Background: an optimization exercise with open tools, aiming at small area and a short achievable clock period. Do not read the settings as production practice.
Only simulation tests tie the RTL to the original design; equivalence was not proved.
Not every run is shown, and edits may drop behaviour that the tests do not exercise.

### design/flow/design.v
module mul_unit (
	input  [15:0] a,
	input  [15:0] b,
	output [15:0] pf,
	output [12:0] pi,
	output        error
);
wire m1, m2, m3, m4, m5, m6, m7, m8, m9, m10, m11, m12;
wire m13, m14, m15, m16, m17, m18, m19, m20, m21, m22, m23, m24;
wire m25, m26, m27, m28, m29, m30, m31, m32, m33, m34, m35, m36;
wire m37, m38, m39, m40, m41, m42, m43, m44, m45, m46, m47, m48;
wire m49, m50, m51, m52, m53, m54, m55, m56, m57, m58, m59, m60;
wire m61, m62, m63, m64, m65, m66, m67, m68, m69, m70, m71, m72;
wire m73, m74, m75, m76, m77, m78, m79, m80, m81, m82, m83, m84;
wire m85, m86, m87, m88, m89, m90, m91, m92, m93, m94, m95, m96;
wire m97, m98, m99, m100, m101, m102, m103, m104, m105, m106, m107, m108;
wire m109, m110, m111, m112, m113, m114, m115, m116, m117, m118, m119, m120;
wire m121, m122, m123, m124, m125, m126, m127, m128, m129, m130, m131, m132;
wire m133, m134, m135, m136, m137, m138, m139, m140, m141, m142, m143, m144;
wire m145, m146, m147, m148, m149, m150, m151, m152, m153, m154, m155, m156;
wire m157, m158, m159, m160, m161, m162, m163, m164, m165, m166, m167, m168;
wire m169, m170, m171, m172, m173, m174, m175, m176, m177, m178, m179, m180;
wire m181, m182, m183, m184, m185, m186, m187, m188, m189, m190, m191, m192;
wire m193, m194, m195, m196, m197, m198, m199, m200, m201, m202, m203, m204;
wire m205, m206, m207, m208, m209, m210, m211, m212;
assign m1 = (a[0] & b[6]) ^ (a[1] & b[5]);
assign m2 = (a[0] & b[6]) & (a[1] & b[5]);
assign m3 = (a[0] & b[7]) ^ (a[1] & b[6]) ^ (a[2] & b[5]);
assign m4 = ((a[0] & b[7]) & (a[1] & b[6])) | ((a[0] & b[7]) & (a[2] & b[5])) | ((a[1] & b[6]) & (a[2] & b[5]));
assign m5 = (a[3] & b[4]) ^ (a[4] & b[3]);
assign m6 = (a[3] & b[4]) & (a[4] & b[3]);
assign m7 = (a[1] & b[7]) ^ (a[2] & b[6]) ^ (a[3] & b[5]);
assign m8 = ((a[1] & b[7]) & (a[2] & b[6])) | ((a[1] & b[7]) & (a[3] & b[5])) | ((a[2] & b[6]) & (a[3] & b[5]));
assign m9 = (a[4] & b[4]) ^ (a[5] & b[3]);
assign m10 = (a[4] & b[4]) & (a[5] & b[3]);
assign m11 = (a[2] & b[7]) ^ (a[3] & b[6]) ^ (a[4] & b[5]);
assign m12 = ((a[2] & b[7]) & (a[3] & b[6])) | ((a[2] & b[7]) & (a[4] & b[5])) | ((a[3] & b[6]) & (a[4] & b[5]));
assign m13 = (a[0] & b[4]) ^ (a[1] & b[3]);
assign m14 = (a[0] & b[4]) & (a[1] & b[3]);
assign m15 = (a[0] & b[5]) ^ (a[1] & b[4]) ^ (a[2] & b[3]);
assign m16 = ((a[0] & b[5]) & (a[1] & b[4])) | ((a[0] & b[5]) & (a[2] & b[3])) | ((a[1] & b[4]) & (a[2] & b[3]));
assign m17 = (a[3] & b[2]) ^ (a[4] & b[1]);
assign m18 = (a[3] & b[2]) & (a[4] & b[1]);
assign m19 = m1 ^ (a[2] & b[4]) ^ (a[3] & b[3]);
assign m20 = (m1 & (a[2] & b[4])) | (m1 & (a[3] & b[3])) | ((a[2] & b[4]) & (a[3] & b[3]));
assign m21 = (a[4] & b[2]) ^ (a[5] & b[1]) ^ (a[6] & b[0]);
assign m22 = ((a[4] & b[2]) & (a[5] & b[1])) | ((a[4] & b[2]) & (a[6] & b[0])) | ((a[5] & b[1]) & (a[6] & b[0]));
assign m23 = m2 ^ m3 ^ m5;
assign m24 = (m2 & m3) | (m2 & m5) | (m3 & m5);
assign m25 = (a[5] & b[2]) ^ (a[6] & b[1]) ^ (a[7] & b[0]);
assign m26 = ((a[5] & b[2]) & (a[6] & b[1])) | ((a[5] & b[2]) & (a[7] & b[0])) | ((a[6] & b[1]) & (a[7] & b[0]));
assign m27 = m4 ^ m6 ^ m7;
assign m28 = (m4 & m6) | (m4 & m7) | (m6 & m7);
assign m29 = m9 ^ (a[6] & b[2]) ^ (a[7] & b[1]);
assign m30 = (m9 & (a[6] & b[2])) | (m9 & (a[7] & b[1])) | ((a[6] & b[2]) & (a[7] & b[1]));
assign m31 = m8 ^ m10 ^ m11;
assign m32 = (m8 & m10) | (m8 & m11) | (m10 & m11);
assign m33 = (a[5] & b[4]) ^ (a[6] & b[3]) ^ (a[7] & b[2]);
assign m34 = ((a[5] & b[4]) & (a[6] & b[3])) | ((a[5] & b[4]) & (a[7] & b[2])) | ((a[6] & b[3]) & (a[7] & b[2]));
assign m35 = m12 ^ (a[3] & b[7]) ^ (a[4] & b[6]);
assign m36 = (m12 & (a[3] & b[7])) | (m12 & (a[4] & b[6])) | ((a[3] & b[7]) & (a[4] & b[6]));
assign m37 = (a[5] & b[5]) ^ (a[6] & b[4]) ^ (a[7] & b[3]);
assign m38 = ((a[5] & b[5]) & (a[6] & b[4])) | ((a[5] & b[5]) & (a[7] & b[3])) | ((a[6] & b[4]) & (a[7] & b[3]));
assign m39 = (a[4] & b[7]) ^ (a[5] & b[6]) ^ (a[6] & b[5]);
assign m40 = ((a[4] & b[7]) & (a[5] & b[6])) | ((a[4] & b[7]) & (a[6] & b[5])) | ((a[5] & b[6]) & (a[6] & b[5]));
assign m41 = (a[0] & b[3]) ^ (a[1] & b[2]);
assign m42 = (a[0] & b[3]) & (a[1] & b[2]);
assign m43 = m13 ^ (a[2] & b[2]) ^ (a[3] & b[1]);
assign m44 = (m13 & (a[2] & b[2])) | (m13 & (a[3] & b[1])) | ((a[2] & b[2]) & (a[3] & b[1]));
assign m45 = m14 ^ m15 ^ m17;
assign m46 = (m14 & m15) | (m14 & m17) | (m15 & m17);
assign m47 = m16 ^ m18 ^ m19;
assign m48 = (m16 & m18) | (m16 & m19) | (m18 & m19);
assign m49 = m20 ^ m22 ^ m23;
assign m50 = (m20 & m22) | (m20 & m23) | (m22 & m23);
assign m51 = m24 ^ m26 ^ m27;
assign m52 = (m24 & m26) | (m24 & m27) | (m26 & m27);
assign m53 = m28 ^ m30 ^ m31;
assign m54 = (m28 & m30) | (m28 & m31) | (m30 & m31);
assign m55 = m32 ^ m34 ^ m35;
assign m56 = (m32 & m34) | (m32 & m35) | (m34 & m35);
assign m57 = m36 ^ m38 ^ m39;
assign m58 = (m36 & m38) | (m36 & m39) | (m38 & m39);
assign m59 = m40 ^ (a[5] & b[7]) ^ (a[6] & b[6]);
assign m60 = (m40 & (a[5] & b[7])) | (m40 & (a[6] & b[6])) | ((a[5] & b[7]) & (a[6] & b[6]));
assign m61 = (a[0] & b[2]) ^ (a[1] & b[1]);
assign m62 = (a[0] & b[2]) & (a[1] & b[1]);
assign m63 = m41 ^ (a[2] & b[1]) ^ (a[3] & b[0]);
assign m64 = (m41 & (a[2] & b[1])) | (m41 & (a[3] & b[0])) | ((a[2] & b[1]) & (a[3] & b[0]));
assign m65 = m42 ^ m43 ^ (a[4] & b[0]);
assign m66 = (m42 & m43) | (m42 & (a[4] & b[0])) | (m43 & (a[4] & b[0]));
assign m67 = m44 ^ m45 ^ (a[5] & b[0]);
assign m68 = (m44 & m45) | (m44 & (a[5] & b[0])) | (m45 & (a[5] & b[0]));
assign m69 = m46 ^ m47 ^ m21;
assign m70 = (m46 & m47) | (m46 & m21) | (m47 & m21);
assign m71 = m48 ^ m49 ^ m25;
assign m72 = (m48 & m49) | (m48 & m25) | (m49 & m25);
assign m73 = m50 ^ m51 ^ m29;
assign m74 = (m50 & m51) | (m50 & m29) | (m51 & m29);
assign m75 = m52 ^ m53 ^ m33;
assign m76 = (m52 & m53) | (m52 & m33) | (m53 & m33);
assign m77 = m54 ^ m55 ^ m37;
assign m78 = (m54 & m55) | (m54 & m37) | (m55 & m37);
assign m79 = m56 ^ m57 ^ (a[7] & b[4]);
assign m80 = (m56 & m57) | (m56 & (a[7] & b[4])) | (m57 & (a[7] & b[4]));
assign m81 = m58 ^ m59 ^ (a[7] & b[5]);
assign m82 = (m58 & m59) | (m58 & (a[7] & b[5])) | (m59 & (a[7] & b[5]));
assign m83 = m60 ^ (a[6] & b[7]) ^ (a[7] & b[6]);
assign m84 = (m60 & (a[6] & b[7])) | (m60 & (a[7] & b[6])) | ((a[6] & b[7]) & (a[7] & b[6]));
assign m85 = m74 ^ m75;
assign m86 = m74 & m75;
assign m87 = m76 ^ m77;
assign m88 = m76 & m77;
assign m89 = m78 ^ m79;
assign m90 = m78 & m79;
assign m91 = m80 ^ m81;
assign m92 = m80 & m81;
assign m93 = m72 ^ m73;
assign m94 = m72 & m73;
assign m95 = m85 ^ ~(a[7] & b[1]) ^ ~(b[7] & a[1]);
assign m96 = (m85 & ~(a[7] & b[1])) | (m85 & ~(b[7] & a[1])) | (~(a[7] & b[1]) & ~(b[7] & a[1]));
assign m97 = m86 ^ m87 ^ ~(a[7] & b[2]);
assign m98 = (m86 & m87) | (m86 & ~(a[7] & b[2])) | (m87 & ~(a[7] & b[2]));
assign m99 = m88 ^ m89 ^ ~(a[7] & b[3]);
assign m100 = (m88 & m89) | (m88 & ~(a[7] & b[3])) | (m89 & ~(a[7] & b[3]));
assign m101 = m90 ^ m91 ^ ~(a[7] & b[4]);
assign m102 = (m90 & m91) | (m90 & ~(a[7] & b[4])) | (m91 & ~(a[7] & b[4]));
assign m103 = m93 ^ ~(a[7] & b[0]);
assign m104 = m93 & ~(a[7] & b[0]);
assign m105 = m94 ^ m95 ^ 1'b1;
assign m106 = (m94 & m95) | (m94 & 1'b1) | (m95 & 1'b1);
assign m107 = m96 ^ m97 ^ ~(b[7] & a[2]);
assign m108 = (m96 & m97) | (m96 & ~(b[7] & a[2])) | (m97 & ~(b[7] & a[2]));
assign m109 = m98 ^ m99 ^ ~(b[7] & a[3]);
assign m110 = (m98 & m99) | (m98 & ~(b[7] & a[3])) | (m99 & ~(b[7] & a[3]));
assign m111 = m100 ^ m101 ^ ~(b[7] & a[4]);
assign m112 = (m100 & m101) | (m100 & ~(b[7] & a[4])) | (m101 & ~(b[7] & a[4]));
assign m113 = m102 ^ m92;
assign m114 = m102 & m92;
assign m115 = m76 ^ m77 ^ a[0];
assign m116 = (m76 & m77) | (m76 & a[0]) | (m77 & a[0]);
assign m117 = m78 ^ m79 ^ a[1];
assign m118 = (m78 & m79) | (m78 & a[1]) | (m79 & a[1]);
assign m119 = (a[2] & b[9]) ^ (a[3] & b[8]);
assign m120 = (a[2] & b[9]) & (a[3] & b[8]);
assign m121 = m80 ^ m81 ^ a[2];
assign m122 = (m80 & m81) | (m80 & a[2]) | (m81 & a[2]);
assign m123 = (a[3] & b[9]) ^ (a[4] & b[8]) ^ (a[8] & b[4]);
assign m124 = ((a[3] & b[9]) & (a[4] & b[8])) | ((a[3] & b[9]) & (a[8] & b[4])) | ((a[4] & b[8]) & (a[8] & b[4]));
assign m125 = m82 ^ m83 ^ a[3];
assign m126 = (m82 & m83) | (m82 & a[3]) | (m83 & a[3]);
assign m127 = (a[4] & b[9]) ^ (a[5] & b[8]) ^ (a[8] & b[5]);
assign m128 = ((a[4] & b[9]) & (a[5] & b[8])) | ((a[4] & b[9]) & (a[8] & b[5])) | ((a[5] & b[8]) & (a[8] & b[5]));
assign m129 = m84 ^ (a[7] & b[7]) ^ a[4];
assign m130 = (m84 & (a[7] & b[7])) | (m84 & a[4]) | ((a[7] & b[7]) & a[4]);
assign m131 = (a[5] & b[9]) ^ (a[6] & b[8]) ^ (a[8] & b[6]);
assign m132 = ((a[5] & b[9]) & (a[6] & b[8])) | ((a[5] & b[9]) & (a[8] & b[6])) | ((a[6] & b[8]) & (a[8] & b[6]));
assign m133 = a[5] ^ (a[6] & b[9]) ^ (a[7] & b[8]);
assign m134 = (a[5] & (a[6] & b[9])) | (a[5] & (a[7] & b[8])) | ((a[6] & b[9]) & (a[7] & b[8]));
assign m135 = m74 ^ m75 ^ (a[0] & b[9]);
assign m136 = (m74 & m75) | (m74 & (a[0] & b[9])) | (m75 & (a[0] & b[9]));
assign m137 = m115 ^ (a[1] & b[9]) ^ (a[2] & b[8]);
assign m138 = (m115 & (a[1] & b[9])) | (m115 & (a[2] & b[8])) | ((a[1] & b[9]) & (a[2] & b[8]));
assign m139 = (a[8] & b[2]) ^ (a[9] & b[1]);
assign m140 = (a[8] & b[2]) & (a[9] & b[1]);
assign m141 = m116 ^ m117 ^ m119;
assign m142 = (m116 & m117) | (m116 & m119) | (m117 & m119);
assign m143 = (a[8] & b[3]) ^ (a[9] & b[2]) ^ b[1];
assign m144 = ((a[8] & b[3]) & (a[9] & b[2])) | ((a[8] & b[3]) & b[1]) | ((a[9] & b[2]) & b[1]);
assign m145 = m118 ^ m120 ^ m121;
assign m146 = (m118 & m120) | (m118 & m121) | (m120 & m121);
assign m147 = m123 ^ (a[9] & b[3]) ^ b[2];
assign m148 = (m123 & (a[9] & b[3])) | (m123 & b[2]) | ((a[9] & b[3]) & b[2]);
assign m149 = m122 ^ m124 ^ m125;
assign m150 = (m122 & m124) | (m122 & m125) | (m124 & m125);
assign m151 = m127 ^ (a[9] & b[4]) ^ b[3];
assign m152 = (m127 & (a[9] & b[4])) | (m127 & b[3]) | ((a[9] & b[4]) & b[3]);
assign m153 = m126 ^ m128 ^ m129;
assign m154 = (m126 & m128) | (m126 & m129) | (m128 & m129);
assign m155 = m131 ^ (a[9] & b[5]) ^ b[4];
assign m156 = (m131 & (a[9] & b[5])) | (m131 & b[4]) | ((a[9] & b[5]) & b[4]);
assign m157 = m130 ^ m132 ^ m133;
assign m158 = (m130 & m132) | (m130 & m133) | (m132 & m133);
assign m159 = (a[8] & b[7]) ^ (a[9] & b[6]) ^ b[5];
assign m160 = ((a[8] & b[7]) & (a[9] & b[6])) | ((a[8] & b[7]) & b[5]) | ((a[9] & b[6]) & b[5]);
assign m161 = m134 ^ a[6] ^ (a[7] & b[9]);
assign m162 = (m134 & a[6]) | (m134 & (a[7] & b[9])) | (a[6] & (a[7] & b[9]));
assign m163 = (a[8] & b[8]) ^ (a[9] & b[7]) ^ b[6];
assign m164 = ((a[8] & b[8]) & (a[9] & b[7])) | ((a[8] & b[8]) & b[6]) | ((a[9] & b[7]) & b[6]);
assign m165 = a[7] ^ (a[8] & b[9]) ^ (a[9] & b[8]);
assign m166 = (a[7] & (a[8] & b[9])) | (a[7] & (a[9] & b[8])) | ((a[8] & b[9]) & (a[9] & b[8]));
assign m167 = m72 ^ m73;
assign m168 = m72 & m73;
assign m169 = m135 ^ (a[1] & b[8]) ^ (a[8] & b[1]);
assign m170 = (m135 & (a[1] & b[8])) | (m135 & (a[8] & b[1])) | ((a[1] & b[8]) & (a[8] & b[1]));
assign m171 = m136 ^ m137 ^ m139;
assign m172 = (m136 & m137) | (m136 & m139) | (m137 & m139);
assign m173 = m138 ^ m140 ^ m141;
assign m174 = (m138 & m140) | (m138 & m141) | (m140 & m141);
assign m175 = m142 ^ m144 ^ m145;
assign m176 = (m142 & m144) | (m142 & m145) | (m144 & m145);
assign m177 = m146 ^ m148 ^ m149;
assign m178 = (m146 & m148) | (m146 & m149) | (m148 & m149);
assign m179 = m150 ^ m152 ^ m153;
assign m180 = (m150 & m152) | (m150 & m153) | (m152 & m153);
assign m181 = m154 ^ m156 ^ m157;
assign m182 = (m154 & m156) | (m154 & m157) | (m156 & m157);
assign m183 = m158 ^ m160 ^ m161;
assign m184 = (m158 & m160) | (m158 & m161) | (m160 & m161);
assign m185 = m162 ^ m164 ^ m165;
assign m186 = (m162 & m164) | (m162 & m165) | (m164 & m165);
assign m187 = m166 ^ a[8] ^ (a[9] & b[9]);
assign m188 = (m166 & a[8]) | (m166 & (a[9] & b[9])) | (a[8] & (a[9] & b[9]));
assign m189 = m167 ^ (a[0] & b[8]);
assign m190 = m167 & (a[0] & b[8]);
assign m191 = m168 ^ m169 ^ (a[9] & b[0]);
assign m192 = (m168 & m169) | (m168 & (a[9] & b[0])) | (m169 & (a[9] & b[0]));
assign m193 = m170 ^ m171 ^ b[0];
assign m194 = (m170 & m171) | (m170 & b[0]) | (m171 & b[0]);
assign m195 = m172 ^ m173 ^ m143;
assign m196 = (m172 & m173) | (m172 & m143) | (m173 & m143);
assign m197 = m174 ^ m175 ^ m147;
assign m198 = (m174 & m175) | (m174 & m147) | (m175 & m147);
assign m199 = m176 ^ m177 ^ m151;
assign m200 = (m176 & m177) | (m176 & m151) | (m177 & m151);
assign m201 = m178 ^ m179 ^ m155;
assign m202 = (m178 & m179) | (m178 & m155) | (m179 & m155);
assign m203 = m180 ^ m181 ^ m159;
assign m204 = (m180 & m181) | (m180 & m159) | (m181 & m159);
assign m205 = m182 ^ m183 ^ m163;
assign m206 = (m182 & m183) | (m182 & m163) | (m183 & m163);
assign m207 = m184 ^ m185 ^ b[7];
assign m208 = (m184 & m185) | (m184 & b[7]) | (m185 & b[7]);
assign m209 = m186 ^ m187 ^ b[8];
assign m210 = (m186 & m187) | (m186 & b[8]) | (m187 & b[8]);
assign m211 = m188 ^ a[9] ^ b[9];
assign m212 = (m188 & a[9]) | (m188 & b[9]) | (a[9] & b[9]);
wire [12:0] ix0 = {m110, m108, m106, m104, m103, m70, m68, m66, m64, m62, m61, (a[0] & b[1]), (a[0] & b[0])};
wire [12:0] ix1 = {m111, m109, m107, m105, ~(b[7] & a[0]), m71, m69, m67, m65, m63, (a[2] & b[0]), (a[1] & b[0]), 1'b0};
wire [21:0] fx0 = {1'b0, m212, m210, m208, m206, m204, m202, m200, m198, m196, m194, m192, m190, m189, m70, m68, m66, m64, m62, m61, (a[0] & b[1]), (a[0] & b[0])};
wire [21:0] fx1 = {1'b0, 1'b1, m211, m209, m207, m205, m203, m201, m199, m197, m195, m193, m191, (a[8] & b[0]), m71, m69, m67, m65, m63, (a[2] & b[0]), (a[1] & b[0]), 1'b0};
	wire [12:0] isum = ix0 + ix1;
	wire        iz   = (a[7:0] == 8'h80) | (b[7:0] == 8'h80);
	assign pi = iz ? 13'd0 : isum;
	wire [21:0] m  = fx0 + fx1;
	wire [5:0]  s  = a[14:10] + b[14:10];
	wire        uf = (s < 6'd15);
	wire        of = (s > 6'd46);
	wire [4:0]  e  = s[4:0] + 5'd17 + {4'd0, m[21]};
	wire [9:0]  f  = m[21] ? m[20:11] : m[19:10];
	wire        sg = a[15] ^ b[15];
	wire        z  = ~(|a) | ~(|b);
	assign error = uf | of;
	assign pf = z  ? 16'b0 :
	            uf ? {sg, 15'b0} :
	            of ? {sg, 5'h1f, 10'b0} :
	                 {sg, e, f};
endmodule
module mac_top
(
	input                    clk,
	input                    rst_n,         
	input                    enable,
	input                    valid,
	input                    read,    
	input                    mode,    
	input                    cfg,
	input             [15:0] in_a,
	input             [15:0] in_b,
	output            [15:0] mac_out,
	output                   error
);
	reg [15:0] pf_reg;    
	reg [12:0] pi_reg;    
	reg        err_reg;   
	reg [15:0] c_reg;
	reg        mode_reg;
	wire [15:0] pf_next, sum;
	wire [12:0] pi_next;
	wire        err_next;
	mul_unit u_mul  (.a(in_a), .b(in_b), .pf(pf_next), .pi(pi_next), .error(err_next));
	mac_add  u_add  (.mode(mode_reg), .pf(pf_reg), .pi(pi_reg), .c(c_reg), .s(sum));
	always @ ( posedge clk or negedge rst_n ) begin
		if ( ! rst_n ) begin
			pf_reg   <= 16'b0;   
			pi_reg   <= 13'b0;
			err_reg  <= 1'b1;    
			c_reg    <= 16'b0;
			mode_reg <= 1'b0;
		end else if (enable) begin
			if (valid) begin
				pf_reg  <= pf_next;
				pi_reg  <= pi_next;
				err_reg <= err_next;
				c_reg   <= sum;
			end
			else if (read) begin  
				pf_reg  <= 16'b0;
				pi_reg  <= 13'b0;
				err_reg <= 1'b1;
				c_reg   <= 16'b0;
			end
		end else if (cfg) begin
			mode_reg <= mode;
		end
	end
	assign error   = err_reg;
	assign mac_out = (read && enable && ~valid) ? sum : 16'b0;
endmodule
module mac_add (
	input         mode,
	input  [15:0] pf,
	input  [12:0] pi,
	input  [15:0] c,
	output [15:0] s
);
	wire [11:0] lo = pi[10:0] + c[10:0];
	wire [1:0]  hi = pi[12:11] + c[12:11];
	wire [15:0] s_int = {hi, 2'b00, lo};
	wire [4:0]  ep   = pf[14:10];
	wire [4:0]  ec   = c[14:10];
	wire [5:0]  d1   = {1'b0, ep} - {1'b0, ec};
	wire [4:0]  d2   = ec - ep;
	wire        p_ge = ~d1[5];
	wire [4:0]  sh   = p_ge ? d1[4:0] : d2;
	wire [4:0]  eb   = p_ge ? ep : ec;
	wire        a_gt = pf[14:0] > c[14:0];
	wire [9:0]  mb   = a_gt ? pf[9:0] : c[9:0];
	wire [9:0]  ms   = a_gt ? c[9:0]  : pf[9:0];
	wire        sign = a_gt ? pf[15]  : c[15];
	wire        sub  = pf[15] ^ c[15];
	wire [21:0] af   = {1'b1, ms, 11'd0} >> sh;
	wire [13:0] al   = {af[21:11], af[10], |af[8:0], af[9]};
	wire [14:0] sum  = {2'b01, mb, 3'd0} + {1'b0, al ^ {14{sub}}} + {14'd0, sub};
	wire [14:0] ma   = {sum[14] & ~sub, sum[13:0]};
	reg  [4:0]  nzl;
	always @(*) begin
		casez (ma[14:3])
			12'b1???????????: nzl = 5'd0;
			12'b01??????????: nzl = 5'd1;
			12'b001?????????: nzl = 5'd2;
			12'b0001????????: nzl = 5'd3;
			12'b00001???????: nzl = 5'd4;
			12'b000001??????: nzl = 5'd5;
			12'b0000001?????: nzl = 5'd6;
			12'b00000001????: nzl = 5'd7;
			12'b000000001???: nzl = 5'd8;
			12'b0000000001??: nzl = 5'd9;
			12'b00000000001?: nzl = 5'd10;
			12'b000000000001: nzl = 5'd11;
			default:          nzl = 5'd0;
		endcase
	end
	wire [5:0]  sle  = {1'b0, eb} - {1'b0, nzl} + 6'd1;
	wire [3:0]  lsv  = (nzl > sle[4:0]) ? sle[3:0] : nzl[3:0];
	wire [14:0] nm   = ma << lsv;
	wire        rnd  = (|nm[2:0] | nm[4]) & nm[3];
	wire [4:0]  ex   = sub ? (sle[5] ? 5'd0 : sle[4:0]) : (eb + {4'd0, ma[14]});
	wire [9:0]  fr   = nm[13:4] + {9'd0, rnd};
	wire [15:0] s_fp = {sign, ex, fr};
	assign s = mode ? s_fp : s_int;
endmodule
### design/flow/run.sh
#!/bin/bash
# synth_recipe.tcl (not shown) runs the flow's synth.tcl, then flattens the netlist and writes it again
# the make line also repeats each setting of config.mk as NAME=value (left out here)
make -C /OpenROAD-flow-scripts/flow DESIGN_CONFIG=/design/flow/config.mk WORK_HOME=/design/flow/orfs CLKGATE_MAP_FILE= SYNTH_SCRIPT=/design/flow/synth_recipe.tcl finish
### design/flow/config.mk
export PLATFORM = sky130hd
export DESIGN_NAME = mac_top
export DESIGN_NICKNAME = mac_top
export VERILOG_FILES = /design/flow/design.v
export SDC_FILE = /design/flow/constraint.sdc
export NUM_CORES = 4
export LEC_CHECK = 0
export ABC_AREA = 1
export CAP_MARGIN = 20
export CORE_MARGIN = 2
export CORE_UTILIZATION = 40
export PLACE_DENSITY = 0.6
export SLEW_MARGIN = 20
### design/flow/constraint.sdc
create_clock -name core_clock -period 42.0 [get_ports {clk}]
set_input_delay 8.4000 -clock core_clock [delete_from_list [all_inputs] [get_ports {clk}]]
set_output_delay 8.4000 -clock core_clock [all_outputs]
set_load 0.01 [all_outputs]
==> reports/metrics.yaml, run 1 <==
die:
  io_pins: 56
  initial_core_util: 0.407
  core_um2: 26900
  die_h_um: 169
final_layout:
  num-clock-buffers: 5
  nonClkBufAreaFrac: 0.0477
  mostFrequentLayoutCells: "nand2_1, inv_1, nand3_1"
  dominant_cells: "multi-input gates"
  nets: 1929
  drive_above_1_share: 0.0425
  multi_input_gates: 1246
  multi_input_area_share: 0.697
  diodes: 0
  seq_cell_count: 47
  clock_area_frac: 0.0129
  register_area_um2: 1180
  n_all_inverters: 335
  multiInputGateArea_um2: 8220
  syn2layout_area_growth_pct: 7.87
global_routing:
  antenna_found_initial: 0
  grt-ovfl-total: 0
  grt_pass1_wl_mm: 50.3
  busiest_layer: "met2"
logic_synthesis:
  synthCells: 1684
  yosys.area_share.simple: 0.315
  synth-xor-area-share: 0.0399
  synth_top_family_by_area: "simple AND/OR/NAND/NOR gates"
  ys_ff_latch: 47
  synth_compound_area_frac: 0.106
  syn-num-nets: 1921
  synthArstFlopShare: 1.00
  synthMuxAreaShare: 0.00183
  synth_area_leaders: "fa_1, nand2_1, ha_1, inv_1, dfrtp_1"
  synthAdderAreaFrac: 0.289
  syn_area_per_cell_um2: 6.50
  ys.flop_type: "dfrtp_1"
  synth_area_um2: 10900
  synth_commonest_cells: "nand2_1, inv_1, nand3_1"
  yosysSeqAreaShare: 0.108
  ys_warn_count: 2
sta:
  tightest_slew_ns: 1.10
  finalSetupTns_ns: 0
  slew_headroom: 0.264
  rsz0062_at_grt: "false"
  finalCritPeriodShare: 0.454
  period_minus_slack_ns: 19.05
  setup_viol: 0
  hold_violations: 0
  finalWorstSetupSlack_ns: 22.95
  fin_skew_ns: 0.00628
detailed_routing:
  top_layer_used: "met4"
  wl_met2_mm: 14.8
  wl_mm: 29.9
  dr.first_iter.drc_count: 688
  antenna_left: 0
  viasPerCell: 5.09
placement:
  dp_cells: 2026
  place.gp.congestion: 0.908
  io_buffer_count: 55
run:
  drv_cap: 0
worst_hold_path:
  holdCritStartpoint: "pi_reg[9]"
  holdPathStages: 2
cts:
  clock_sinks: 47
  cts_tree: "yes"
  cts-root-buf: "clkbuf_16"
  htreeDepth: 2
  cts_resized: 0
  postCtsSetupBuffers: 0
  clock_path_buffers: 2
setup_path:
  cp-start-kind: "flip-flop"
  required_ns: 33.60
  end_kind: "output port"
  critPathMaxFanout: 16
  critPathBufInv: 10
  path_delay_family: "simple AND/OR/NAND/NOR gates"
  crit_type: "flip-flop to output port"
  critPathMaxStageDelay_ns: 0.60
  timing.rr.start: "pf_reg[12]"
  cp_common_cell: "nand2_1"
  r2r_slack_ns: 32.09
  critPathArrivalTime_ns: 10.65
status:
  status: "timing/DRC/antenna clean"
[run 1: worst max-delay path by stage]
stage                     startpoint          to  slack [ns]  cells after the start
after detailed placement      enable  mac_out[8]       23.30                      6
after global placement        enable  mac_out[8]       23.43                      6
final                     pf_reg[12]  mac_out[8]       22.95                     57
after CTS                 pf_reg[12]  mac_out[8]       23.09                     55
after floorplan                 read  mac_out[0]       24.57                      5
after global routing      pf_reg[10]  mac_out[8]       21.91                     58
[run 1: per-stage QoR]
stage | hold WS, ns | area [um2] | util
3_5_place_dp | 0.486 | 11600 | 0.433
4_1_cts | 0.507 | 11800 | 0.439
2_1_floorplan | 0.458 | 10900 | -
3_3_place_gp | 0.488 | 11600 | 0.433
5_1_grt | 0.512 | 11800 | 0.439
6_report | 0.505 | 11800 | 0.439
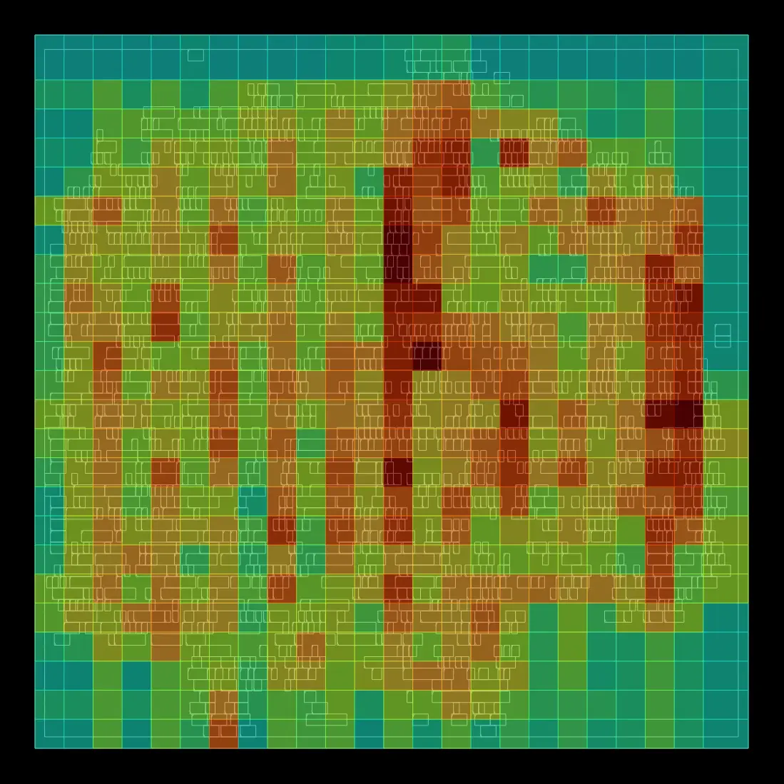
*Routing congestion, run 1*
GRT Util Overall: 0.214
met2 Use GR: 0.389
Wirelength per Cell: 14.7 um
met1 Track Usage GR: 0.278
GRT met3 Usage: 0.00840

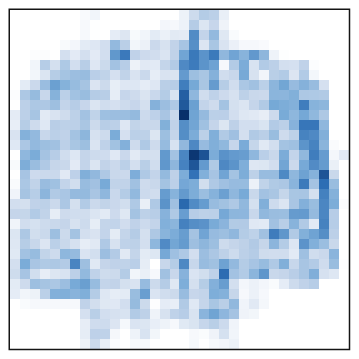
*Signal metal coverage by tile, run 1*
Drawn at 2 px/um. The die is cut into 34 by 34 equal tiles; white is low, dark blue is high, scaled to the fullest tile. Values are wire area over tile area, all layers added.
The fullest tile reaches 0.66. 21% of the tiles are nearly empty. 9.1% of the tiles are over half the peak. The mean over all tiles is 0.16. The densest ninth of the die: centre. The emptiest ninth of the die: south-east.

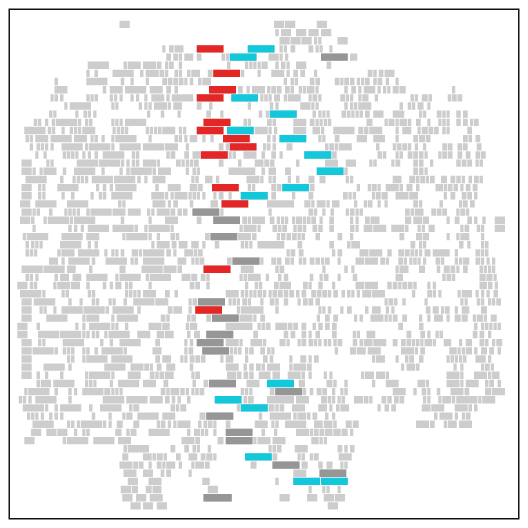
*Register map, names as in the netlist, run 1*
Drawn at 3 px/um. Other sequential cells in the stronger grey, the rest of the logic in the fainter grey.
Cyan is c_reg, placed flops 16. Red is pi_reg, placed flops 13.
Another 18 sequential cells are not coloured.

==> run 2, diff against run 1 <==
==> design/flow/flow/run.sh (new file) <==
#!/bin/bash
set -euo pipefail
bash standard.sh SETUP_SLACK_MARGIN=24 finish > standard_flow.log 2>&1
==> design/flow/standard.sh (new file) <==
#!/bin/bash
# synth_recipe.tcl (not shown) runs the flow's synth.tcl, then flattens the netlist and writes it again
# the make line also repeats each setting of config.mk as NAME=value (left out here)
make -C /OpenROAD-flow-scripts/flow DESIGN_CONFIG=/design/flow/config.mk WORK_HOME=/design/flow/orfs CLKGATE_MAP_FILE= SYNTH_SCRIPT=/design/flow/synth_recipe.tcl "${@:-finish}"
removed: design/flow/run.sh
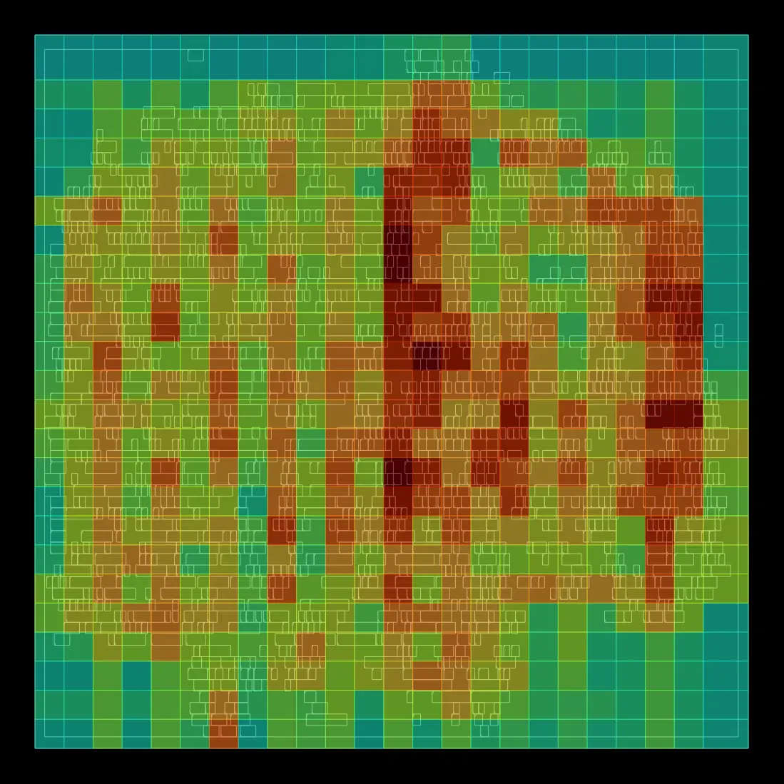
*Routing congestion, run 2*
GRT Util Overall: 0.216
final core utilization: 0.458
Wirelength per Cell: 14.9 um

==> run 2 against run 1 <==
- setup slack gained 1.2 ns
- wire length increased by 2.9%
- area after synthesis unchanged
- register-to-register slack improved by 1.1 ns
- highest routed layer unchanged
- hold slack improved by 0.00056 ns
- critical path type is now input port to output port
- core utilization increased by 1.9 points
- final area increased by 4.3%
==> reports/metrics.yaml, run 2 <==
status:
  status: "timing/DRC/antenna clean"  # unchanged
die:
  die_w_um: 169  # unchanged
  die_h_um: 169  # unchanged
  core_um2: 26900  # unchanged
  io_pins: 56  # unchanged
  initial_core_util: 0.407  # unchanged
setup_path:
  timing.rr.start: "pf_reg[13]"  # was pf_reg[12]
  end_kind: "output port"  # unchanged
  critPathMaxFanout: 6  # was 16
  cp-endpoint: "mac_out[8]"  # unchanged
  crit_type: "input port to output port"  # was flip-flop to output port
  crit_start: "enable"  # was pf_reg[12]
  cp.depth: 7  # was 57
  critPathArrivalTime_ns: 9.47  # was 10.65 ns
  required_ns: 33.60  # about the same
  critPathMaxStageDelay_ns: 0.23  # was 0.60 ns
  r2r_slack_ns: 33.24  # was 32.09 ns
  critPathBufInv: 4  # was 10
  path_delay_family: "buffers and inverters"  # was simple AND/OR/NAND/NOR gates
  cp-start-kind: "input port"  # was flip-flop
logic_synthesis:
  synth_area_leaders: "fa_1, nand2_1, ha_1, inv_1, dfrtp_1"  # unchanged
  syn_area_per_cell_um2: 6.50  # unchanged
  ys.flop_type: "dfrtp_1"  # unchanged
  synthArstFlopShare: 1.00  # unchanged
  ys_ff_latch: 47  # unchanged
  synth_top_cell_area_share: 0.167  # unchanged
  ys_warn_count: 2  # unchanged
  synth_area_um2: 10900  # unchanged
  yosysSeqAreaShare: 0.108  # unchanged
  syn-num-nets: 1921  # unchanged
  synthCells: 1684  # unchanged
  synth_commonest_cells: "nand2_1, inv_1, nand3_1"  # unchanged
final_layout:
  nets: 1965  # was 1,929
  drive_above_1_share: 0.0966  # was 0.0425
  mostFrequentLayoutCells: "nand2_1, inv_1, nand3_1"  # unchanged
  layout_commonest_cell: "nand2_1"  # unchanged
  instances_no_fill: 2070  # was 2,034
  syn2layout_area_growth_pct: 12.5  # was 7.87%
  fin_area_um2: 12300  # was 11,800 um2
  diodes: 0  # unchanged
cts:
  clock_path_buffers: 2  # unchanged
  cts_tree: "yes"  # unchanged
  postCtsSetupBuffers: 6  # was 0
  clkTransAtPathRegs_ns: 0.07  # about the same
  clock_sinks: 47  # unchanged
  postCtsHoldBufs: 0  # unchanged
  cts-root-buf: "clkbuf_16"  # unchanged
  cts_resized: 76  # was 0
  htreeDepth: 2  # unchanged
sta:
  rsz0062_at_grt: "true"  # was false
  setup_viol: 0  # unchanged
  finalCritPeriodShare: 0.425  # was 0.454
  fin_skew_ns: 0.00616  # was 0.00628 ns
  tightest_slew_ns: 1.08  # was 1.10 ns
  hold_ws_ns: 0.506  # was 0.505 ns
  finalSetupTns_ns: 0  # unchanged
  slew_headroom: 0.281  # was 0.264
  period_minus_slack_ns: 17.87  # was 19.05 ns
  hold_violations: 0  # unchanged
  finalWorstSetupSlack_ns: 24.13  # was 22.95 ns
detailed_routing:
  dr.first_iter.drc_count: 753  # was 688
  firstDrtPassIters: 7  # was 6
  antenna_left: 0  # unchanged
  viasPerCell: 5.12  # was 5.09
  wl_mm: 30.8  # was 29.9 mm
worst_hold_path:
  hp-class: "flip-flop to flip-flop"  # unchanged
  holdPathStages: 2  # unchanged
  holdCritStartpoint: "pi_reg[9]"  # unchanged
  min_to: "pi_reg[9]"  # unchanged
placement:
  placed_cell_area_um2: 11600  # unchanged
  place.gp.congestion: 0.908  # unchanged
  io_buffer_count: 55  # unchanged
  dp_cells: 2026  # unchanged
global_routing:
  use_met2: 0.388  # was 0.389
  grtUsageMet1: 0.279  # was 0.278
  busiest_layer: "met2"  # unchanged
  gr-usage-met3: 0.00863  # was 0.00840
  antenna_found_initial: 0  # unchanged
  grt-ovfl-total: 0  # unchanged
  grt_pass1_wl_mm: 50.6  # was 50.3 mm
run:
  drv_cap: 0  # unchanged
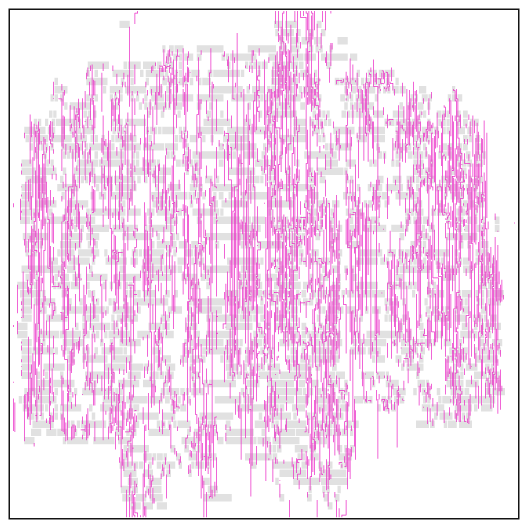
*M2 wires, run 2*
Drawn at 3 px/um.
The longest straight run is 87.7 um. The wires run mostly vertical. The layer holds 50% of the routed length. The layer carries 15,300 um of wire.

==> run 2: cell counts after synthesis <==
Identical to the previous run, type by type.
==> run 2: per-layer routing <==
layer,vias up,share of wire
li1,5378,-
met1,4931,0.45
met2,230,0.50
met3,51,0.026
met4,0,0.029
met5,-,0
==> run 2: cell families (layout without fill, tap and decap cells) <==
group	after synthesis	in the layout	share of synthesized area
adders and majority gates	198	198	0.289
muxes	2	2	0.00183
DFF	47	47	0.108
buffers and inverters	391	434	0.141
AOI/OAI and AO/OA	207	207	0.106
and+or+nand+nor	790	792	0.315
xor gates and xnor gates	49	49	0.0399
==> run 2: cell type report <==
| cell class | count | area, um2 | area share |
|---|---|---|---|
| Tap cell | 341 | 427 | 0.0347 |
| Multi-Input combinational cell | 1248 | 8500 | 0.691 |
| Clock buffer | 5 | 125 | 0.0102 |
| Clock inverter | 3 | 27.5 | 0.00224 |
| Inverter | 335 | 1270 | 0.104 |
| Sequential cell | 47 | 1180 | 0.0960 |
| Timing Repair Buffer | 91 | 769 | 0.0625 |
==> run 2: tightest hold or removal path, delay by kind of cell (launching register included) <==
kind             cells  cell delay (ns)
AO/OA/AOI/OAI        1             0.05
flip-flops           1             0.36
AND/OR/NAND/NOR      1             0.06
==> run 3, diff against run 2 <==
--- a/design/flow/config.mk
+++ b/design/flow/config.mk
@@ -9,5 +9,5 @@
 export CAP_MARGIN = 20
 export CORE_MARGIN = 2
-export CORE_UTILIZATION = 40
-export PLACE_DENSITY = 0.6
+export CORE_UTILIZATION = 60
+export PLACE_DENSITY = 0.8
 export SLEW_MARGIN = 20
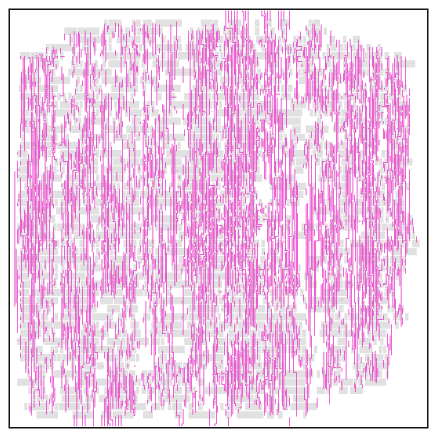
*M2 wires, run 3*
Drawn at 3 px/um.
The longest straight run is 49.4 um. The layer carries 15,200 um of wire. 1,630 nets have wire on it.

==> run 3 against run 2 <==
- still clean
- register-to-register slack got worse by 0.13 ns
- final area increased by 1.3%
- via count increased by 4.4%
- fmax decreased by 0.23%
- sequential share of layout area decreased by 0.080 points
- first-iteration DRC count decreased by 6.2%
- clock-buffer cell count unchanged
- global-route usage increased by 8.1 points
- critical endpoint is now mac_out[2]
==> reports/metrics.yaml, run 3 <==
status:
  status: "timing/DRC/antenna clean"  # unchanged
setup_path:
  crit_type: "input port to output port"  # unchanged
  critPathMaxFanout: 5  # was 6
  critPathArrivalTime_ns: 9.51  # was 9.47 ns
  reg2regPathDepth: 60  # was 63
  end_kind: "output port"  # unchanged
  cp-start-kind: "input port"  # unchanged
  required_ns: 33.60  # about the same
global_routing:
  grtUsageMet1: 0.356  # was 0.279
  grt_max_degree: 48  # unchanged
  grt_pass1_wl_mm: 47.9  # was 50.6 mm
  grt-ovfl-total: 0  # unchanged
  use_met2: 0.542  # was 0.388
  gr-usage-met3: 0.0173  # was 0.00863
  grt_pass1_vias: 10300  # was 10,200
  grt.total_usage: 0.296  # was 0.216
  antenna_found_initial: 0  # unchanged
  busiest_layer: "met2"  # unchanged
detailed_routing:
  routedWlPerCell_um: 15.4  # was 14.9 um
  drc: 0  # unchanged
  vias: 11100  # was 10,600
  dr.first_iter.drc_count: 706  # was 753
  wl_met1_mm: 12.1  # was 13.8 mm
  viasPerCell: 5.61  # was 5.12
  wl_met2_mm: 15.2  # was 15.3 mm
  wl_mm: 30.3  # was 30.8 mm
  top_layer_used: "met4"  # unchanged
  firstDrtPassIters: 6  # was 7
  antenna_left: 0  # unchanged
  wl_met3_mm: 1.44  # was 794 um
final_layout:
  multiInputGateArea_um2: 8650  # was 8500 um2
  dominant_cells: "multi-input gates"  # unchanged
  syn2layout_area_growth_pct: 13.9  # was 12.5%
  nFillCells: 1545  # was 2,848
  multi_input_area_share: 0.694  # was 0.691
  num-clock-buffers: 5  # unchanged
  seq_share: 0.0952  # was 0.0960
  multi_input_gates: 1249  # was 1,248
  nonClkBufAreaFrac: 0.0688  # was 0.0625
  register_area_um2: 1190  # was 1180 um2
  drive_above_1_share: 0.121  # was 0.0966
  layout_commonest_cell: "nand2_1"  # unchanged
  seq_cell_count: 47  # unchanged
  clock_area_frac: 0.0158  # was 0.0124
  n_all_inverters: 336  # was 335
  nNonClkBuffers: 102  # was 91
  nets: 1978  # was 1,965
  fin_area_um2: 12500  # was 12,300 um2
  diodes: 0  # unchanged
  mostFrequentLayoutCells: "nand2_1, inv_1, nand3_1"  # unchanged
logic_synthesis:
  synth_enable_flop_cells: 0  # unchanged
  synth_area_leaders: "fa_1, nand2_1, ha_1, inv_1, dfrtp_1"  # unchanged
  synthMuxAreaShare: 0.00183  # unchanged
  ys_ff_latch: 47  # unchanged
  yosysTopAreaCell: "fa_1"  # unchanged
  ys_warn_count: 2  # unchanged
  yosysSeqAreaShare: 0.108  # unchanged
  syn_area_per_cell_um2: 6.50  # unchanged
  syn-num-nets: 1921  # unchanged
  synthCells: 1684  # unchanged
  synthArstFlopShare: 1.00  # unchanged
  synth_compound_area_frac: 0.106  # unchanged
  synth-xor-area-share: 0.0399  # unchanged
  ys.flop_type: "dfrtp_1"  # unchanged
  synth_top_cell_area_share: 0.167  # unchanged
  synth_area_um2: 10900  # unchanged
  synth_commonest_cells: "nand2_1, inv_1, nand3_1"  # unchanged
  synth_most_common_cell: "nand2_1"  # unchanged
  synthAdderAreaFrac: 0.289  # unchanged
  yosys.area_share.simple: 0.315  # unchanged
  ys_types: 54  # unchanged
  synth_top_family_by_area: "simple AND/OR/NAND/NOR gates"  # unchanged
cts:
  postCtsSetupBuffers: 7  # was 6
  clkTransAtPathRegs_ns: 0.07  # about the same
  cts_buffers: 5  # unchanged
  postCtsHoldBufs: 0  # unchanged
  cts_tree: "yes"  # unchanged
  htreeDepth: 2  # unchanged
  clock_path_buffers: 2  # unchanged
  cts-root-buf: "clkbuf_16"  # unchanged
  clock_sinks: 47  # unchanged
  cts_resized: 76  # unchanged
  clk-insertion-delay-late_ns: 0.30  # about the same
sta:
  fin_skew_ns: 0.00220  # was 0.00616 ns
  rsz0062_at_grt: "false"  # was true
  period_minus_slack_ns: 17.91  # was 17.87 ns
  finalSetupTns_ns: 0  # unchanged
  tightest_slew_ns: 1.02  # was 1.08 ns
  slew_headroom: 0.322  # was 0.281
  setup_viol: 0  # unchanged
  max_clock_freq_mhz: 55.8  # was 56.0 MHz
  finalCritPeriodShare: 0.426  # was 0.425
  hold_violations: 0  # unchanged
  slew_viol_final: 0  # unchanged
die:
  initial_core_util: 0.611  # was 0.407
  die-area_um2: 19300  # was 28,700 um2
  n_tap_cell: 229  # was 341
  die_w_um: 139  # was 169 um
  core_um2: 17900  # was 26,900 um2
  num_rows: 49  # was 60
  die_h_um: 139  # was 169 um
  io_pins: 56  # unchanged
worst_hold_path:
  hp-class: "flip-flop to flip-flop"  # unchanged
  holdPathStages: 2  # unchanged
placement:
  placed_cell_area_um2: 11500  # was 11,600 um2
  dp_hpwl_mm: 23.6  # was 25.1 mm
  io_buffer_count: 55  # unchanged
  place.gp.congestion: 1.01  # was 0.908
run:
  drv_cap: 0  # unchanged
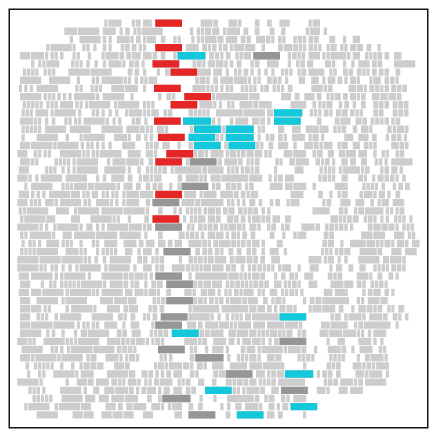
*Register map, names as in the netlist, run 3*
Drawn at 3 px/um. Other sequential cells in the stronger grey, the rest of the logic in the fainter grey.
Red is pi_reg, placed flops 13. Cyan is c_reg, placed flops 16.

-- run 3: changes by cell type in the layout (fill, tap and decap cells not counted), moves of 9 or more --
| cell | delta |
|---|---|
| nand3_2 | +10 |
| nand3_1 | -10 |
| nand2_1 | -11 |
| nand2_2 | +9 |
| buf_4 | +11 |
-- run 3: worst paths after layout --
kind,from,slack (ns),endpoint
setup / recovery,enable,24.09,mac_out[2]
min in group asynchronous,rst_n,8.10,pf_reg[14]
hold / removal,err_reg,0.51,err_reg
hold reg to reg,err_reg,0.51,err_reg
max in group asynchronous,rst_n,33.44,c_reg[1]
setup reg to reg,c_reg[10],33.11,c_reg[7]
-- run 3: worst max-delay path: stages --
cell             delay (ns)
dlygate4sd2_1          0.25
nand2_2                0.10
nor2_4                 0.12
clkinvlp_4             0.15
buf_6                  0.15
nor2_1                 0.10
clkdlybuf4s15_1        0.24
-- run 3: metrics by stage --
stage               hold slack [ns]  worst slack [ns]  instances  utilization
finish                        0.508             24.09       1971        0.696
global route                  0.544             23.78       1971        0.696
global placement              0.477             23.43       1912        0.642
floorplan                     0.458             24.57       1684            -
CTS                           0.504             23.91       1929        0.658
detailed placement            0.484             23.41       1912        0.642
==> run 4, diff against run 3 <==
==> design/flow/flow/run.sh (replaced) <==
#!/bin/bash
set -euo pipefail
bash standard.sh SETUP_SLACK_MARGIN=23 finish > standard_flow.log 2>&1
--- a/design/flow/config.mk
+++ b/design/flow/config.mk
@@ -9,5 +9,5 @@
 export CAP_MARGIN = 20
 export CORE_MARGIN = 2
-export CORE_UTILIZATION = 60
-export PLACE_DENSITY = 0.8
+export CORE_UTILIZATION = 40
+export PLACE_DENSITY = 0.6
 export SLEW_MARGIN = 20
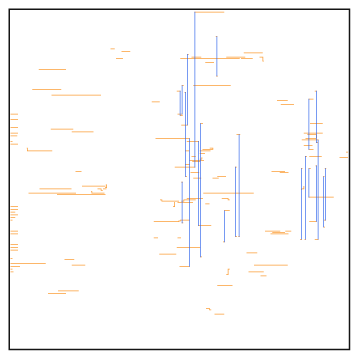
*Routed metal, one colour a layer, run 4*
Drawn at 2 px/um. Two of the layers only.
Blue is metal 4, wire length 766 um. Orange is metal 3, wire length 790 um.

==> run 4 against run 3 <==
- still clean on timing, DRC and antenna
- critical path depth fell by 1
- sequential share of layout area rose by 0.21 points
- hold slack got worse by 0.0027 ns
- die area rose by 48%
- cell count rose by 4.4%
- critical endpoint is now mac_out[9]
==> reports/metrics.yaml, run 4 <==
sta:
  max_clock_freq_mhz: 53.7  # was 55.8 MHz
  tightest_slew_ns: 1.10  # was 1.02 ns
  hold_violations: 0  # unchanged
  period_minus_slack_ns: 18.61  # was 17.91 ns
  finalSetupTns_ns: 0  # unchanged
  finalCritPeriodShare: 0.443  # was 0.426
  hold_ws_ns: 0.506  # was 0.508 ns
  setup_viol: 0  # unchanged
  slew_viol_final: 0  # unchanged
  fin_skew_ns: 0.00566  # was 0.00220 ns
  rsz0062_at_grt: "false"  # unchanged
run:
  drv_cap: 0  # unchanged
logic_synthesis:
  synth_commonest_cells: "nand2_1, inv_1, nand3_1"  # unchanged
  ys_ff_latch: 47  # unchanged
  synth_enable_flop_cells: 0  # unchanged
  ys_warn_count: 2  # unchanged
  synth_most_common_cell: "nand2_1"  # unchanged
  synthCells: 1684  # unchanged
  yosysSeqAreaShare: 0.108  # unchanged
  synthArstFlopShare: 1.00  # unchanged
  syn-num-nets: 1921  # unchanged
  syn_area_per_cell_um2: 6.50  # unchanged
  synthMuxAreaShare: 0.00183  # unchanged
  synth_top_cell_area_share: 0.167  # unchanged
  yosys.area_share.simple: 0.315  # unchanged
  ys_types: 54  # unchanged
  synth_top_family_by_area: "simple AND/OR/NAND/NOR gates"  # unchanged
  synth_area_um2: 10900  # unchanged
  yosysTopAreaCell: "fa_1"  # unchanged
placement:
  place.gp.congestion: 0.908  # was 1.01
  dp_slack_ns: 23.30  # was 23.41 ns
  io_buffer_count: 55  # unchanged
  dp_cells: 2026  # was 1,912
  dp_hpwl_mm: 25.1  # was 23.6 mm
die:
  num_rows: 60  # was 49
  n_tap_cell: 341  # was 229
  die_w_um: 169  # was 139 um
  initial_core_util: 0.407  # was 0.611
  die-area_um2: 28700  # was 19,300 um2
  core_um2: 26900  # was 17,900 um2
final_layout:
  multi_input_gates: 1248  # was 1,249
  seq_cell_count: 47  # unchanged
  multiInputGateArea_um2: 8350  # was 8650 um2
  diodes: 0  # unchanged
  final_core_util: 0.450  # was 0.696
  nFillCells: 2861  # was 1,545
  n_all_inverters: 335  # was 336
  register_area_um2: 1180  # was 1190 um2
  nonClkBufAreaFrac: 0.0606  # was 0.0688
  nNonClkBuffers: 78  # was 102
  dominant_cells: "multi-input gates"  # unchanged
  seq_share: 0.0973  # was 0.0952
  drive_above_1_share: 0.0635  # was 0.121
  fin_area_um2: 12100  # was 12,500 um2
  instances_no_fill: 2057  # was 1,971
  mostFrequentLayoutCells: "nand2_1, inv_1, nand3_1"  # unchanged
  num-clock-buffers: 5  # unchanged
cts:
  clock_path_buffers: 2  # unchanged
  cts_buffers: 5  # unchanged
  cts_tree: "yes"  # unchanged
  clkTransAtPathRegs_ns: 0.07  # about the same
  clock_sinks: 47  # unchanged
  clk-insertion-delay-late_ns: 0.30  # about the same
setup_path:
  critPathArrivalTime_ns: 10.21  # was 9.51 ns
  critPathMaxStageDelay_ns: 0.56  # was 0.25 ns
  cp_common_cell: "clkdlybuf4s50_1"
  critPathMaxFanout: 15  # was 5
  path_cells: "clkdlybuf4s50_1, nand2_1, nor2_1, inv_1, a21oi_1, clkdlybuf4s50_1"  # was dlygate4sd2_1, nand2_2, nor2_4, clkinvlp_4, buf_6, nor2_1, clkdlybuf4s15_1
  cp_slowest_cell: "clkdlybuf4s50_1"  # was dlygate4sd2_1
  path_delay_family: "buffers and inverters"  # unchanged
detailed_routing:
  firstDrtPassIters: 5  # was 6
  wl_mm: 30.3  # about the same
  dr.first_iter.drc_count: 663  # was 706
  routedWlPerCell_um: 14.7  # was 15.4 um
  viasPerCell: 5.08  # was 5.61
  drc: 0  # unchanged
  antenna_left: 0  # unchanged
global_routing:
  grt.total_usage: 0.214  # was 0.296
  grt_max_degree: 48  # unchanged
  grt-ovfl-total: 0  # unchanged
  antenna_found_initial: 0  # unchanged
  grt_pass1_vias: 10100  # was 10,300
status:
  status: "timing/DRC/antenna clean"  # unchanged
worst_hold_path:
  hp-class: "flip-flop to flip-flop"  # unchanged
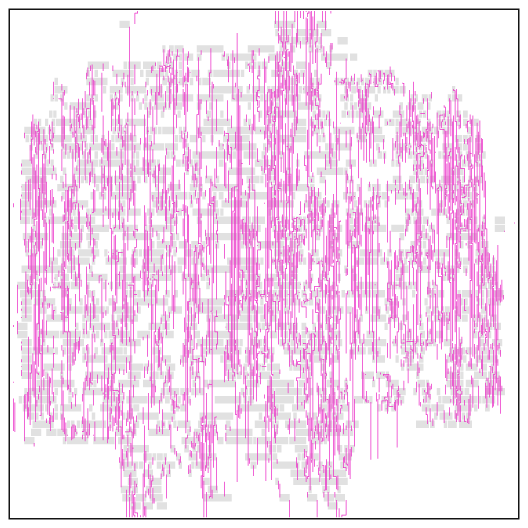
*M2 wires, run 4*
Drawn at 3 px/um.
The layer carries 15,000 um of wire. The wires run mostly vertical.

-- run 4: cell count changes in the layout (fill, tap and decap cells not counted), moves of 6 or more --
cell,before,now
nand3_2,16,4
nand2_1,414,431
nor2_1,92,99
buf_2,11,1
buf_4,43,22
nand3_1,155,167
dfrtp_2,7,0
nand2_2,34,21
clkdlybuf4s50_1,35,53
dfrtp_1,39,46
nor2_4,10,4
-- run 4: worst paths after layout --
path | from | to | slack [ns] | cells after the start
worst min-delay path | pi_reg[9] | pi_reg[9] | 0.51 | 2
worst max register to register | c_reg[6] | c_reg[6] | 32.91 | 59
worst max-delay path | enable | mac_out[9] | 23.39 | 6
worst min register to register | pi_reg[9] | pi_reg[9] | 0.51 | 2
max in group asynchronous | rst_n | c_reg[7] | 33.48 | 1
min in group asynchronous | rst_n | pf_reg[12] | 8.11 | 1
-- run 4: metal layers --
metal | routed length (um) | GRT usage | up-vias
met5 | 0 | 0 | -
met3 | 789 | 0.00840 | 46
met4 | 766 | 0.0613 | 0
met2 | 15000 | 0.389 | 245
li1 | - | - | 5353
met1 | 13800 | 0.278 | 4811
-- run 4: repair_timing --
action	4_1_cts	5_1_grt
endpoints found under the setup margin	0	10
hold buffers	0	0
setup buffers	0	21
resized for setup	0	31
==> run 5, diff against run 4 <==
==> design/flow/flow/run.sh (replaced) <==
#!/bin/bash
# Standard layout with two changes to how it is made (the clock, constraints
# and checks are the design's own):
#  - synthesis maps adders' carry logic with Yosys's default Brent-Kung tree
#    (any SYNTH_OPERATIONS_ARGS drops ORFS's Kogge-Stone extra map; -nordff
#    only concerns memories, which this design has none of)
#  - timing repair aims for more setup slack than the design's period needs
set -euo pipefail
bash standard.sh SYNTH_OPERATIONS_ARGS=-nordff SETUP_SLACK_MARGIN=24 finish > standard_flow.log 2>&1
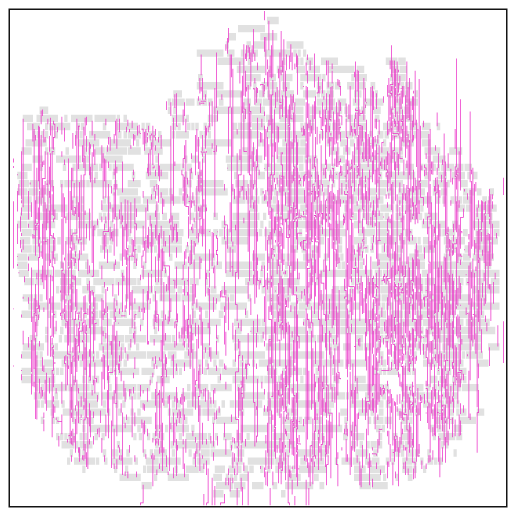
*M2 wires, run 5*
Drawn at 3 px/um.
The layer carries 15,900 um of wire. The layer holds 50% of the routed length. 1,522 nets have wire on it. The longest straight run is 51.0 um.

==> run 5 against run 4 <==
- still clean
- final area up 8.7%
- clock-buffer cell count unchanged
- setup slack better by 0.64 ns
- critical path depth down 1
- register-to-register slack worse by 0.46 ns
- clock skew up 0.0026 ns
- global-route usage up 2.2 points
- area after synthesis down 4.8%
- via count down 5.7%
- non-clock buffer count up 86
- critical endpoint is now mac_out[1]
==> reports/metrics.yaml, run 5 <==
detailed_routing:
  wl_met1_mm: 13.5  # was 13.8 mm
  drc: 0  # unchanged
  routedWlPerCell_um: 16.4  # was 14.7 um
  wl_met3_mm: 1.03  # was 789 um
  antenna_left: 0  # unchanged
  viasPerCell: 5.12  # was 5.08
  dr.first_iter.drc_count: 550  # was 663
  vias: 9862  # was 10,500
cts:
  htreeDepth: 2  # unchanged
  cts_buffers: 5  # unchanged
  clock_path_buffers: 2  # unchanged
  clk-insertion-delay-late_ns: 0.29  # was 0.30 ns
  postCtsSetupBuffers: 75  # was 0
final_layout:
  layout_commonest_cell: "nand2_1"  # unchanged
  seq_cell_count: 47  # unchanged
  syn2layout_area_growth_pct: 26.4  # was 10.7%
  drive_above_1_share: 0.223  # was 0.0635
  diodes: 0  # unchanged
  instances_no_fill: 1925  # was 2,057
  clock_area_frac: 0.0101  # was 0.0126
  nFillCells: 2528  # was 2,861
  num-clock-buffers: 5  # unchanged
logic_synthesis:
  synthCells: 1467  # was 1,684
  synth_compound_area_frac: 0.106  # about the same
  syn-num-nets: 1729  # was 1,921
  synth_enable_flop_cells: 0  # unchanged
  synth_commonest_cells: "inv_1, nand2_1, fa_1"  # was nand2_1, inv_1, nand3_1
  synth_top_cell_area_share: 0.225  # was 0.167
  ys_types: 53  # was 54
  synthMuxAreaShare: 0.00288  # was 0.00183
  synth-xor-area-share: 0.0404  # was 0.0399
  ys_warn_count: 2  # unchanged
  yosysTopAreaCell: "fa_1"  # unchanged
setup_path:
  reg2regPathDepth: 74  # was 59
  cp-start-kind: "input port"  # unchanged
  critPathMaxFanout: 6  # was 15
  required_ns: 33.60  # about the same
  r2r_slack_ns: 32.45  # was 32.91 ns
  crit_type: "input port to output port"  # unchanged
  critPathArrivalTime_ns: 9.57  # was 10.21 ns
  end_kind: "output port"  # unchanged
  timing.rr.start: "c_reg[5]"  # was c_reg[6]
sta:
  finalCritPeriodShare: 0.428  # was 0.443
  setup_viol: 0  # unchanged
  fin_skew_ns: 0.00829  # was 0.00566 ns
global_routing:
  busiest_layer: "met2"  # unchanged
  grt-ovfl-total: 0  # unchanged
  use_met2: 0.431  # was 0.389
  grt_max_degree: 48  # unchanged
run:
  drv_cap: 0  # unchanged
status:
  status: "timing/DRC/antenna clean"  # unchanged
die:
  n_tap_cell: 335  # was 341
  io_pins: 56  # unchanged
placement:
  dp_cells: 1809  # was 2,026
  dp_hpwl_mm: 24.1  # was 25.1 mm
worst_hold_path:
  holdCritStartpoint: "pi_reg[3]"  # was pi_reg[9]
  min_to: "pi_reg[3]"  # was pi_reg[9]
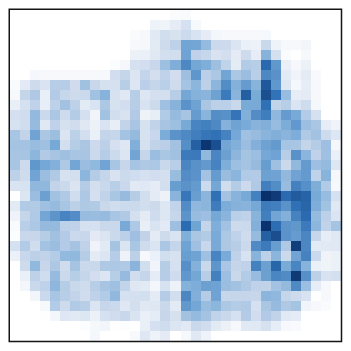
*Signal metal coverage by tile, run 5*
Drawn at 2 px/um. The die is cut into 33 by 33 equal tiles; white is low, dark blue is high, scaled to the fullest tile. Values are wire area over tile area, all layers added.
The mean over all tiles is 0.18. 18% of the tiles are nearly empty. The emptiest ninth of the die: north-west.

[run 5: changes by cell type after synthesis, sizes merged, moves of 11 or more]
cell   previous run  this run
nand3           172       110
a21oi            67        32
nand2           457       355
buf              21        10
nor2            114        69
fa               91       117
[run 5: worst max-delay path by stage]
stage / start / endpoint / slack [ns] / cells past startpoint
floorplan: pf_reg[13] / mac_out[9] / 24.08 / 67
global placement: pf_reg[13] / mac_out[6] / 21.74 / 62
detailed placement: pf_reg[13] / mac_out[6] / 21.54 / 62
CTS: c_reg[10] / mac_out[9] / 23.96 / 67
global route: c_reg[10] / mac_out[7] / 23.50 / 67
finish: valid / mac_out[1] / 24.03 / 5
[run 5: critical path: stages]
cell,delay [ns]
clkdlybuf4s50_1,0.42
or2_4,0.31
buf_6,0.15
nor2_4,0.16
buf_6,0.13
[run 5: through the flow]
| stage | instance area [um2] | worst slack, ns |
|---|---|---|
| after CTS | 12600 | 23.96 |
| after global placement | 11200 | 21.74 |
| after floorplan | 10400 | 24.08 |
| after detailed placement | 11200 | 21.54 |
| after global routing | 13200 | 23.50 |
| final | 13200 | 24.03 |
==> run 6, diff against run 5 <==
==> design/flow/flow/run.sh (replaced) <==
#!/bin/bash
# Standard layout with three changes to how it is made (the clock, constraints
# and checks are the design's own):
#  - synthesis maps logic with the area-oriented ABC script in flow/abc_area.script
#  - synthesis maps adders' carry logic with Yosys's default Brent-Kung tree
#    (any SYNTH_OPERATIONS_ARGS drops ORFS's Kogge-Stone extra map; -nordff
#    only concerns memories, which this design has none of)
#  - timing repair aims for more setup slack than the design's period needs
set -euo pipefail
W=$(pwd)
rm -rf "$W/scripts_local"
cp -r "$FLOW_HOME/scripts" "$W/scripts_local"
cp "$W/flow/abc_area.script" "$W/scripts_local/abc_area.script"
bash standard.sh SCRIPTS_DIR="$W/scripts_local" SYNTH_OPERATIONS_ARGS=-nordff \
	SETUP_SLACK_MARGIN=24 finish > standard_flow.log 2>&1
==> design/flow/flow/abc_area.script (new file) <==
strash
dch -f
map -a
topo
stime -c
dnsize -c
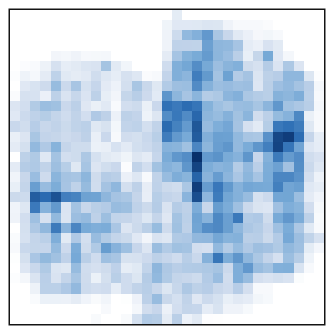
*Signal metal coverage by tile, run 6*
Drawn at 2 px/um. The die is cut into 31 by 31 equal tiles; white is low, dark blue is high, scaled to the fullest tile. Values are wire area over tile area, all layers added.
18% of the tiles are nearly empty. The emptiest ninth of the die: north-west. The fullest tile reaches 0.75. 11% of the tiles are over half the peak. The densest ninth of the die: east. The mean over all tiles is 0.19.

==> run 6 against run 5 <==
- still clean on timing, DRC and antenna
- via count down 9.2%
- cell count down 12%
- core utilization up 1.7 points
- sequential share of layout area up 0.76 points
- synthesized cell count down 16%
- critical path type is now flip-flop to output port
- critical endpoint is now mac_out[9]
- highest routed layer unchanged
==> reports/metrics.yaml, run 6 <==
logic_synthesis:
  ys_types: 37  # was 53
  synthAdderAreaFrac: 0.392  # was 0.352
  synth-xor-area-share: 0.0496  # was 0.0404
  synth_area_um2: 9360  # was 10,400 um2
  yosysTopAreaCell: "fa_1"  # unchanged
  synth_top_cell_area_share: 0.250  # was 0.225
  synth_most_common_cell: "clkinv_1"
  syn-num-nets: 1501  # was 1,729
  yosysSeqAreaShare: 0.126  # was 0.113
  synthArstFlopShare: 1.00  # unchanged
  synth_compound_area_frac: 0.145  # was 0.106
  ys_ff_latch: 47  # unchanged
  ys.flop_type: "dfrtp_1"  # unchanged
  synthCells: 1239  # was 1,467
  synth_top_family_by_area: "adder cells"  # unchanged
  ys_warn_count: 2  # unchanged
  synthMuxAreaShare: 0.00535  # was 0.00288
  synth_area_leaders: "fa_1, ha_1, dfrtp_1, clkinv_1, nand2_1"  # was fa_1, ha_1, inv_1, nand2_1, dfrtp_1
  synth_commonest_cells: "clkinv_1, nand2_1, nor2_1"  # was inv_1, nand2_1, fa_1
  syn_area_per_cell_um2: 7.56  # was 7.10 um2
  yosys.area_share.simple: 0.179  # was 0.243
  synth_enable_flop_cells: 0  # unchanged
die:
  die_h_um: 157  # was 165 um
  io_pins: 56  # unchanged
  die-area_um2: 24600  # was 27,300 um2
  die_w_um: 157  # was 165 um
  initial_core_util: 0.411  # was 0.403
  num_rows: 55  # was 59
  core_um2: 22800  # was 25,800 um2
worst_hold_path:
  min_to: "pi_reg[5]"  # was pi_reg[3]
  holdPathStages: 2  # unchanged
  holdCritStartpoint: "pi_reg[5]"  # was pi_reg[3]
  hp-class: "flip-flop to flip-flop"  # unchanged
cts:
  cts_tree: "yes"  # unchanged
  clock_path_buffers: 2  # unchanged
  postCtsSetupBuffers: 59  # was 75
  htreeDepth: 2  # unchanged
  clock_sinks: 47  # unchanged
  cts_buffers: 5  # unchanged
  cts-root-buf: "clkbuf_16"  # unchanged
  clk-insertion-delay-late_ns: 0.30  # was 0.29 ns
  clkTransAtPathRegs_ns: 0.07  # was 0.06 ns
  cts_resized: 156  # was 248
  postCtsHoldBufs: 0  # unchanged
final_layout:
  syn2layout_area_growth_pct: 28.1  # was 26.4%
  fin_area_um2: 12000  # was 13,200 um2
  layout_commonest_cell: "clkinv_1"  # was nand2_1
  final_core_util: 0.527  # was 0.509
  diodes: 0  # unchanged
  register_area_um2: 1180  # was 1190 um2
  multiInputGateArea_um2: 8030  # was 8760 um2
  nets: 1651  # was 1,853
  instances_no_fill: 1702  # was 1,925
  nFillCells: 2154  # was 2,528
  mostFrequentLayoutCells: "clkinv_1, nand2_1, nor2_1"  # was nand2_1, inv_1, fa_1
  drive_above_1_share: 0.191  # was 0.223
sta:
  setup_viol: 0  # unchanged
  finalWorstSetupSlack_ns: 22.93  # was 24.03 ns
  finalCritPeriodShare: 0.454  # was 0.428
  period_minus_slack_ns: 19.07  # was 17.97 ns
  fin_skew_ns: 0.00579  # was 0.00829 ns
  hold_ws_ns: 0.497  # was 0.496 ns
  tightest_slew_ns: 1.01  # was 0.979 ns
  slew_viol_final: 0  # unchanged
  finalSetupTns_ns: 0  # unchanged
  slew_headroom: 0.327  # was 0.340
  hold_violations: 0  # unchanged
  rsz0062_at_grt: "true"  # unchanged
  max_clock_freq_mhz: 52.4  # was 55.7 MHz
detailed_routing:
  firstDrtPassIters: 5  # unchanged
  antenna_left: 0  # unchanged
  viasPerCell: 5.26  # was 5.12
  routedWlPerCell_um: 17.4  # was 16.4 um
  drc: 0  # unchanged
  dr.first_iter.drc_count: 582  # was 550
  vias: 8958  # was 9,862
  wl_mm: 29.6  # was 31.5 mm
placement:
  dp_slack_ns: 21.62  # was 21.54 ns
  place.gp.congestion: 0.912  # was 0.967
  placed_cell_area_um2: 10600  # was 11,200 um2
  dp_cells: 1611  # was 1,809
  dp_hpwl_mm: 23.0  # was 24.1 mm
  io_buffer_count: 55  # unchanged
setup_path:
  cp-start-kind: "flip-flop"  # was input port
  r2r_slack_ns: 31.54  # was 32.45 ns
  critPathMaxFanout: 5  # was 6
  r2r_end: "c_reg[7]"  # was c_reg[8]
  cp-endpoint: "mac_out[9]"  # was mac_out[1]
  critPathMaxStageDelay_ns: 0.58  # was 0.42 ns
  cp_slowest_cell: "fa_1"  # was clkdlybuf4s50_1
  crit_type: "flip-flop to output port"  # was input port to output port
  reg2regPathDepth: 68  # was 74
  cp_common_cell: "nor2_4"  # was buf_6
  crit_start: "c_reg[3]"  # was valid
  timing.rr.start: "c_reg[3]"  # was c_reg[5]
  required_ns: 33.60  # about the same
  critPathArrivalTime_ns: 10.67  # was 9.57 ns
  end_kind: "output port"  # unchanged
run:
  drv_cap: 0  # unchanged
global_routing:
  grt.total_usage: 0.248  # was 0.236
  grt_pass1_wl_mm: 48.0  # was 51.1 mm
  grt-ovfl-total: 0  # unchanged
  grt_max_degree: 48  # unchanged
  grt_pass1_vias: 9215  # was 10,200
  antenna_found_initial: 0  # unchanged
status:
  status: "timing/DRC/antenna clean"  # unchanged
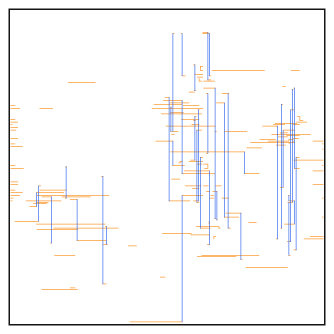
*Routed metal, one colour a layer, run 6*
Drawn at 2 px/um. Two of the layers only.
Blue is metal 4, wire length 1,290 um. Orange is metal 3, wire length 1,120 um.

==> run 6: changes by cell type in the layout (fill, tap and decap cells not counted), moves of 19 or more <==
| cell | change |
|---|---|
| o22ai_1 | +19 |
| clkinv_1 | +235 |
| nand3_1 | -60 |
| buf_4 | -33 |
| a21oi_1 | +21 |
| inv_1 | -310 |
| nor2_1 | +99 |
| nand2_1 | -152 |
==> run 6: final cells by class <==
class | instances | area share
timing repair inverter | 1 | 0.000417
inverter | 259 | 0.0846
clock buffer | 6 | 0.0107
clock inverter | 1 | 0.00250
tap | 313 | 0.0327
sequential | 47 | 0.0983
timing repair buffer | 137 | 0.101
multi-input combinational | 938 | 0.670
==> run 6: metal layers <==
metal	GRT usage	up-vias	part of all wire
met4	0.107	0	0.043
met3	0.0195	85	0.038
met5	0	-	0
met2	0.453	263	0.51
li1	-	4326	-
met1	0.300	4284	0.41
==> run 6: worst max-delay path, delay by kind of cell, from the launching register on <==
kind / cells / cell delay [ns]
adder cells (fa/ha/maj): 10 / 2.72
flip-flops: 1 / 0.35
AO/OA/AOI/OAI: 23 / 3.07
buffers and inverters: 8 / 0.88
AND/OR/NAND/NOR: 22 / 2.87
XOR/XNOR: 3 / 0.46
==> run 7, diff against run 6 <==
==> design/flow/flow/run.sh (replaced) <==
#!/bin/bash
# Standard layout with four changes to how it is made (the clock, constraints
# and checks are the design's own):
#  - synthesis maps logic with the delay-bounded area mapping in flow/abc_area.script
#  - synthesis leaves full and half adders to that mapping (no ADDER_MAP_FILE)
#  - synthesis maps adders' carry logic with Yosys's default Brent-Kung tree
#    (any SYNTH_OPERATIONS_ARGS drops ORFS's Kogge-Stone extra map; -nordff
#    only concerns memories, which this design has none of)
#  - timing repair aims for more setup slack than the design's period needs
set -euo pipefail
W=$(pwd)
rm -rf "$W/scripts_local"
cp -r "$FLOW_HOME/scripts" "$W/scripts_local"
cp "$W/flow/abc_area.script" "$W/scripts_local/abc_area.script"
bash standard.sh SCRIPTS_DIR="$W/scripts_local" SYNTH_OPERATIONS_ARGS=-nordff ADDER_MAP_FILE= \
	SETUP_SLACK_MARGIN=24 finish > standard_flow.log 2>&1
==> design/flow/flow/abc_area.script (replaced) <==
strash
dch -f
map -D 5000
topo
stime -c
dnsize -c -D 5000
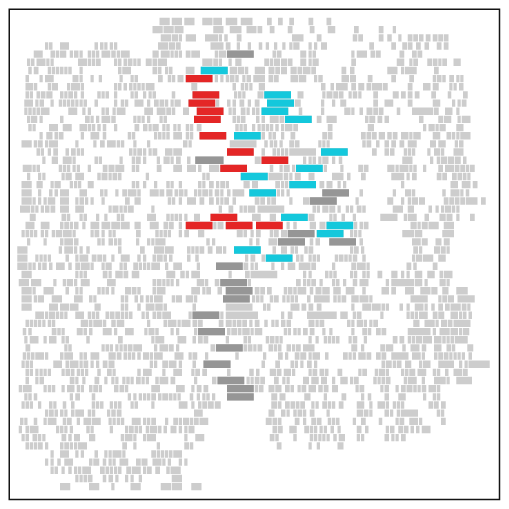
*Register map, names as in the netlist, run 7*
Drawn at 3 px/um. Other sequential cells in the stronger grey, the rest of the logic in the fainter grey.
Red is pi_reg, placed flops 13. Cyan is c_reg, placed flops 16.
Another 18 sequential cells are not coloured.

==> run 7 against run 6 <==
- still clean on timing, DRC and antenna
- synthesized cell count is 55% higher
- via count is 43% higher
- fmax is 7.2% higher
- clock-buffer cell count stayed put
- wire length is 23% higher
- sequential share of layout area is 0.21 points higher
- area after synthesis is 7.9% higher
- critical path type is now input port to output port
- critical endpoint is now mac_out[11]
- largest cell class unchanged
==> reports/metrics.yaml, run 7 <==
final_layout:
  diodes: 0  # unchanged
  seq_cell_count: 47  # unchanged
  n_all_inverters: 273  # was 260
  mostFrequentLayoutCells: "nand2_1, nor2_1, clkinv_1"  # was clkinv_1, nand2_1, nor2_1
  syn2layout_area_growth_pct: 16.0  # was 28.1%
  layout_commonest_cell: "nand2_1"  # was clkinv_1
  drive_above_1_share: 0.0698  # was 0.191
  nFillCells: 2778  # was 2,154
  register_area_um2: 1180  # about the same
  instances_no_fill: 2337  # was 1,702
  nNonClkBuffers: 80  # was 137
  clock_area_frac: 0.0148  # was 0.0132
  dominant_cells: "multi-input gates"  # unchanged
  multi_input_gates: 1599  # was 938
  final_core_util: 0.470  # was 0.527
  multi_input_area_share: 0.701  # was 0.670
  nonClkBufAreaFrac: 0.0597  # was 0.101
logic_synthesis:
  synth_most_common_cell: "nand2_1"  # was clkinv_1
  synth_area_leaders: "nand2_1, nor2_1, dfrtp_1, clkinv_1, nand3_1"  # was fa_1, ha_1, dfrtp_1, clkinv_1, nand2_1
  synthCells: 1918  # was 1,239
  ys_warn_count: 2  # unchanged
  syn-num-nets: 1957  # was 1,501
  synthArstFlopShare: 1.00  # unchanged
  synth_area_um2: 10100  # was 9360 um2
  ys.flop_type: "dfrtp_1"  # unchanged
  ys_types: 43  # was 37
  yosysTopAreaCell: "nand2_1"  # was fa_1
  synth_commonest_cells: "nand2_1, nor2_1, clkinv_1"  # was clkinv_1, nand2_1, nor2_1
  yosysSeqAreaShare: 0.117  # was 0.126
  synth_top_cell_area_share: 0.181  # was 0.250
detailed_routing:
  antenna_left: 0  # unchanged
  wl_mm: 36.5  # was 29.6 mm
  routedWlPerCell_um: 15.6  # was 17.4 um
  wl_met2_mm: 18.1  # was 15.0 mm
  vias: 12800  # was 8,958
  wl_met1_mm: 15.1  # was 12.2 mm
  wl_met3_mm: 1.51  # was 1.12 mm
  viasPerCell: 5.46  # was 5.26
  firstDrtPassIters: 6  # was 5
cts:
  clock_sinks: 47  # unchanged
  postCtsSetupBuffers: 7  # was 59
  cts-root-buf: "clkbuf_16"  # unchanged
  cts_tree: "yes"  # unchanged
  clock_path_buffers: 2  # unchanged
  cts_resized: 56  # was 156
  clk-insertion-delay-late_ns: 0.29  # was 0.30 ns
sta:
  period_minus_slack_ns: 17.80  # was 19.07 ns
  max_clock_freq_mhz: 56.2  # was 52.4 MHz
  setup_viol: 0  # unchanged
  tightest_slew_ns: 0.781  # was 1.01 ns
  slew_viol_final: 0  # unchanged
  slew_headroom: 0.476  # was 0.327
  hold_violations: 0  # unchanged
  finalSetupTns_ns: 0  # unchanged
  finalWorstSetupSlack_ns: 24.20  # was 22.93 ns
  hold_ws_ns: 0.538  # was 0.497 ns
die:
  core_um2: 25000  # was 22,800 um2
  n_tap_cell: 330  # was 313
  die_h_um: 163  # was 157 um
  die-area_um2: 26600  # was 24,600 um2
  io_pins: 56  # unchanged
  num_rows: 58  # was 55
global_routing:
  grt_pass1_wl_mm: 58.4  # was 48.0 mm
  grt_max_degree: 48  # unchanged
  grt.total_usage: 0.272  # was 0.248
  antenna_found_initial: 0  # unchanged
  grt_pass1_vias: 11800  # was 9,215
  grt-ovfl-total: 0  # unchanged
status:
  status: "timing/DRC/antenna clean"  # unchanged
placement:
  placed_cell_area_um2: 11100  # was 10,600 um2
  place.gp.congestion: 0.951  # was 0.912
  dp_slack_ns: 22.49  # was 21.62 ns
  io_buffer_count: 55  # unchanged
  dp_cells: 2312  # was 1,611
worst_hold_path:
  hp-class: "flip-flop to flip-flop"  # unchanged
setup_path:
  required_ns: 33.60  # about the same
  end_kind: "output port"  # unchanged
  cp-start-kind: "input port"  # was flip-flop
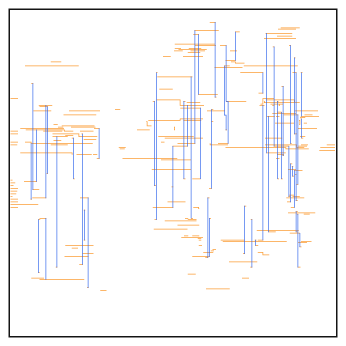
*Routed metal, one colour a layer, run 7*
Drawn at 2 px/um. Two of the layers only.
Blue is metal 4, wire length 1,820 um. Orange is metal 3, wire length 1,510 um.

==> run 7: kinds of logic after synthesis <==
group / after synthesis / share of synthesized area
AOI/OAI and AO/OA: 353 / 0.207
xor gates and xnor gates: 125 / 0.108
adders and majority gates: 2 / 0.00198
buffers and inverters: 273 / 0.101
DFF: 47 / 0.117
and+or+nand+nor: 1118 / 0.465
==> run 7: critical path: stages <==
cell	delay, ns
dlygate4sd2_1	0.25
nand3b_1	0.17
buf_6	0.18
nor2_2	0.15
clkdlybuf4s15_2	0.24
==> run 7: path summary, 6_finish.rpt <==
check	from	end	cells after the start	slack, ns
min	pi_reg[12]	pi_reg[12]	2	0.54
min reg2reg	pi_reg[12]	pi_reg[12]	2	0.54
max	enable	mac_out[11]	5	24.20
max reg2reg	c_reg[12]	c_reg[9]	43	33.34
min in group asynchronous	rst_n	mode_reg	2	8.19
max in group asynchronous	rst_n	c_reg[4]	2	33.37
==> run 7: layer usage <==
| layer | GRT usage | vias up |
|---|---|---|
| li1 | - | 6558 |
| met1 | 0.323 | 5708 |
| met2 | 0.503 | 388 |
| met3 | 0.0140 | 114 |
| met4 | 0.123 | 0 |
| met5 | 0 | - |
==> run 8, diff against run 7 <==
==> design/flow/flow/run.sh (replaced) <==
#!/bin/bash
# Standard layout with five changes to how it is made (the clock, constraints
# and checks are the design's own):
#  - synthesis maps logic with the delay-bounded area mapping in flow/abc_area.script
#  - synthesis leaves full and half adders to that mapping (no ADDER_MAP_FILE)
#  - synthesis maps adders' carry logic with Yosys's default Brent-Kung tree
#    (any SYNTH_OPERATIONS_ARGS drops ORFS's Kogge-Stone extra map; -nordff
#    only concerns memories, which this design has none of)
#  - ports get the smallest buffer (buf_1); timing repair resizes the ones that matter
#  - timing repair aims for more setup slack than the design's period needs
set -euo pipefail
W=$(pwd)
rm -rf "$W/scripts_local"
cp -r "$FLOW_HOME/scripts" "$W/scripts_local"
cp "$W/flow/abc_area.script" "$W/scripts_local/abc_area.script"
bash standard.sh SCRIPTS_DIR="$W/scripts_local" SYNTH_OPERATIONS_ARGS=-nordff ADDER_MAP_FILE= \
	"BUFFER_PORTS_ARGS=-buffer_cell sky130_fd_sc_hd__buf_1" SETUP_SLACK_MARGIN=23.5 finish > standard_flow.log 2>&1
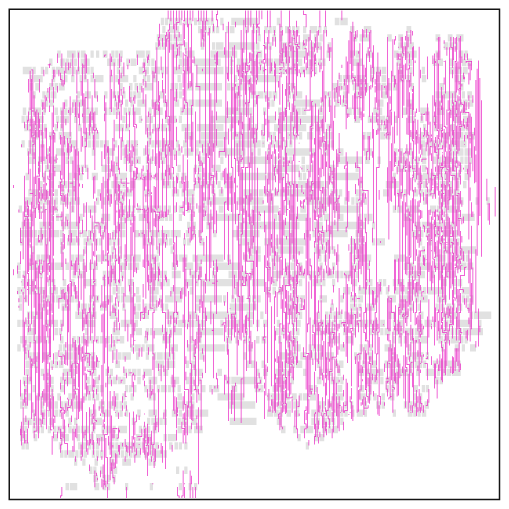
*M2 wires, run 8*
Drawn at 3 px/um.
The layer carries 17,500 um of wire. The wires run mostly vertical. 1,635 nets have wire on it.

==> run 8 against run 7 <==
- register-to-register slack worse by 0.34 ns
- flip-flop and latch count unchanged
- hold slack got worse by 0.0073 ns
- setup slack got worse by 0.27 ns
- cell count decreased by 0.21%
- largest cell class unchanged
- highest routed layer unchanged
==> reports/metrics.yaml, run 8 <==
cts:
  clk-insertion-delay-late_ns: 0.30  # was 0.29 ns
  cts_tree: "yes"  # unchanged
  clock_path_buffers: 2  # unchanged
  clkTransAtPathRegs_ns: 0.07  # was 0.06 ns
  cts-root-buf: "clkbuf_16"  # unchanged
  clock_sinks: 47  # unchanged
status:
  status: "timing/DRC/antenna clean"  # unchanged
logic_synthesis:
  synth_most_common_cell: "nand2_1"  # unchanged
  synth-xor-area-share: 0.108  # unchanged
  ys_ff_latch: 47  # unchanged
  synth_top_cell_area_share: 0.181  # unchanged
  synthArstFlopShare: 1.00  # unchanged
  ys.flop_type: "dfrtp_1"  # unchanged
  yosysSeqAreaShare: 0.117  # unchanged
  ys_warn_count: 2  # unchanged
  syn_area_per_cell_um2: 5.27  # unchanged
  synthCells: 1918  # unchanged
  synth_enable_flop_cells: 0  # unchanged
  synth_area_leaders: "nand2_1, nor2_1, dfrtp_1, clkinv_1, nand3_1"  # unchanged
  syn-num-nets: 1957  # unchanged
placement:
  place.gp.congestion: 0.930  # was 0.951
  io_buffer_count: 55  # unchanged
detailed_routing:
  vias: 12700  # was 12,800
  wl_mm: 35.8  # was 36.5 mm
  firstDrtPassIters: 7  # was 6
  routedWlPerCell_um: 15.3  # was 15.6 um
  drc: 0  # unchanged
die:
  initial_core_util: 0.405  # unchanged
  die_h_um: 163  # unchanged
  die_w_um: 163  # unchanged
  io_pins: 56  # unchanged
  num_rows: 58  # unchanged
setup_path:
  cp_common_cell: "buf_1"
  critPathBufInv: 2  # was 3
  crit_start: "valid"  # was enable
  cp.depth: 4  # was 5
  required_ns: 33.60  # about the same
  r2r_slack_ns: 33.00  # was 33.34 ns
  critPathArrivalTime_ns: 9.67  # was 9.40 ns
  cp-endpoint: "mac_out[1]"  # was mac_out[11]
  cp-start-kind: "input port"  # unchanged
  cp_slowest_cell: "nand3b_1"  # was dlygate4sd2_1
  timing.rr.start: "pf_reg[10]"  # was c_reg[12]
  r2r_end: "c_reg[9]"  # unchanged
worst_hold_path:
  holdCritStartpoint: "pi_reg[12]"  # unchanged
  min_to: "pi_reg[12]"  # unchanged
  holdPathStages: 2  # unchanged
  hp-class: "flip-flop to flip-flop"  # unchanged
sta:
  finalCritPeriodShare: 0.430  # was 0.424
  period_minus_slack_ns: 18.07  # was 17.80 ns
  slew_headroom: 0.370  # was 0.476
final_layout:
  n_all_inverters: 273  # unchanged
  syn2layout_area_growth_pct: 11.1  # was 16.0%
  dominant_cells: "multi-input gates"  # unchanged
  clock_area_frac: 0.0154  # was 0.0148
  nNonClkBuffers: 76  # was 80
  diodes: 0  # unchanged
  layout_commonest_cell: "nand2_1"  # unchanged
  mostFrequentLayoutCells: "nand2_1, nor2_1, clkinv_1"  # unchanged
  fin_area_um2: 11200  # was 11,700 um2
  nFillCells: 2795  # was 2,778
  multi_input_gates: 1598  # was 1,599
  register_area_um2: 1180  # unchanged
  num-clock-buffers: 5  # was 6
  multi_input_area_share: 0.719  # was 0.701
  multiInputGateArea_um2: 8070  # was 8220 um2
global_routing:
  grt_max_degree: 48  # unchanged
  antenna_found_initial: 0  # unchanged
run:
  drv_cap: 0  # unchanged
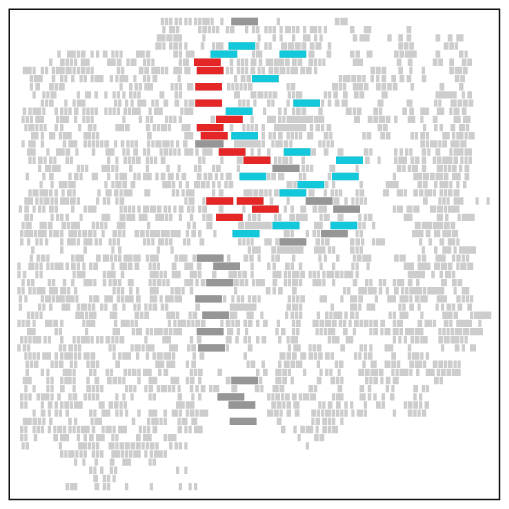
*Register map, names as in the netlist, run 8*
Drawn at 3 px/um. Other sequential cells in the stronger grey, the rest of the logic in the fainter grey.
Cyan is c_reg, placed flops 16. Red is pi_reg, placed flops 13, where north.

## run 8: cell counts after synthesis
No cell type changed its count.
## run 8: metal layers
| layer | GRT usage | vias up | share of wire |
|---|---|---|---|
| met1 | 0.325 | 5672 | 0.43 |
| met3 | 0.0115 | 97 | 0.039 |
| li1 | - | 6545 | - |
| met5 | 0 | - | 0 |
| met2 | 0.485 | 382 | 0.49 |
| met4 | 0.114 | 0 | 0.043 |
## run 8: what timing repair did
| item | CTS | global route |
|---|---|---|
| pin swaps | 1 | 5 |
| hold buffers | 0 | 0 |
| setup endpoints to repair | 10 | 11 |
| setup buffers | 2 | 7 |
| gates resized for setup | 7 | 33 |
## run 8: through the flow
| step | setup WS (ns) | hold slack [ns] | cells |
|---|---|---|---|
| 2_1_floorplan | 23.89 | 0.473 | 1918 |
| 3_3_place_gp | 23.23 | 0.512 | 2315 |
| 3_5_place_dp | 22.90 | 0.513 | 2315 |
| 4_1_cts | 23.51 | 0.529 | 2325 |
| 5_1_grt | 23.38 | 0.552 | 2332 |
| 6_report | 23.93 | 0.530 | 2332 |
==> run 9, diff against run 8 <==
--- a/design/flow/flow/run.sh
+++ b/design/flow/flow/run.sh
@@ -15,3 +15,3 @@
 cp "$W/flow/abc_area.script" "$W/scripts_local/abc_area.script"
 bash standard.sh SCRIPTS_DIR="$W/scripts_local" SYNTH_OPERATIONS_ARGS=-nordff ADDER_MAP_FILE= \
-	"BUFFER_PORTS_ARGS=-buffer_cell sky130_fd_sc_hd__buf_1" SETUP_SLACK_MARGIN=23.5 finish > standard_flow.log 2>&1
+	"BUFFER_PORTS_ARGS=-buffer_cell sky130_fd_sc_hd__buf_1" SETUP_SLACK_MARGIN=24 finish > standard_flow.log 2>&1
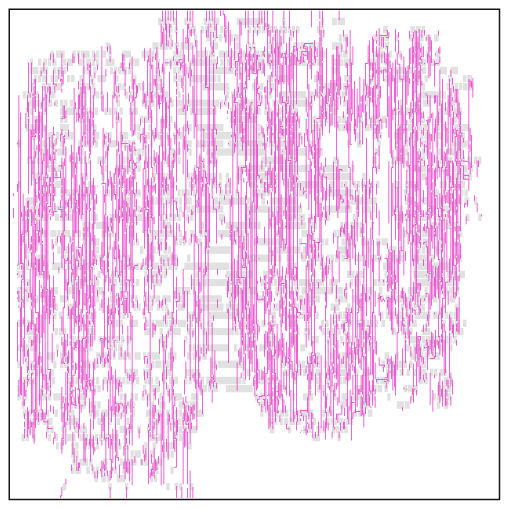
*M2 wires, run 9*
Drawn at 3 px/um.
The layer holds 49% of the routed length. The wires run mostly vertical. The layer carries 17,400 um of wire. The longest straight run is 87.7 um.

==> run 9 against run 8 <==
- still clean on timing, DRC and antenna
- register-to-register slack improved by 0.37 ns
- via count fell by 1.2%
- flip-flop and latch count did not move
==> reports/metrics.yaml, run 9 <==
sta:
  rsz0062_at_grt: "false"  # unchanged
  slew_viol_final: 0  # unchanged
  finalSetupTns_ns: 0  # unchanged
  tightest_slew_ns: 0.928  # was 0.941 ns
  finalWorstSetupSlack_ns: 24.35  # was 23.93 ns
  hold_ws_ns: 0.536  # was 0.530 ns
  period_minus_slack_ns: 17.65  # was 18.07 ns
  max_clock_freq_mhz: 56.6  # was 55.3 MHz
  hold_violations: 0  # unchanged
final_layout:
  syn2layout_area_growth_pct: 12.1  # was 11.1%
  dominant_cells: "multi-input gates"  # unchanged
  nets: 2045  # was 2,040
  clock_area_frac: 0.0170  # was 0.0154
  multiInputGateArea_um2: 8100  # was 8070 um2
  nFillCells: 2779  # was 2,795
  instances_no_fill: 2337  # was 2,332
  num-clock-buffers: 5  # unchanged
  diodes: 0  # unchanged
  drive_above_1_share: 0.0528  # was 0.0475
  layout_commonest_cell: "nand2_1"  # unchanged
  n_all_inverters: 273  # unchanged
  multi_input_area_share: 0.715  # was 0.719
logic_synthesis:
  synth_top_family_by_area: "simple AND/OR/NAND/NOR gates"  # unchanged
  synthCells: 1918  # unchanged
  synth_commonest_cells: "nand2_1, nor2_1, clkinv_1"  # unchanged
  yosysSeqAreaShare: 0.117  # unchanged
  ys_warn_count: 2  # unchanged
  synth_enable_flop_cells: 0  # unchanged
  syn_area_per_cell_um2: 5.27  # unchanged
  synthMuxAreaShare: 0  # unchanged
  ys_types: 43  # unchanged
  synth_top_cell_area_share: 0.181  # unchanged
  yosysTopAreaCell: "nand2_1"  # unchanged
  synth_area_um2: 10100  # unchanged
  synthArstFlopShare: 1.00  # unchanged
  synth_area_leaders: "nand2_1, nor2_1, dfrtp_1, clkinv_1, nand3_1"  # unchanged
  synth-xor-area-share: 0.108  # unchanged
  synth_compound_area_frac: 0.207  # unchanged
setup_path:
  r2r_end: "c_reg[6]"  # was c_reg[9]
  crit_type: "input port to output port"  # unchanged
  path_cells: "buf_1, nand3b_1, buf_4, nor2_1, buf_1"  # was buf_1, nand3b_1, nor2_1, buf_1
  reg2regPathDepth: 46  # was 45
  end_kind: "output port"  # unchanged
  cp-start-kind: "input port"  # unchanged
  cp.depth: 5  # was 4
  crit_start: "valid"  # unchanged
  cp_common_cell: "buf_1"  # unchanged
  critPathBufInv: 3  # was 2
die:
  die_h_um: 163  # unchanged
  num_rows: 58  # unchanged
  n_tap_cell: 330  # unchanged
  die_w_um: 163  # unchanged
  initial_core_util: 0.405  # unchanged
placement:
  io_buffer_count: 55  # unchanged
  dp_cells: 2314  # was 2,315
cts:
  postCtsSetupBuffers: 2  # unchanged
  postCtsHoldBufs: 0  # unchanged
  htreeDepth: 2  # unchanged
  cts_resized: 12  # was 7
  cts_buffers: 5  # unchanged
  clk-insertion-delay-late_ns: 0.29  # was 0.30 ns
  clkTransAtPathRegs_ns: 0.06  # was 0.07 ns
  cts-root-buf: "clkbuf_16"  # unchanged
detailed_routing:
  viasPerCell: 5.37  # was 5.44
  routedWlPerCell_um: 15.1  # was 15.3 um
  antenna_left: 0  # unchanged
  firstDrtPassIters: 7  # unchanged
  drc: 0  # unchanged
  wl_mm: 35.2  # was 35.8 mm
  dr.first_iter.drc_count: 892  # was 1,045
global_routing:
  antenna_found_initial: 0  # unchanged
  grt_pass1_vias: 11300  # was 11,500
  grt-ovfl-total: 0  # unchanged
  grt_max_degree: 48  # unchanged
  grt_pass1_wl_mm: 56.5  # was 57.2 mm
worst_hold_path:
  holdPathStages: 2  # unchanged
  hp-class: "flip-flop to flip-flop"  # unchanged
  holdCritStartpoint: "pi_reg[12]"  # unchanged
status:
  status: "timing/DRC/antenna clean"  # unchanged
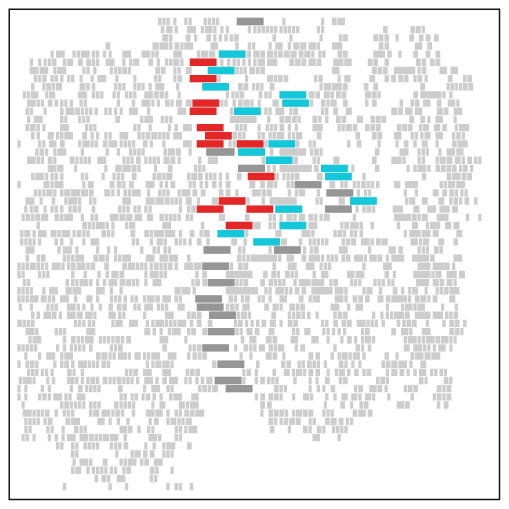
*Register map, names as in the netlist, run 9*
Drawn at 3 px/um. Other sequential cells in the stronger grey, the rest of the logic in the fainter grey.
Red is pi_reg, placed flops 13, where north. Cyan is c_reg, placed flops 16.

==> run 9: tightest hold or removal path, stage by stage (launching register included) <==
cell	delay (ns)
dfrtp_1	0.38
nand2_1	0.06
o21ai_0	0.06
==> run 9: stage by stage <==
step / util / area (um2)
floorplan: - / 10100
global placement: 0.433 / 10800
detailed placement: 0.433 / 10800
CTS: 0.444 / 11100
global route: 0.454 / 11300
finish: 0.454 / 11300
==> run 9: per-layer routing <==
layer / share of wire / global-route usage / up-vias
met4: 0.041 / 0.103 / 0
li1: - / - / 6561
met1: 0.43 / 0.320 / 5574
met5: 0 / 0 / -
met3: 0.041 / 0.0107 / 78
met2: 0.49 / 0.487 / 332
==> run 9: cells by family (layout without fill, tap and decap cells) <==
group                    Yosys count  count (layout)
adder cells (fa/ha/maj)            2               2
flip-flops                        47              47
AO/OA/AOI/OAI                    353             353
buffers and inverters            273             361
AND/OR/NAND/NOR                 1118            1119
XOR/XNOR                         125             125
==> run 10, diff against run 9 <==
--- a/design/flow/config.mk
+++ b/design/flow/config.mk
@@ -7,7 +7,8 @@
 export LEC_CHECK = 0
 export ABC_AREA = 1
-export CAP_MARGIN = 20
+export CAP_MARGIN = 10
 export CORE_MARGIN = 2
 export CORE_UTILIZATION = 40
+export CTS_BUF_LIST = sky130_fd_sc_hd__clkbuf_4 sky130_fd_sc_hd__clkbuf_8
 export PLACE_DENSITY = 0.6
-export SLEW_MARGIN = 20
+export SLEW_MARGIN = 10
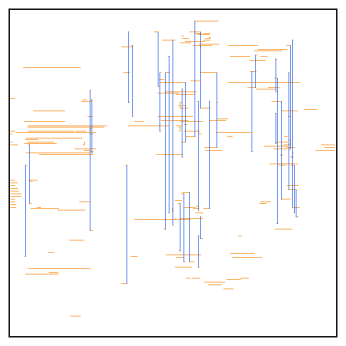
*Routed metal, one colour a layer, run 10*
Drawn at 2 px/um. Two of the layers only.
Orange is metal 3, wire length 1,290 um. Blue is metal 4, wire length 1,470 um.

==> run 10 against run 9 <==
- synthesized cell count did not move
- via count up 0.58%
- fmax barely moved
- clock-buffer cell count unchanged
- largest cell class unchanged
==> reports/metrics.yaml, run 10 <==
status:
  status: "timing/DRC/antenna clean"  # unchanged
worst_hold_path:
  holdCritStartpoint: "pi_reg[12]"  # unchanged
  hp-class: "flip-flop to flip-flop"  # unchanged
  min_to: "pi_reg[12]"  # unchanged
cts:
  cts_buffers: 5  # unchanged
  htreeDepth: 2  # unchanged
  clk-insertion-delay-late_ns: 0.30  # was 0.29 ns
  cts-root-buf: "clkbuf_8"  # was clkbuf_16
  clock_path_buffers: 2  # unchanged
  cts_tree: "yes"  # unchanged
final_layout:
  diodes: 0  # unchanged
  nets: 2046  # was 2,045
  mostFrequentLayoutCells: "nand2_1, nor2_1, clkinv_1"  # unchanged
  multi_input_area_share: 0.719  # was 0.715
  n_all_inverters: 273  # unchanged
  layout_commonest_cell: "nand2_1"  # unchanged
  seq_cell_count: 47  # unchanged
  syn2layout_area_growth_pct: 11.7  # was 12.1%
  instances_no_fill: 2338  # was 2,337
  fin_area_um2: 11300  # about the same
  final_core_util: 0.452  # was 0.454
  drive_above_1_share: 0.0543  # was 0.0528
  nNonClkBuffers: 81  # was 80
sta:
  period_minus_slack_ns: 17.65  # about the same
  hold_ws_ns: 0.543  # was 0.536 ns
  finalSetupTns_ns: 0  # unchanged
  slew_viol_final: 0  # unchanged
  finalCritPeriodShare: 0.420  # about the same
  setup_viol: 0  # unchanged
  slew_headroom: 0.379  # about the same
  hold_violations: 0  # unchanged
  tightest_slew_ns: 0.928  # about the same
  rsz0062_at_grt: "false"  # unchanged
setup_path:
  timing.rr.start: "pf_reg[10]"  # unchanged
  critPathMaxStageDelay_ns: 0.18  # was 0.24 ns
  r2r_end: "c_reg[6]"  # unchanged
  cp-endpoint: "mac_out[8]"  # was mac_out[2]
  critPathMaxFanout: 10  # unchanged
  required_ns: 33.60  # about the same
  r2r_slack_ns: 33.27  # was 33.37 ns
die:
  die_w_um: 163  # unchanged
  initial_core_util: 0.405  # unchanged
  n_tap_cell: 330  # unchanged
  die_h_um: 163  # unchanged
  io_pins: 56  # unchanged
  core_um2: 25000  # unchanged
global_routing:
  grt_pass1_vias: 11400  # was 11,300
  grt.total_usage: 0.263  # about the same
  grt-ovfl-total: 0  # unchanged
  grt_pass1_wl_mm: 56.6  # was 56.5 mm
  antenna_found_initial: 0  # unchanged
logic_synthesis:
  syn_area_per_cell_um2: 5.27  # unchanged
  syn-num-nets: 1957  # unchanged
  ys_ff_latch: 47  # unchanged
  synth_area_um2: 10100  # unchanged
  ys.flop_type: "dfrtp_1"  # unchanged
  synth_most_common_cell: "nand2_1"  # unchanged
placement:
  placed_cell_area_um2: 10800  # unchanged
  dp_cells: 2314  # unchanged
  place.gp.congestion: 0.954  # unchanged
  dp_hpwl_mm: 29.0  # unchanged
detailed_routing:
  antenna_left: 0  # unchanged
  viasPerCell: 5.40  # was 5.37
  wl_mm: 35.2  # about the same
run:
  drv_cap: 0  # unchanged
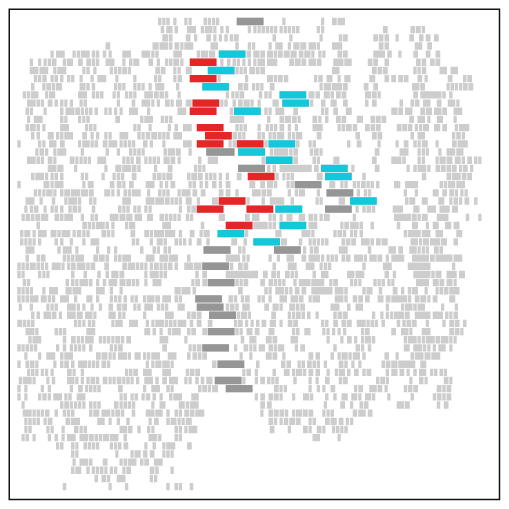
*Register map, names as in the netlist, run 10*
Drawn at 3 px/um. Other sequential cells in the stronger grey, the rest of the logic in the fainter grey.
Cyan is c_reg, placed flops 16. Red is pi_reg, placed flops 13, where north.
Another 18 sequential cells are not coloured.

==> run 10: cell counts after synthesis <==
No cell type changed its count.
==> run 10: per-layer routing <==
| layer | part of all wire | track usage | vias to the layer above |
|---|---|---|---|
| met5 | 0 | 0 | - |
| met4 | 0.042 | 0.102 | 0 |
| met3 | 0.037 | 0.0102 | 78 |
| met2 | 0.49 | 0.486 | 343 |
| met1 | 0.43 | 0.322 | 5641 |
| li1 | - | - | 6556 |
==> run 10: cells by family (layout without fill, tap and decap cells) <==
family	count (synthesis)	after routing	share of synthesized area
flip-flops	47	47	0.117
buffers and inverters	273	362	0.101
adder cells (fa/ha/maj)	2	2	0.00198
AND/OR/NAND/NOR	1118	1119	0.465
AO/OA/AOI/OAI	353	353	0.207
XOR/XNOR	125	125	0.108
==> run 10: critical path: cells and delay by family <==
family        cells  cell delay, ns
buf+inv           4            0.59
simple gates      2            0.26
==> run 10: repair_timing <==
| item | in CTS | in global routing |
|---|---|---|
| hold buffers | 0 | 0 |
| gates resized for setup | 12 | 42 |
| gates cloned | 1 | 0 |
| endpoints found under the setup margin | 15 | 10 |
| pin swaps | 2 | 8 |
| buffers inserted | 4 | 11 |
==> run 11, diff against run 10 <==
--- a/design/flow/config.mk
+++ b/design/flow/config.mk
@@ -11,4 +11,4 @@
 export CORE_UTILIZATION = 40
 export CTS_BUF_LIST = sky130_fd_sc_hd__clkbuf_4 sky130_fd_sc_hd__clkbuf_8
-export PLACE_DENSITY = 0.6
+export PLACE_DENSITY = 0.5
 export SLEW_MARGIN = 10
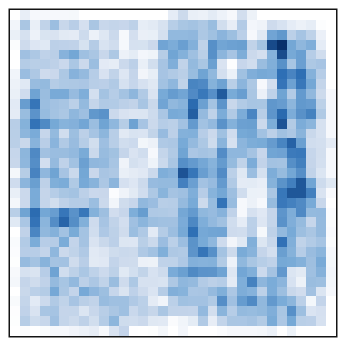
*Signal metal coverage by tile, run 11*
Drawn at 2 px/um. The die is cut into 33 by 33 equal tiles; white is low, dark blue is high, scaled to the fullest tile. Values are wire area over tile area, all layers added.
The fullest tile reaches 0.69. 16% of the tiles are over half the peak. 5.2% of the tiles are nearly empty. The mean over all tiles is 0.22.

==> run 11 against run 10 <==
- still clean
- setup slack better by 0.0098 ns
- clock skew up 0.0041 ns
- wire length up 5.8%
- non-clock buffer count is 3 higher
- critical endpoint is now mac_out[14]
==> reports/metrics.yaml, run 11 <==
setup_path:
  cp_slowest_cell: "buf_4"  # unchanged
  crit_start: "valid"  # unchanged
  crit_type: "input port to output port"  # unchanged
  critPathMaxFanout: 10  # unchanged
  r2r_slack_ns: 33.43  # was 33.27 ns
  cp.depth: 6  # unchanged
  reg2regPathDepth: 48  # was 46
  timing.rr.start: "c_reg[12]"  # was pf_reg[10]
  required_ns: 33.60  # about the same
  cp-endpoint: "mac_out[14]"  # was mac_out[8]
  critPathBufInv: 4  # unchanged
  critPathArrivalTime_ns: 9.24  # was 9.25 ns
  r2r_end: "c_reg[5]"  # was c_reg[6]
  critPathMaxStageDelay_ns: 0.19  # was 0.18 ns
  cp-start-kind: "input port"  # unchanged
  path_cells: "buf_1, nand3b_1, buf_4, buf_4, nor2_1, buf_1"  # unchanged
  path_delay_family: "buffers and inverters"  # unchanged
  end_kind: "output port"  # unchanged
final_layout:
  nFillCells: 2853  # was 2,782
  drive_above_1_share: 0.0622  # was 0.0543
  instances_no_fill: 2341  # was 2,338
  mostFrequentLayoutCells: "nand2_1, nor2_1, clkinv_1"  # unchanged
  multiInputGateArea_um2: 8190  # was 8120 um2
  layout_commonest_cell: "nand2_1"  # unchanged
  fin_area_um2: 11400  # was 11,300 um2
  register_area_um2: 1180  # unchanged
  nets: 2049  # was 2,046
  syn2layout_area_growth_pct: 12.3  # was 11.7%
  diodes: 0  # unchanged
logic_synthesis:
  synth_compound_area_frac: 0.207  # unchanged
  yosysSeqAreaShare: 0.117  # unchanged
  synthArstFlopShare: 1.00  # unchanged
  synthMuxAreaShare: 0  # unchanged
  syn_area_per_cell_um2: 5.27  # unchanged
  yosys.area_share.simple: 0.465  # unchanged
  synth_area_um2: 10100  # unchanged
  synth_top_cell_area_share: 0.181  # unchanged
  synth_most_common_cell: "nand2_1"  # unchanged
  synth_area_leaders: "nand2_1, nor2_1, dfrtp_1, clkinv_1, nand3_1"  # unchanged
  syn-num-nets: 1957  # unchanged
  synth_top_family_by_area: "simple AND/OR/NAND/NOR gates"  # unchanged
  synthCells: 1918  # unchanged
  synth_commonest_cells: "nand2_1, nor2_1, clkinv_1"  # unchanged
  ys_warn_count: 2  # unchanged
  ys_types: 43  # unchanged
  yosysTopAreaCell: "nand2_1"  # unchanged
  synth_enable_flop_cells: 0  # unchanged
  ys.flop_type: "dfrtp_1"  # unchanged
  ys_ff_latch: 47  # unchanged
  synth-xor-area-share: 0.108  # unchanged
  synthAdderAreaFrac: 0.00198  # unchanged
placement:
  dp_cells: 2313  # was 2,314
  io_buffer_count: 55  # unchanged
  place.gp.congestion: 0.921  # was 0.954
  dp_slack_ns: 22.56  # was 22.35 ns
  placed_cell_area_um2: 10800  # about the same
  dp_hpwl_mm: 31.0  # was 29.0 mm
die:
  die_h_um: 163  # unchanged
  num_rows: 58  # unchanged
  io_pins: 56  # unchanged
  die-area_um2: 26600  # unchanged
  initial_core_util: 0.405  # unchanged
  core_um2: 25000  # unchanged
  die_w_um: 163  # unchanged
sta:
  period_minus_slack_ns: 17.65  # about the same
  hold_violations: 0  # unchanged
  finalWorstSetupSlack_ns: 24.36  # was 24.35 ns
  slew_headroom: 0.546  # was 0.379
  hold_ws_ns: 0.520  # was 0.543 ns
  finalSetupTns_ns: 0  # unchanged
  fin_skew_ns: 0.0110  # was 0.00693 ns
  setup_viol: 0  # unchanged
  max_clock_freq_mhz: 56.7  # was 56.6 MHz
  tightest_slew_ns: 0.673  # was 0.928 ns
  rsz0062_at_grt: "false"  # unchanged
  slew_viol_final: 0  # unchanged
  finalCritPeriodShare: 0.420  # about the same
detailed_routing:
  antenna_left: 0  # unchanged
  viasPerCell: 5.38  # was 5.40
  dr.first_iter.drc_count: 839  # was 966
  firstDrtPassIters: 6  # was 8
  wl_mm: 37.3  # was 35.2 mm
  vias: 12600  # about the same
  drc: 0  # unchanged
cts:
  cts-root-buf: "clkbuf_8"  # unchanged
  clk-insertion-delay-late_ns: 0.31  # was 0.30 ns
  htreeDepth: 2  # unchanged
  clock_path_buffers: 2  # unchanged
  clock_sinks: 47  # unchanged
  cts_tree: "yes"  # unchanged
  postCtsHoldBufs: 0  # unchanged
  clkTransAtPathRegs_ns: 0.09  # about the same
  cts_buffers: 5  # unchanged
worst_hold_path:
  hp-class: "flip-flop to flip-flop"  # unchanged
  holdPathStages: 2  # unchanged
  min_to: "pi_reg[12]"  # unchanged
  holdCritStartpoint: "pi_reg[12]"  # unchanged
status:
  status: "timing/DRC/antenna clean"  # unchanged
global_routing:
  grt_pass1_vias: 11300  # was 11,400
  grt_max_degree: 48  # unchanged
  grt_pass1_wl_mm: 59.2  # was 56.6 mm
  antenna_found_initial: 0  # unchanged
  grt-ovfl-total: 0  # unchanged
run:
  drv_cap: 0  # unchanged
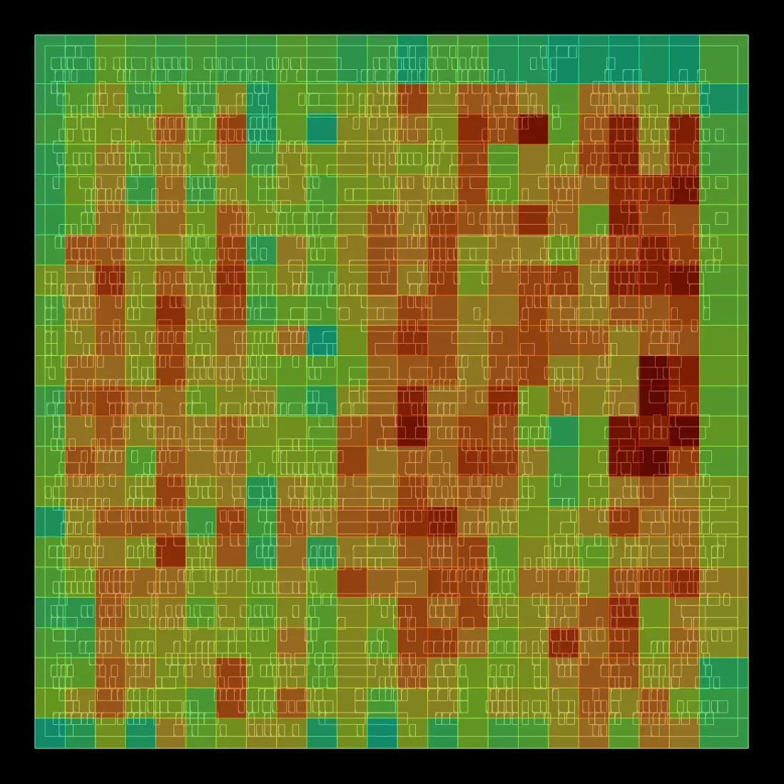
*Routing congestion, run 11*
met2 Use GR: 0.527
GRT Util Overall: 0.280
Wirelength per Cell: 15.9 um
final core utilization: 0.455

-- run 11: routing by layer --
metal  part of all wire  wire length, um  track usage
met5                  0                0            0
met3              0.030             1100      0.00993
met1               0.43            16200        0.338
met4              0.034             1280       0.0990
met2               0.50            18800        0.527
-- run 11: worst reg2reg max path: cells and delay by family (launching register included) --
family	cells	cell delay (ns)
AO/OA/AOI/OAI	14	2.61
XOR/XNOR	1	0.17
buffers and inverters	7	1.22
flip-flops	1	0.44
AND/OR/NAND/NOR	26	3.99
-- run 11: logic make-up after synthesis --
kind of cell,after synthesis
simple gates,1118
compound gates,353
buf+inv,273
xor+xnor,125
flops,47
fa+ha+maj,2
-- run 11: cell type report --
| cell class | instances | share of cell area |
|---|---|---|
| clock inverters | 3 | 0.00165 |
| repair buffers | 84 | 0.0389 |
| clock buffers | 5 | 0.00606 |
| well taps | 330 | 0.0364 |
| inverters | 273 | 0.0914 |
| flip-flops and latches | 47 | 0.104 |
| multi-input cells | 1599 | 0.722 |
-- run 11: repair_timing --
action,CTS,global route
setup buffers,9,10
endpoints found under the setup margin,14,10
pin swaps,2,11
resized for setup,16,57
cloned,0,1
==> run 12, diff against run 11 <==
--- a/design/flow/config.mk
+++ b/design/flow/config.mk
@@ -11,4 +11,4 @@
 export CORE_UTILIZATION = 40
 export CTS_BUF_LIST = sky130_fd_sc_hd__clkbuf_4 sky130_fd_sc_hd__clkbuf_8
-export PLACE_DENSITY = 0.5
+export PLACE_DENSITY = 0.7
 export SLEW_MARGIN = 10
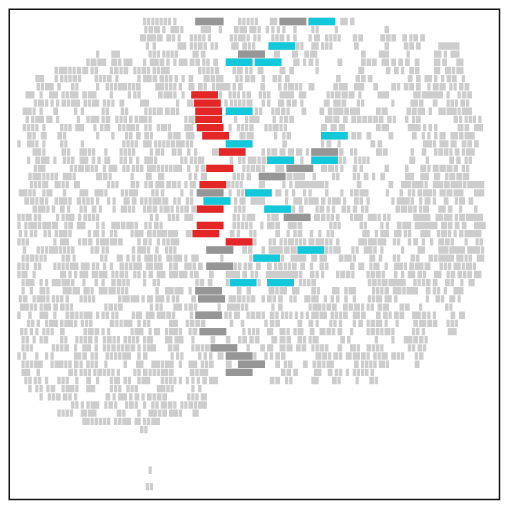
*Register map, names as in the netlist, run 12*
Drawn at 3 px/um. Other sequential cells in the stronger grey, the rest of the logic in the fainter grey.
Red is pi_reg, placed flops 13. Cyan is c_reg, placed flops 16.
Another 18 sequential cells are not coloured.

==> run 12 against run 11 <==
- still clean
- die area stayed put
- sequential share of layout area hardly changed
- core utilization is 0.14 points lower
==> reports/metrics.yaml, run 12 <==
final_layout:
  drive_above_1_share: 0.0583  # was 0.0622
  num-clock-buffers: 6  # was 5
  seq_share: 0.104  # about the same
  dominant_cells: "multi-input gates"  # unchanged
  multiInputGateArea_um2: 8160  # was 8190 um2
  multi_input_area_share: 0.721  # was 0.722
  multi_input_gates: 1598  # was 1,599
  nFillCells: 2730  # was 2,853
  seq_cell_count: 47  # unchanged
  fin_area_um2: 11300  # was 11,400 um2
  nonClkBufAreaFrac: 0.0380  # was 0.0389
  n_all_inverters: 273  # unchanged
  clock_area_frac: 0.00940  # was 0.00772
  nets: 2046  # was 2,049
setup_path:
  cp-start-kind: "input port"  # unchanged
  critPathMaxFanout: 12  # was 10
  critPathBufInv: 3  # was 4
  end_kind: "output port"  # unchanged
  cp_common_cell: "buf_1"
  crit_type: "input port to output port"  # unchanged
  path_cells: "buf_1, nand3b_1, buf_4, nor2_1, buf_1"  # was buf_1, nand3b_1, buf_4, buf_4, nor2_1, buf_1
die:
  initial_core_util: 0.405  # unchanged
  n_tap_cell: 330  # unchanged
  die-area_um2: 26600  # unchanged
  io_pins: 56  # unchanged
  die_w_um: 163  # unchanged
sta:
  tightest_slew_ns: 0.758  # was 0.673 ns
  hold_ws_ns: 0.526  # was 0.520 ns
  finalCritPeriodShare: 0.422  # was 0.420
  finalWorstSetupSlack_ns: 24.28  # was 24.36 ns
  rsz0062_at_grt: "false"  # unchanged
  setup_viol: 0  # unchanged
  max_clock_freq_mhz: 56.4  # was 56.7 MHz
  hold_violations: 0  # unchanged
  period_minus_slack_ns: 17.72  # was 17.65 ns
logic_synthesis:
  yosysTopAreaCell: "nand2_1"  # unchanged
  synth_most_common_cell: "nand2_1"  # unchanged
  synth_top_cell_area_share: 0.181  # unchanged
  ys.flop_type: "dfrtp_1"  # unchanged
  synth_area_um2: 10100  # unchanged
  synthCells: 1918  # unchanged
  synth_enable_flop_cells: 0  # unchanged
  ys_types: 43  # unchanged
  synth_area_leaders: "nand2_1, nor2_1, dfrtp_1, clkinv_1, nand3_1"  # unchanged
  syn-num-nets: 1957  # unchanged
  ys_warn_count: 2  # unchanged
  yosysSeqAreaShare: 0.117  # unchanged
placement:
  place.gp.congestion: 0.999  # was 0.921
  placed_cell_area_um2: 10800  # unchanged
  dp_slack_ns: 22.72  # was 22.56 ns
cts:
  cts_tree: "yes"  # unchanged
  postCtsHoldBufs: 0  # unchanged
  cts-root-buf: "clkbuf_8"  # unchanged
  clkTransAtPathRegs_ns: 0.08  # was 0.09 ns
  cts_buffers: 5  # unchanged
detailed_routing:
  wl_mm: 34.9  # was 37.3 mm
  firstDrtPassIters: 8  # was 6
  top_layer_used: "met4"  # unchanged
  vias: 12900  # was 12,600
  wl_met2_mm: 17.0  # was 18.8 mm
  viasPerCell: 5.52  # was 5.38
  routedWlPerCell_um: 14.9  # was 15.9 um
  dr.first_iter.drc_count: 1248  # was 839
global_routing:
  grt_max_degree: 48  # unchanged
  grt-ovfl-total: 0  # unchanged
worst_hold_path:
  hp-class: "flip-flop to flip-flop"  # unchanged
run:
  drv_cap: 0  # unchanged
status:
  status: "timing/DRC/antenna clean"  # unchanged
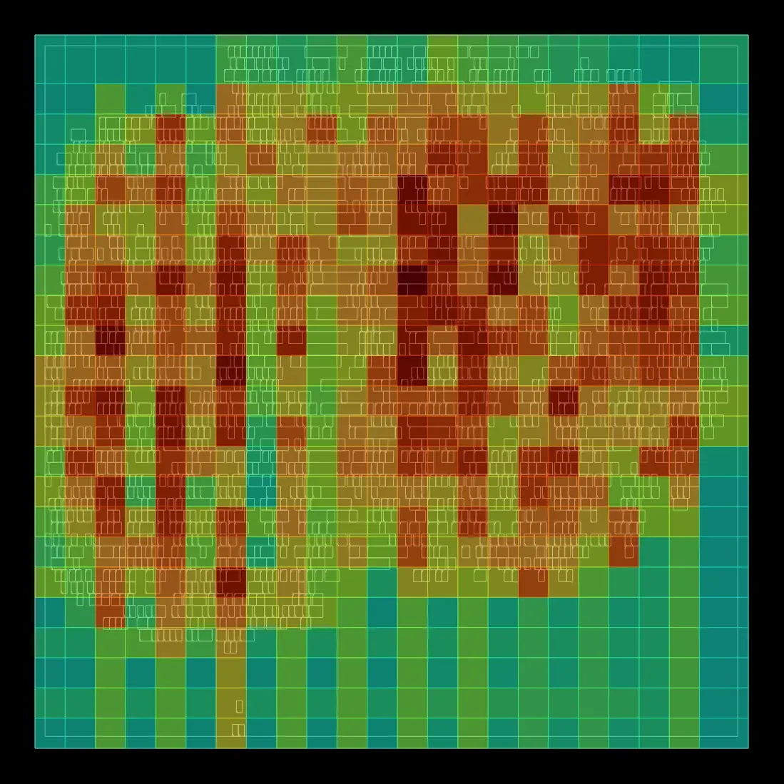
*Routing congestion, run 12*
met2 Use GR: 0.460
final core utilization: 0.453
GRT met3 Usage: 0.0204
grt peak-use layer: met2
met1 Track Usage GR: 0.317

[run 12: cell counts after synthesis]
No cell type changed its count.
[run 12: logic make-up after synthesis]
| logic type | share of synthesized area |
|---|---|
| simple gates | 0.465 |
| compound gates | 0.207 |
| buf+inv | 0.101 |
| xor+xnor | 0.108 |
| flops | 0.117 |
| fa+ha+maj | 0.00198 |
[run 12: worst paths after layout]
path / startpoint / to / slack [ns] / depth (start not counted)
max in group asynchronous: rst_n / c_reg[1] / 33.42 / 2
min reg2reg: err_reg / err_reg / 0.53 / 1
min in group asynchronous: rst_n / c_reg[14] / 8.15 / 2
min: err_reg / err_reg / 0.53 / 1
max reg2reg: pf_reg[10] / c_reg[5] / 33.38 / 48
max: enable / mac_out[2] / 24.28 / 5
[run 12: timing repair]
action	in CTS	in global routing
setup endpoints to repair	12	10
resized for setup	16	49
buffers inserted	2	15
pin swaps	2	8
==> run 13, diff against run 12 <==
--- a/design/flow/config.mk
+++ b/design/flow/config.mk
@@ -9,6 +9,6 @@
 export CAP_MARGIN = 10
 export CORE_MARGIN = 2
-export CORE_UTILIZATION = 40
+export CORE_UTILIZATION = 55
 export CTS_BUF_LIST = sky130_fd_sc_hd__clkbuf_4 sky130_fd_sc_hd__clkbuf_8
-export PLACE_DENSITY = 0.7
+export PLACE_DENSITY = 0.6
 export SLEW_MARGIN = 10
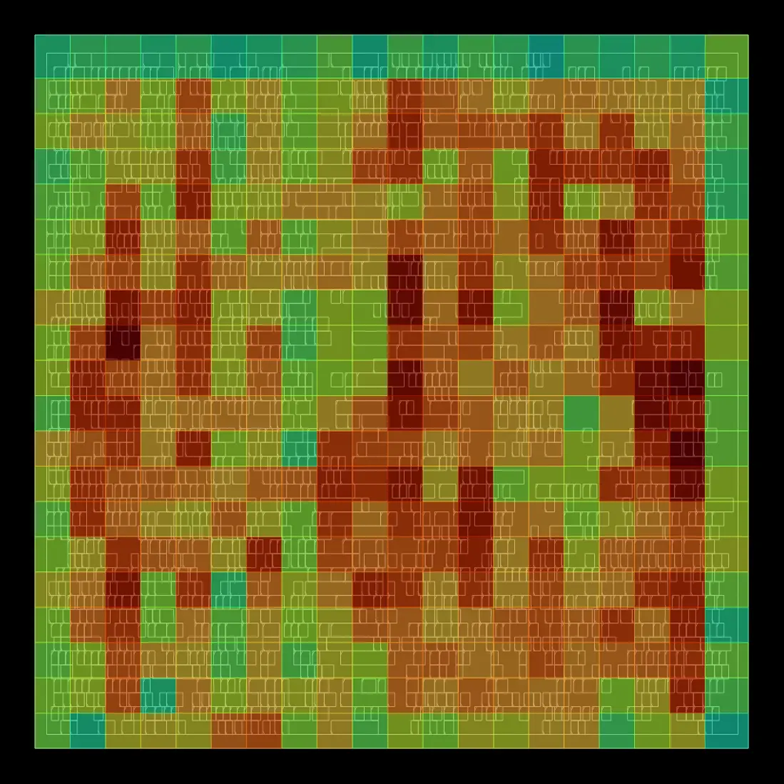
*Routing congestion, run 13*
GRT met3 Usage: 0.0179
met1 Track Usage GR: 0.416
GRT Util Overall: 0.342
Wirelength per Cell: 15.1 um

==> run 13 against run 12 <==
- cell count decreased by 3.9%
- setup slack improved by 0.024 ns
- die area decreased by 27%
- core utilization increased by 17 points
- clock skew increased by 0.0064 ns
- largest cell class unchanged
==> reports/metrics.yaml, run 13 <==
final_layout:
  mostFrequentLayoutCells: "nand2_1, nor2_1, clkinv_1"  # unchanged
  syn2layout_area_growth_pct: 11.0  # was 12.0%
  drive_above_1_share: 0.0610  # was 0.0583
  fin_area_um2: 11200  # was 11,300 um2
  layout_commonest_cell: "nand2_1"  # unchanged
  instances_no_fill: 2247  # was 2,337
logic_synthesis:
  yosysSeqAreaShare: 0.117  # unchanged
  synth_commonest_cells: "nand2_1, nor2_1, clkinv_1"  # unchanged
  ys_ff_latch: 47  # unchanged
  synthArstFlopShare: 1.00  # unchanged
  syn_area_per_cell_um2: 5.27  # unchanged
  synth_top_family_by_area: "simple AND/OR/NAND/NOR gates"  # unchanged
  synth_area_leaders: "nand2_1, nor2_1, dfrtp_1, clkinv_1, nand3_1"  # unchanged
  ys_types: 43  # unchanged
  synth_compound_area_frac: 0.207  # unchanged
  synth_top_cell_area_share: 0.181  # unchanged
  synthAdderAreaFrac: 0.00198  # unchanged
  synth-xor-area-share: 0.108  # unchanged
  ys_warn_count: 2  # unchanged
  synth_enable_flop_cells: 0  # unchanged
  yosys.area_share.simple: 0.465  # unchanged
cts:
  clkTransAtPathRegs_ns: 0.09  # was 0.08 ns
  clock_sinks: 47  # unchanged
  postCtsSetupBuffers: 11  # was 2
  cts-root-buf: "clkbuf_8"  # unchanged
  htreeDepth: 2  # unchanged
  postCtsHoldBufs: 0  # unchanged
  cts_buffers: 5  # unchanged
  clk-insertion-delay-late_ns: 0.32  # about the same
  cts_resized: 11  # was 16
setup_path:
  end_kind: "output port"  # unchanged
  critPathMaxStageDelay_ns: 0.21  # was 0.23 ns
  critPathBufInv: 4  # was 3
  required_ns: 33.60  # about the same
  cp-start-kind: "input port"  # unchanged
  critPathMaxFanout: 13  # was 12
  path_delay_family: "buffers and inverters"  # unchanged
sta:
  rsz0062_at_grt: "false"  # unchanged
  slew_viol_final: 0  # unchanged
  max_clock_freq_mhz: 56.5  # was 56.4 MHz
  fin_skew_ns: 0.0197  # was 0.0133 ns
  period_minus_slack_ns: 17.69  # was 17.72 ns
  setup_viol: 0  # unchanged
  slew_headroom: 0.405  # was 0.493
  finalCritPeriodShare: 0.421  # was 0.422
detailed_routing:
  drc: 0  # unchanged
  firstDrtPassIters: 7  # was 8
  viasPerCell: 5.74  # was 5.52
  vias: 12900  # about the same
  antenna_left: 0  # unchanged
  dr.first_iter.drc_count: 898  # was 1,248
  wl_met1_mm: 14.0  # was 14.5 mm
global_routing:
  antenna_found_initial: 0  # unchanged
  grt_pass1_wl_mm: 55.4  # was 56.1 mm
  busiest_layer: "met2"  # unchanged
die:
  num_rows: 49  # was 58
  io_pins: 56  # unchanged
  die_h_um: 140  # was 163 um
  core_um2: 18000  # was 25,000 um2
  initial_core_util: 0.561  # was 0.405
status:
  status: "timing/DRC/antenna clean"  # unchanged
worst_hold_path:
  hp-class: "flip-flop to flip-flop"  # unchanged
placement:
  io_buffer_count: 55  # unchanged
  placed_cell_area_um2: 10700  # was 10,800 um2
run:
  drv_cap: 0  # unchanged
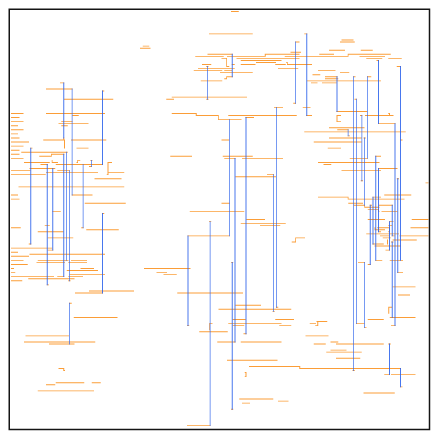
*Routed metal, one colour a layer, run 13*
Drawn at 3 px/um. Two of the layers only.
Orange is metal 3, wire length 1,800 um. Blue is metal 4, wire length 1,470 um.

-- run 13: final timing paths --
kind / startpoint / endpoint / slack, ns / cells after the start
hold reg to reg: pi_reg[12] / pi_reg[12] / 0.53 / 2
max in group asynchronous: rst_n / c_reg[12] / 33.43 / 2
hold / removal: pi_reg[12] / pi_reg[12] / 0.53 / 2
setup reg to reg: c_reg[7] / c_reg[5] / 33.53 / 47
setup / recovery: valid / mac_out[6] / 24.31 / 6
min in group asynchronous: rst_n / pf_reg[9] / 8.16 / 2
-- run 13: layout make-up --
cell class | instances | area [um2] | area share
Tap cell | 229 | 287 | 0.0255
Multi-Input combinational cell | 1599 | 8120 | 0.724
Clock inverter | 3 | 46.3 | 0.00413
Timing Repair Buffer | 91 | 490 | 0.0437
Clock buffer | 5 | 68.8 | 0.00613
Sequential cell | 47 | 1180 | 0.105
Inverter | 273 | 1030 | 0.0918

-- static timing again, ports no longer ideal --
Ports are ideal in the flow. The routed layouts listed here were re-timed in OpenROAD.
Step 1 assumes that a clkbuf_16 drives the clock port and a buf_2 every other input.
Step 2 times the ports against the registers' clock, not the clock port: input delays grow and output delays shrink by t, the midpoint of the rising clock arrivals with the driver on.
Three values: ideal, step 1, step 2; two values: the first two.
run	t, ns	slack for setup (ns)	worst slew at a driven data input, ns
run 1	0.338	22.953 / 22.911 / 23.249	0.05
run 2	0.337	24.134 / 24.110 / 24.110	0.05
run 3	0.331	24.093 / 24.074 / 24.074	0.04
run 4	0.338	23.388 / 23.361 / 23.361	0.05
run 5	0.332	24.031 / 23.998 / 24.010	0.06
run 6	0.335	22.928 / 22.886 / 23.221	0.04
run 7	0.329	24.203 / 24.184 / 24.184	0.03
run 8	0.339	23.932 / 23.912 / 23.912	0.03
run 9	0.327	24.347 / 24.327 / 24.327	0.03
run 10	0.334	24.345 / 24.325 / 24.325	0.03
run 11	0.346	24.355 / 24.332 / 24.332	0.04
run 12	0.344	24.282 / 24.260 / 24.260	0.05
run 13	0.347	24.307 / 24.286 / 24.286	0.04
After both steps every run listed still meets setup and hold. For run 4, which loses most, drivers alone change the setup slack by -0.027 ns; drivers and shift together by -0.027 ns.
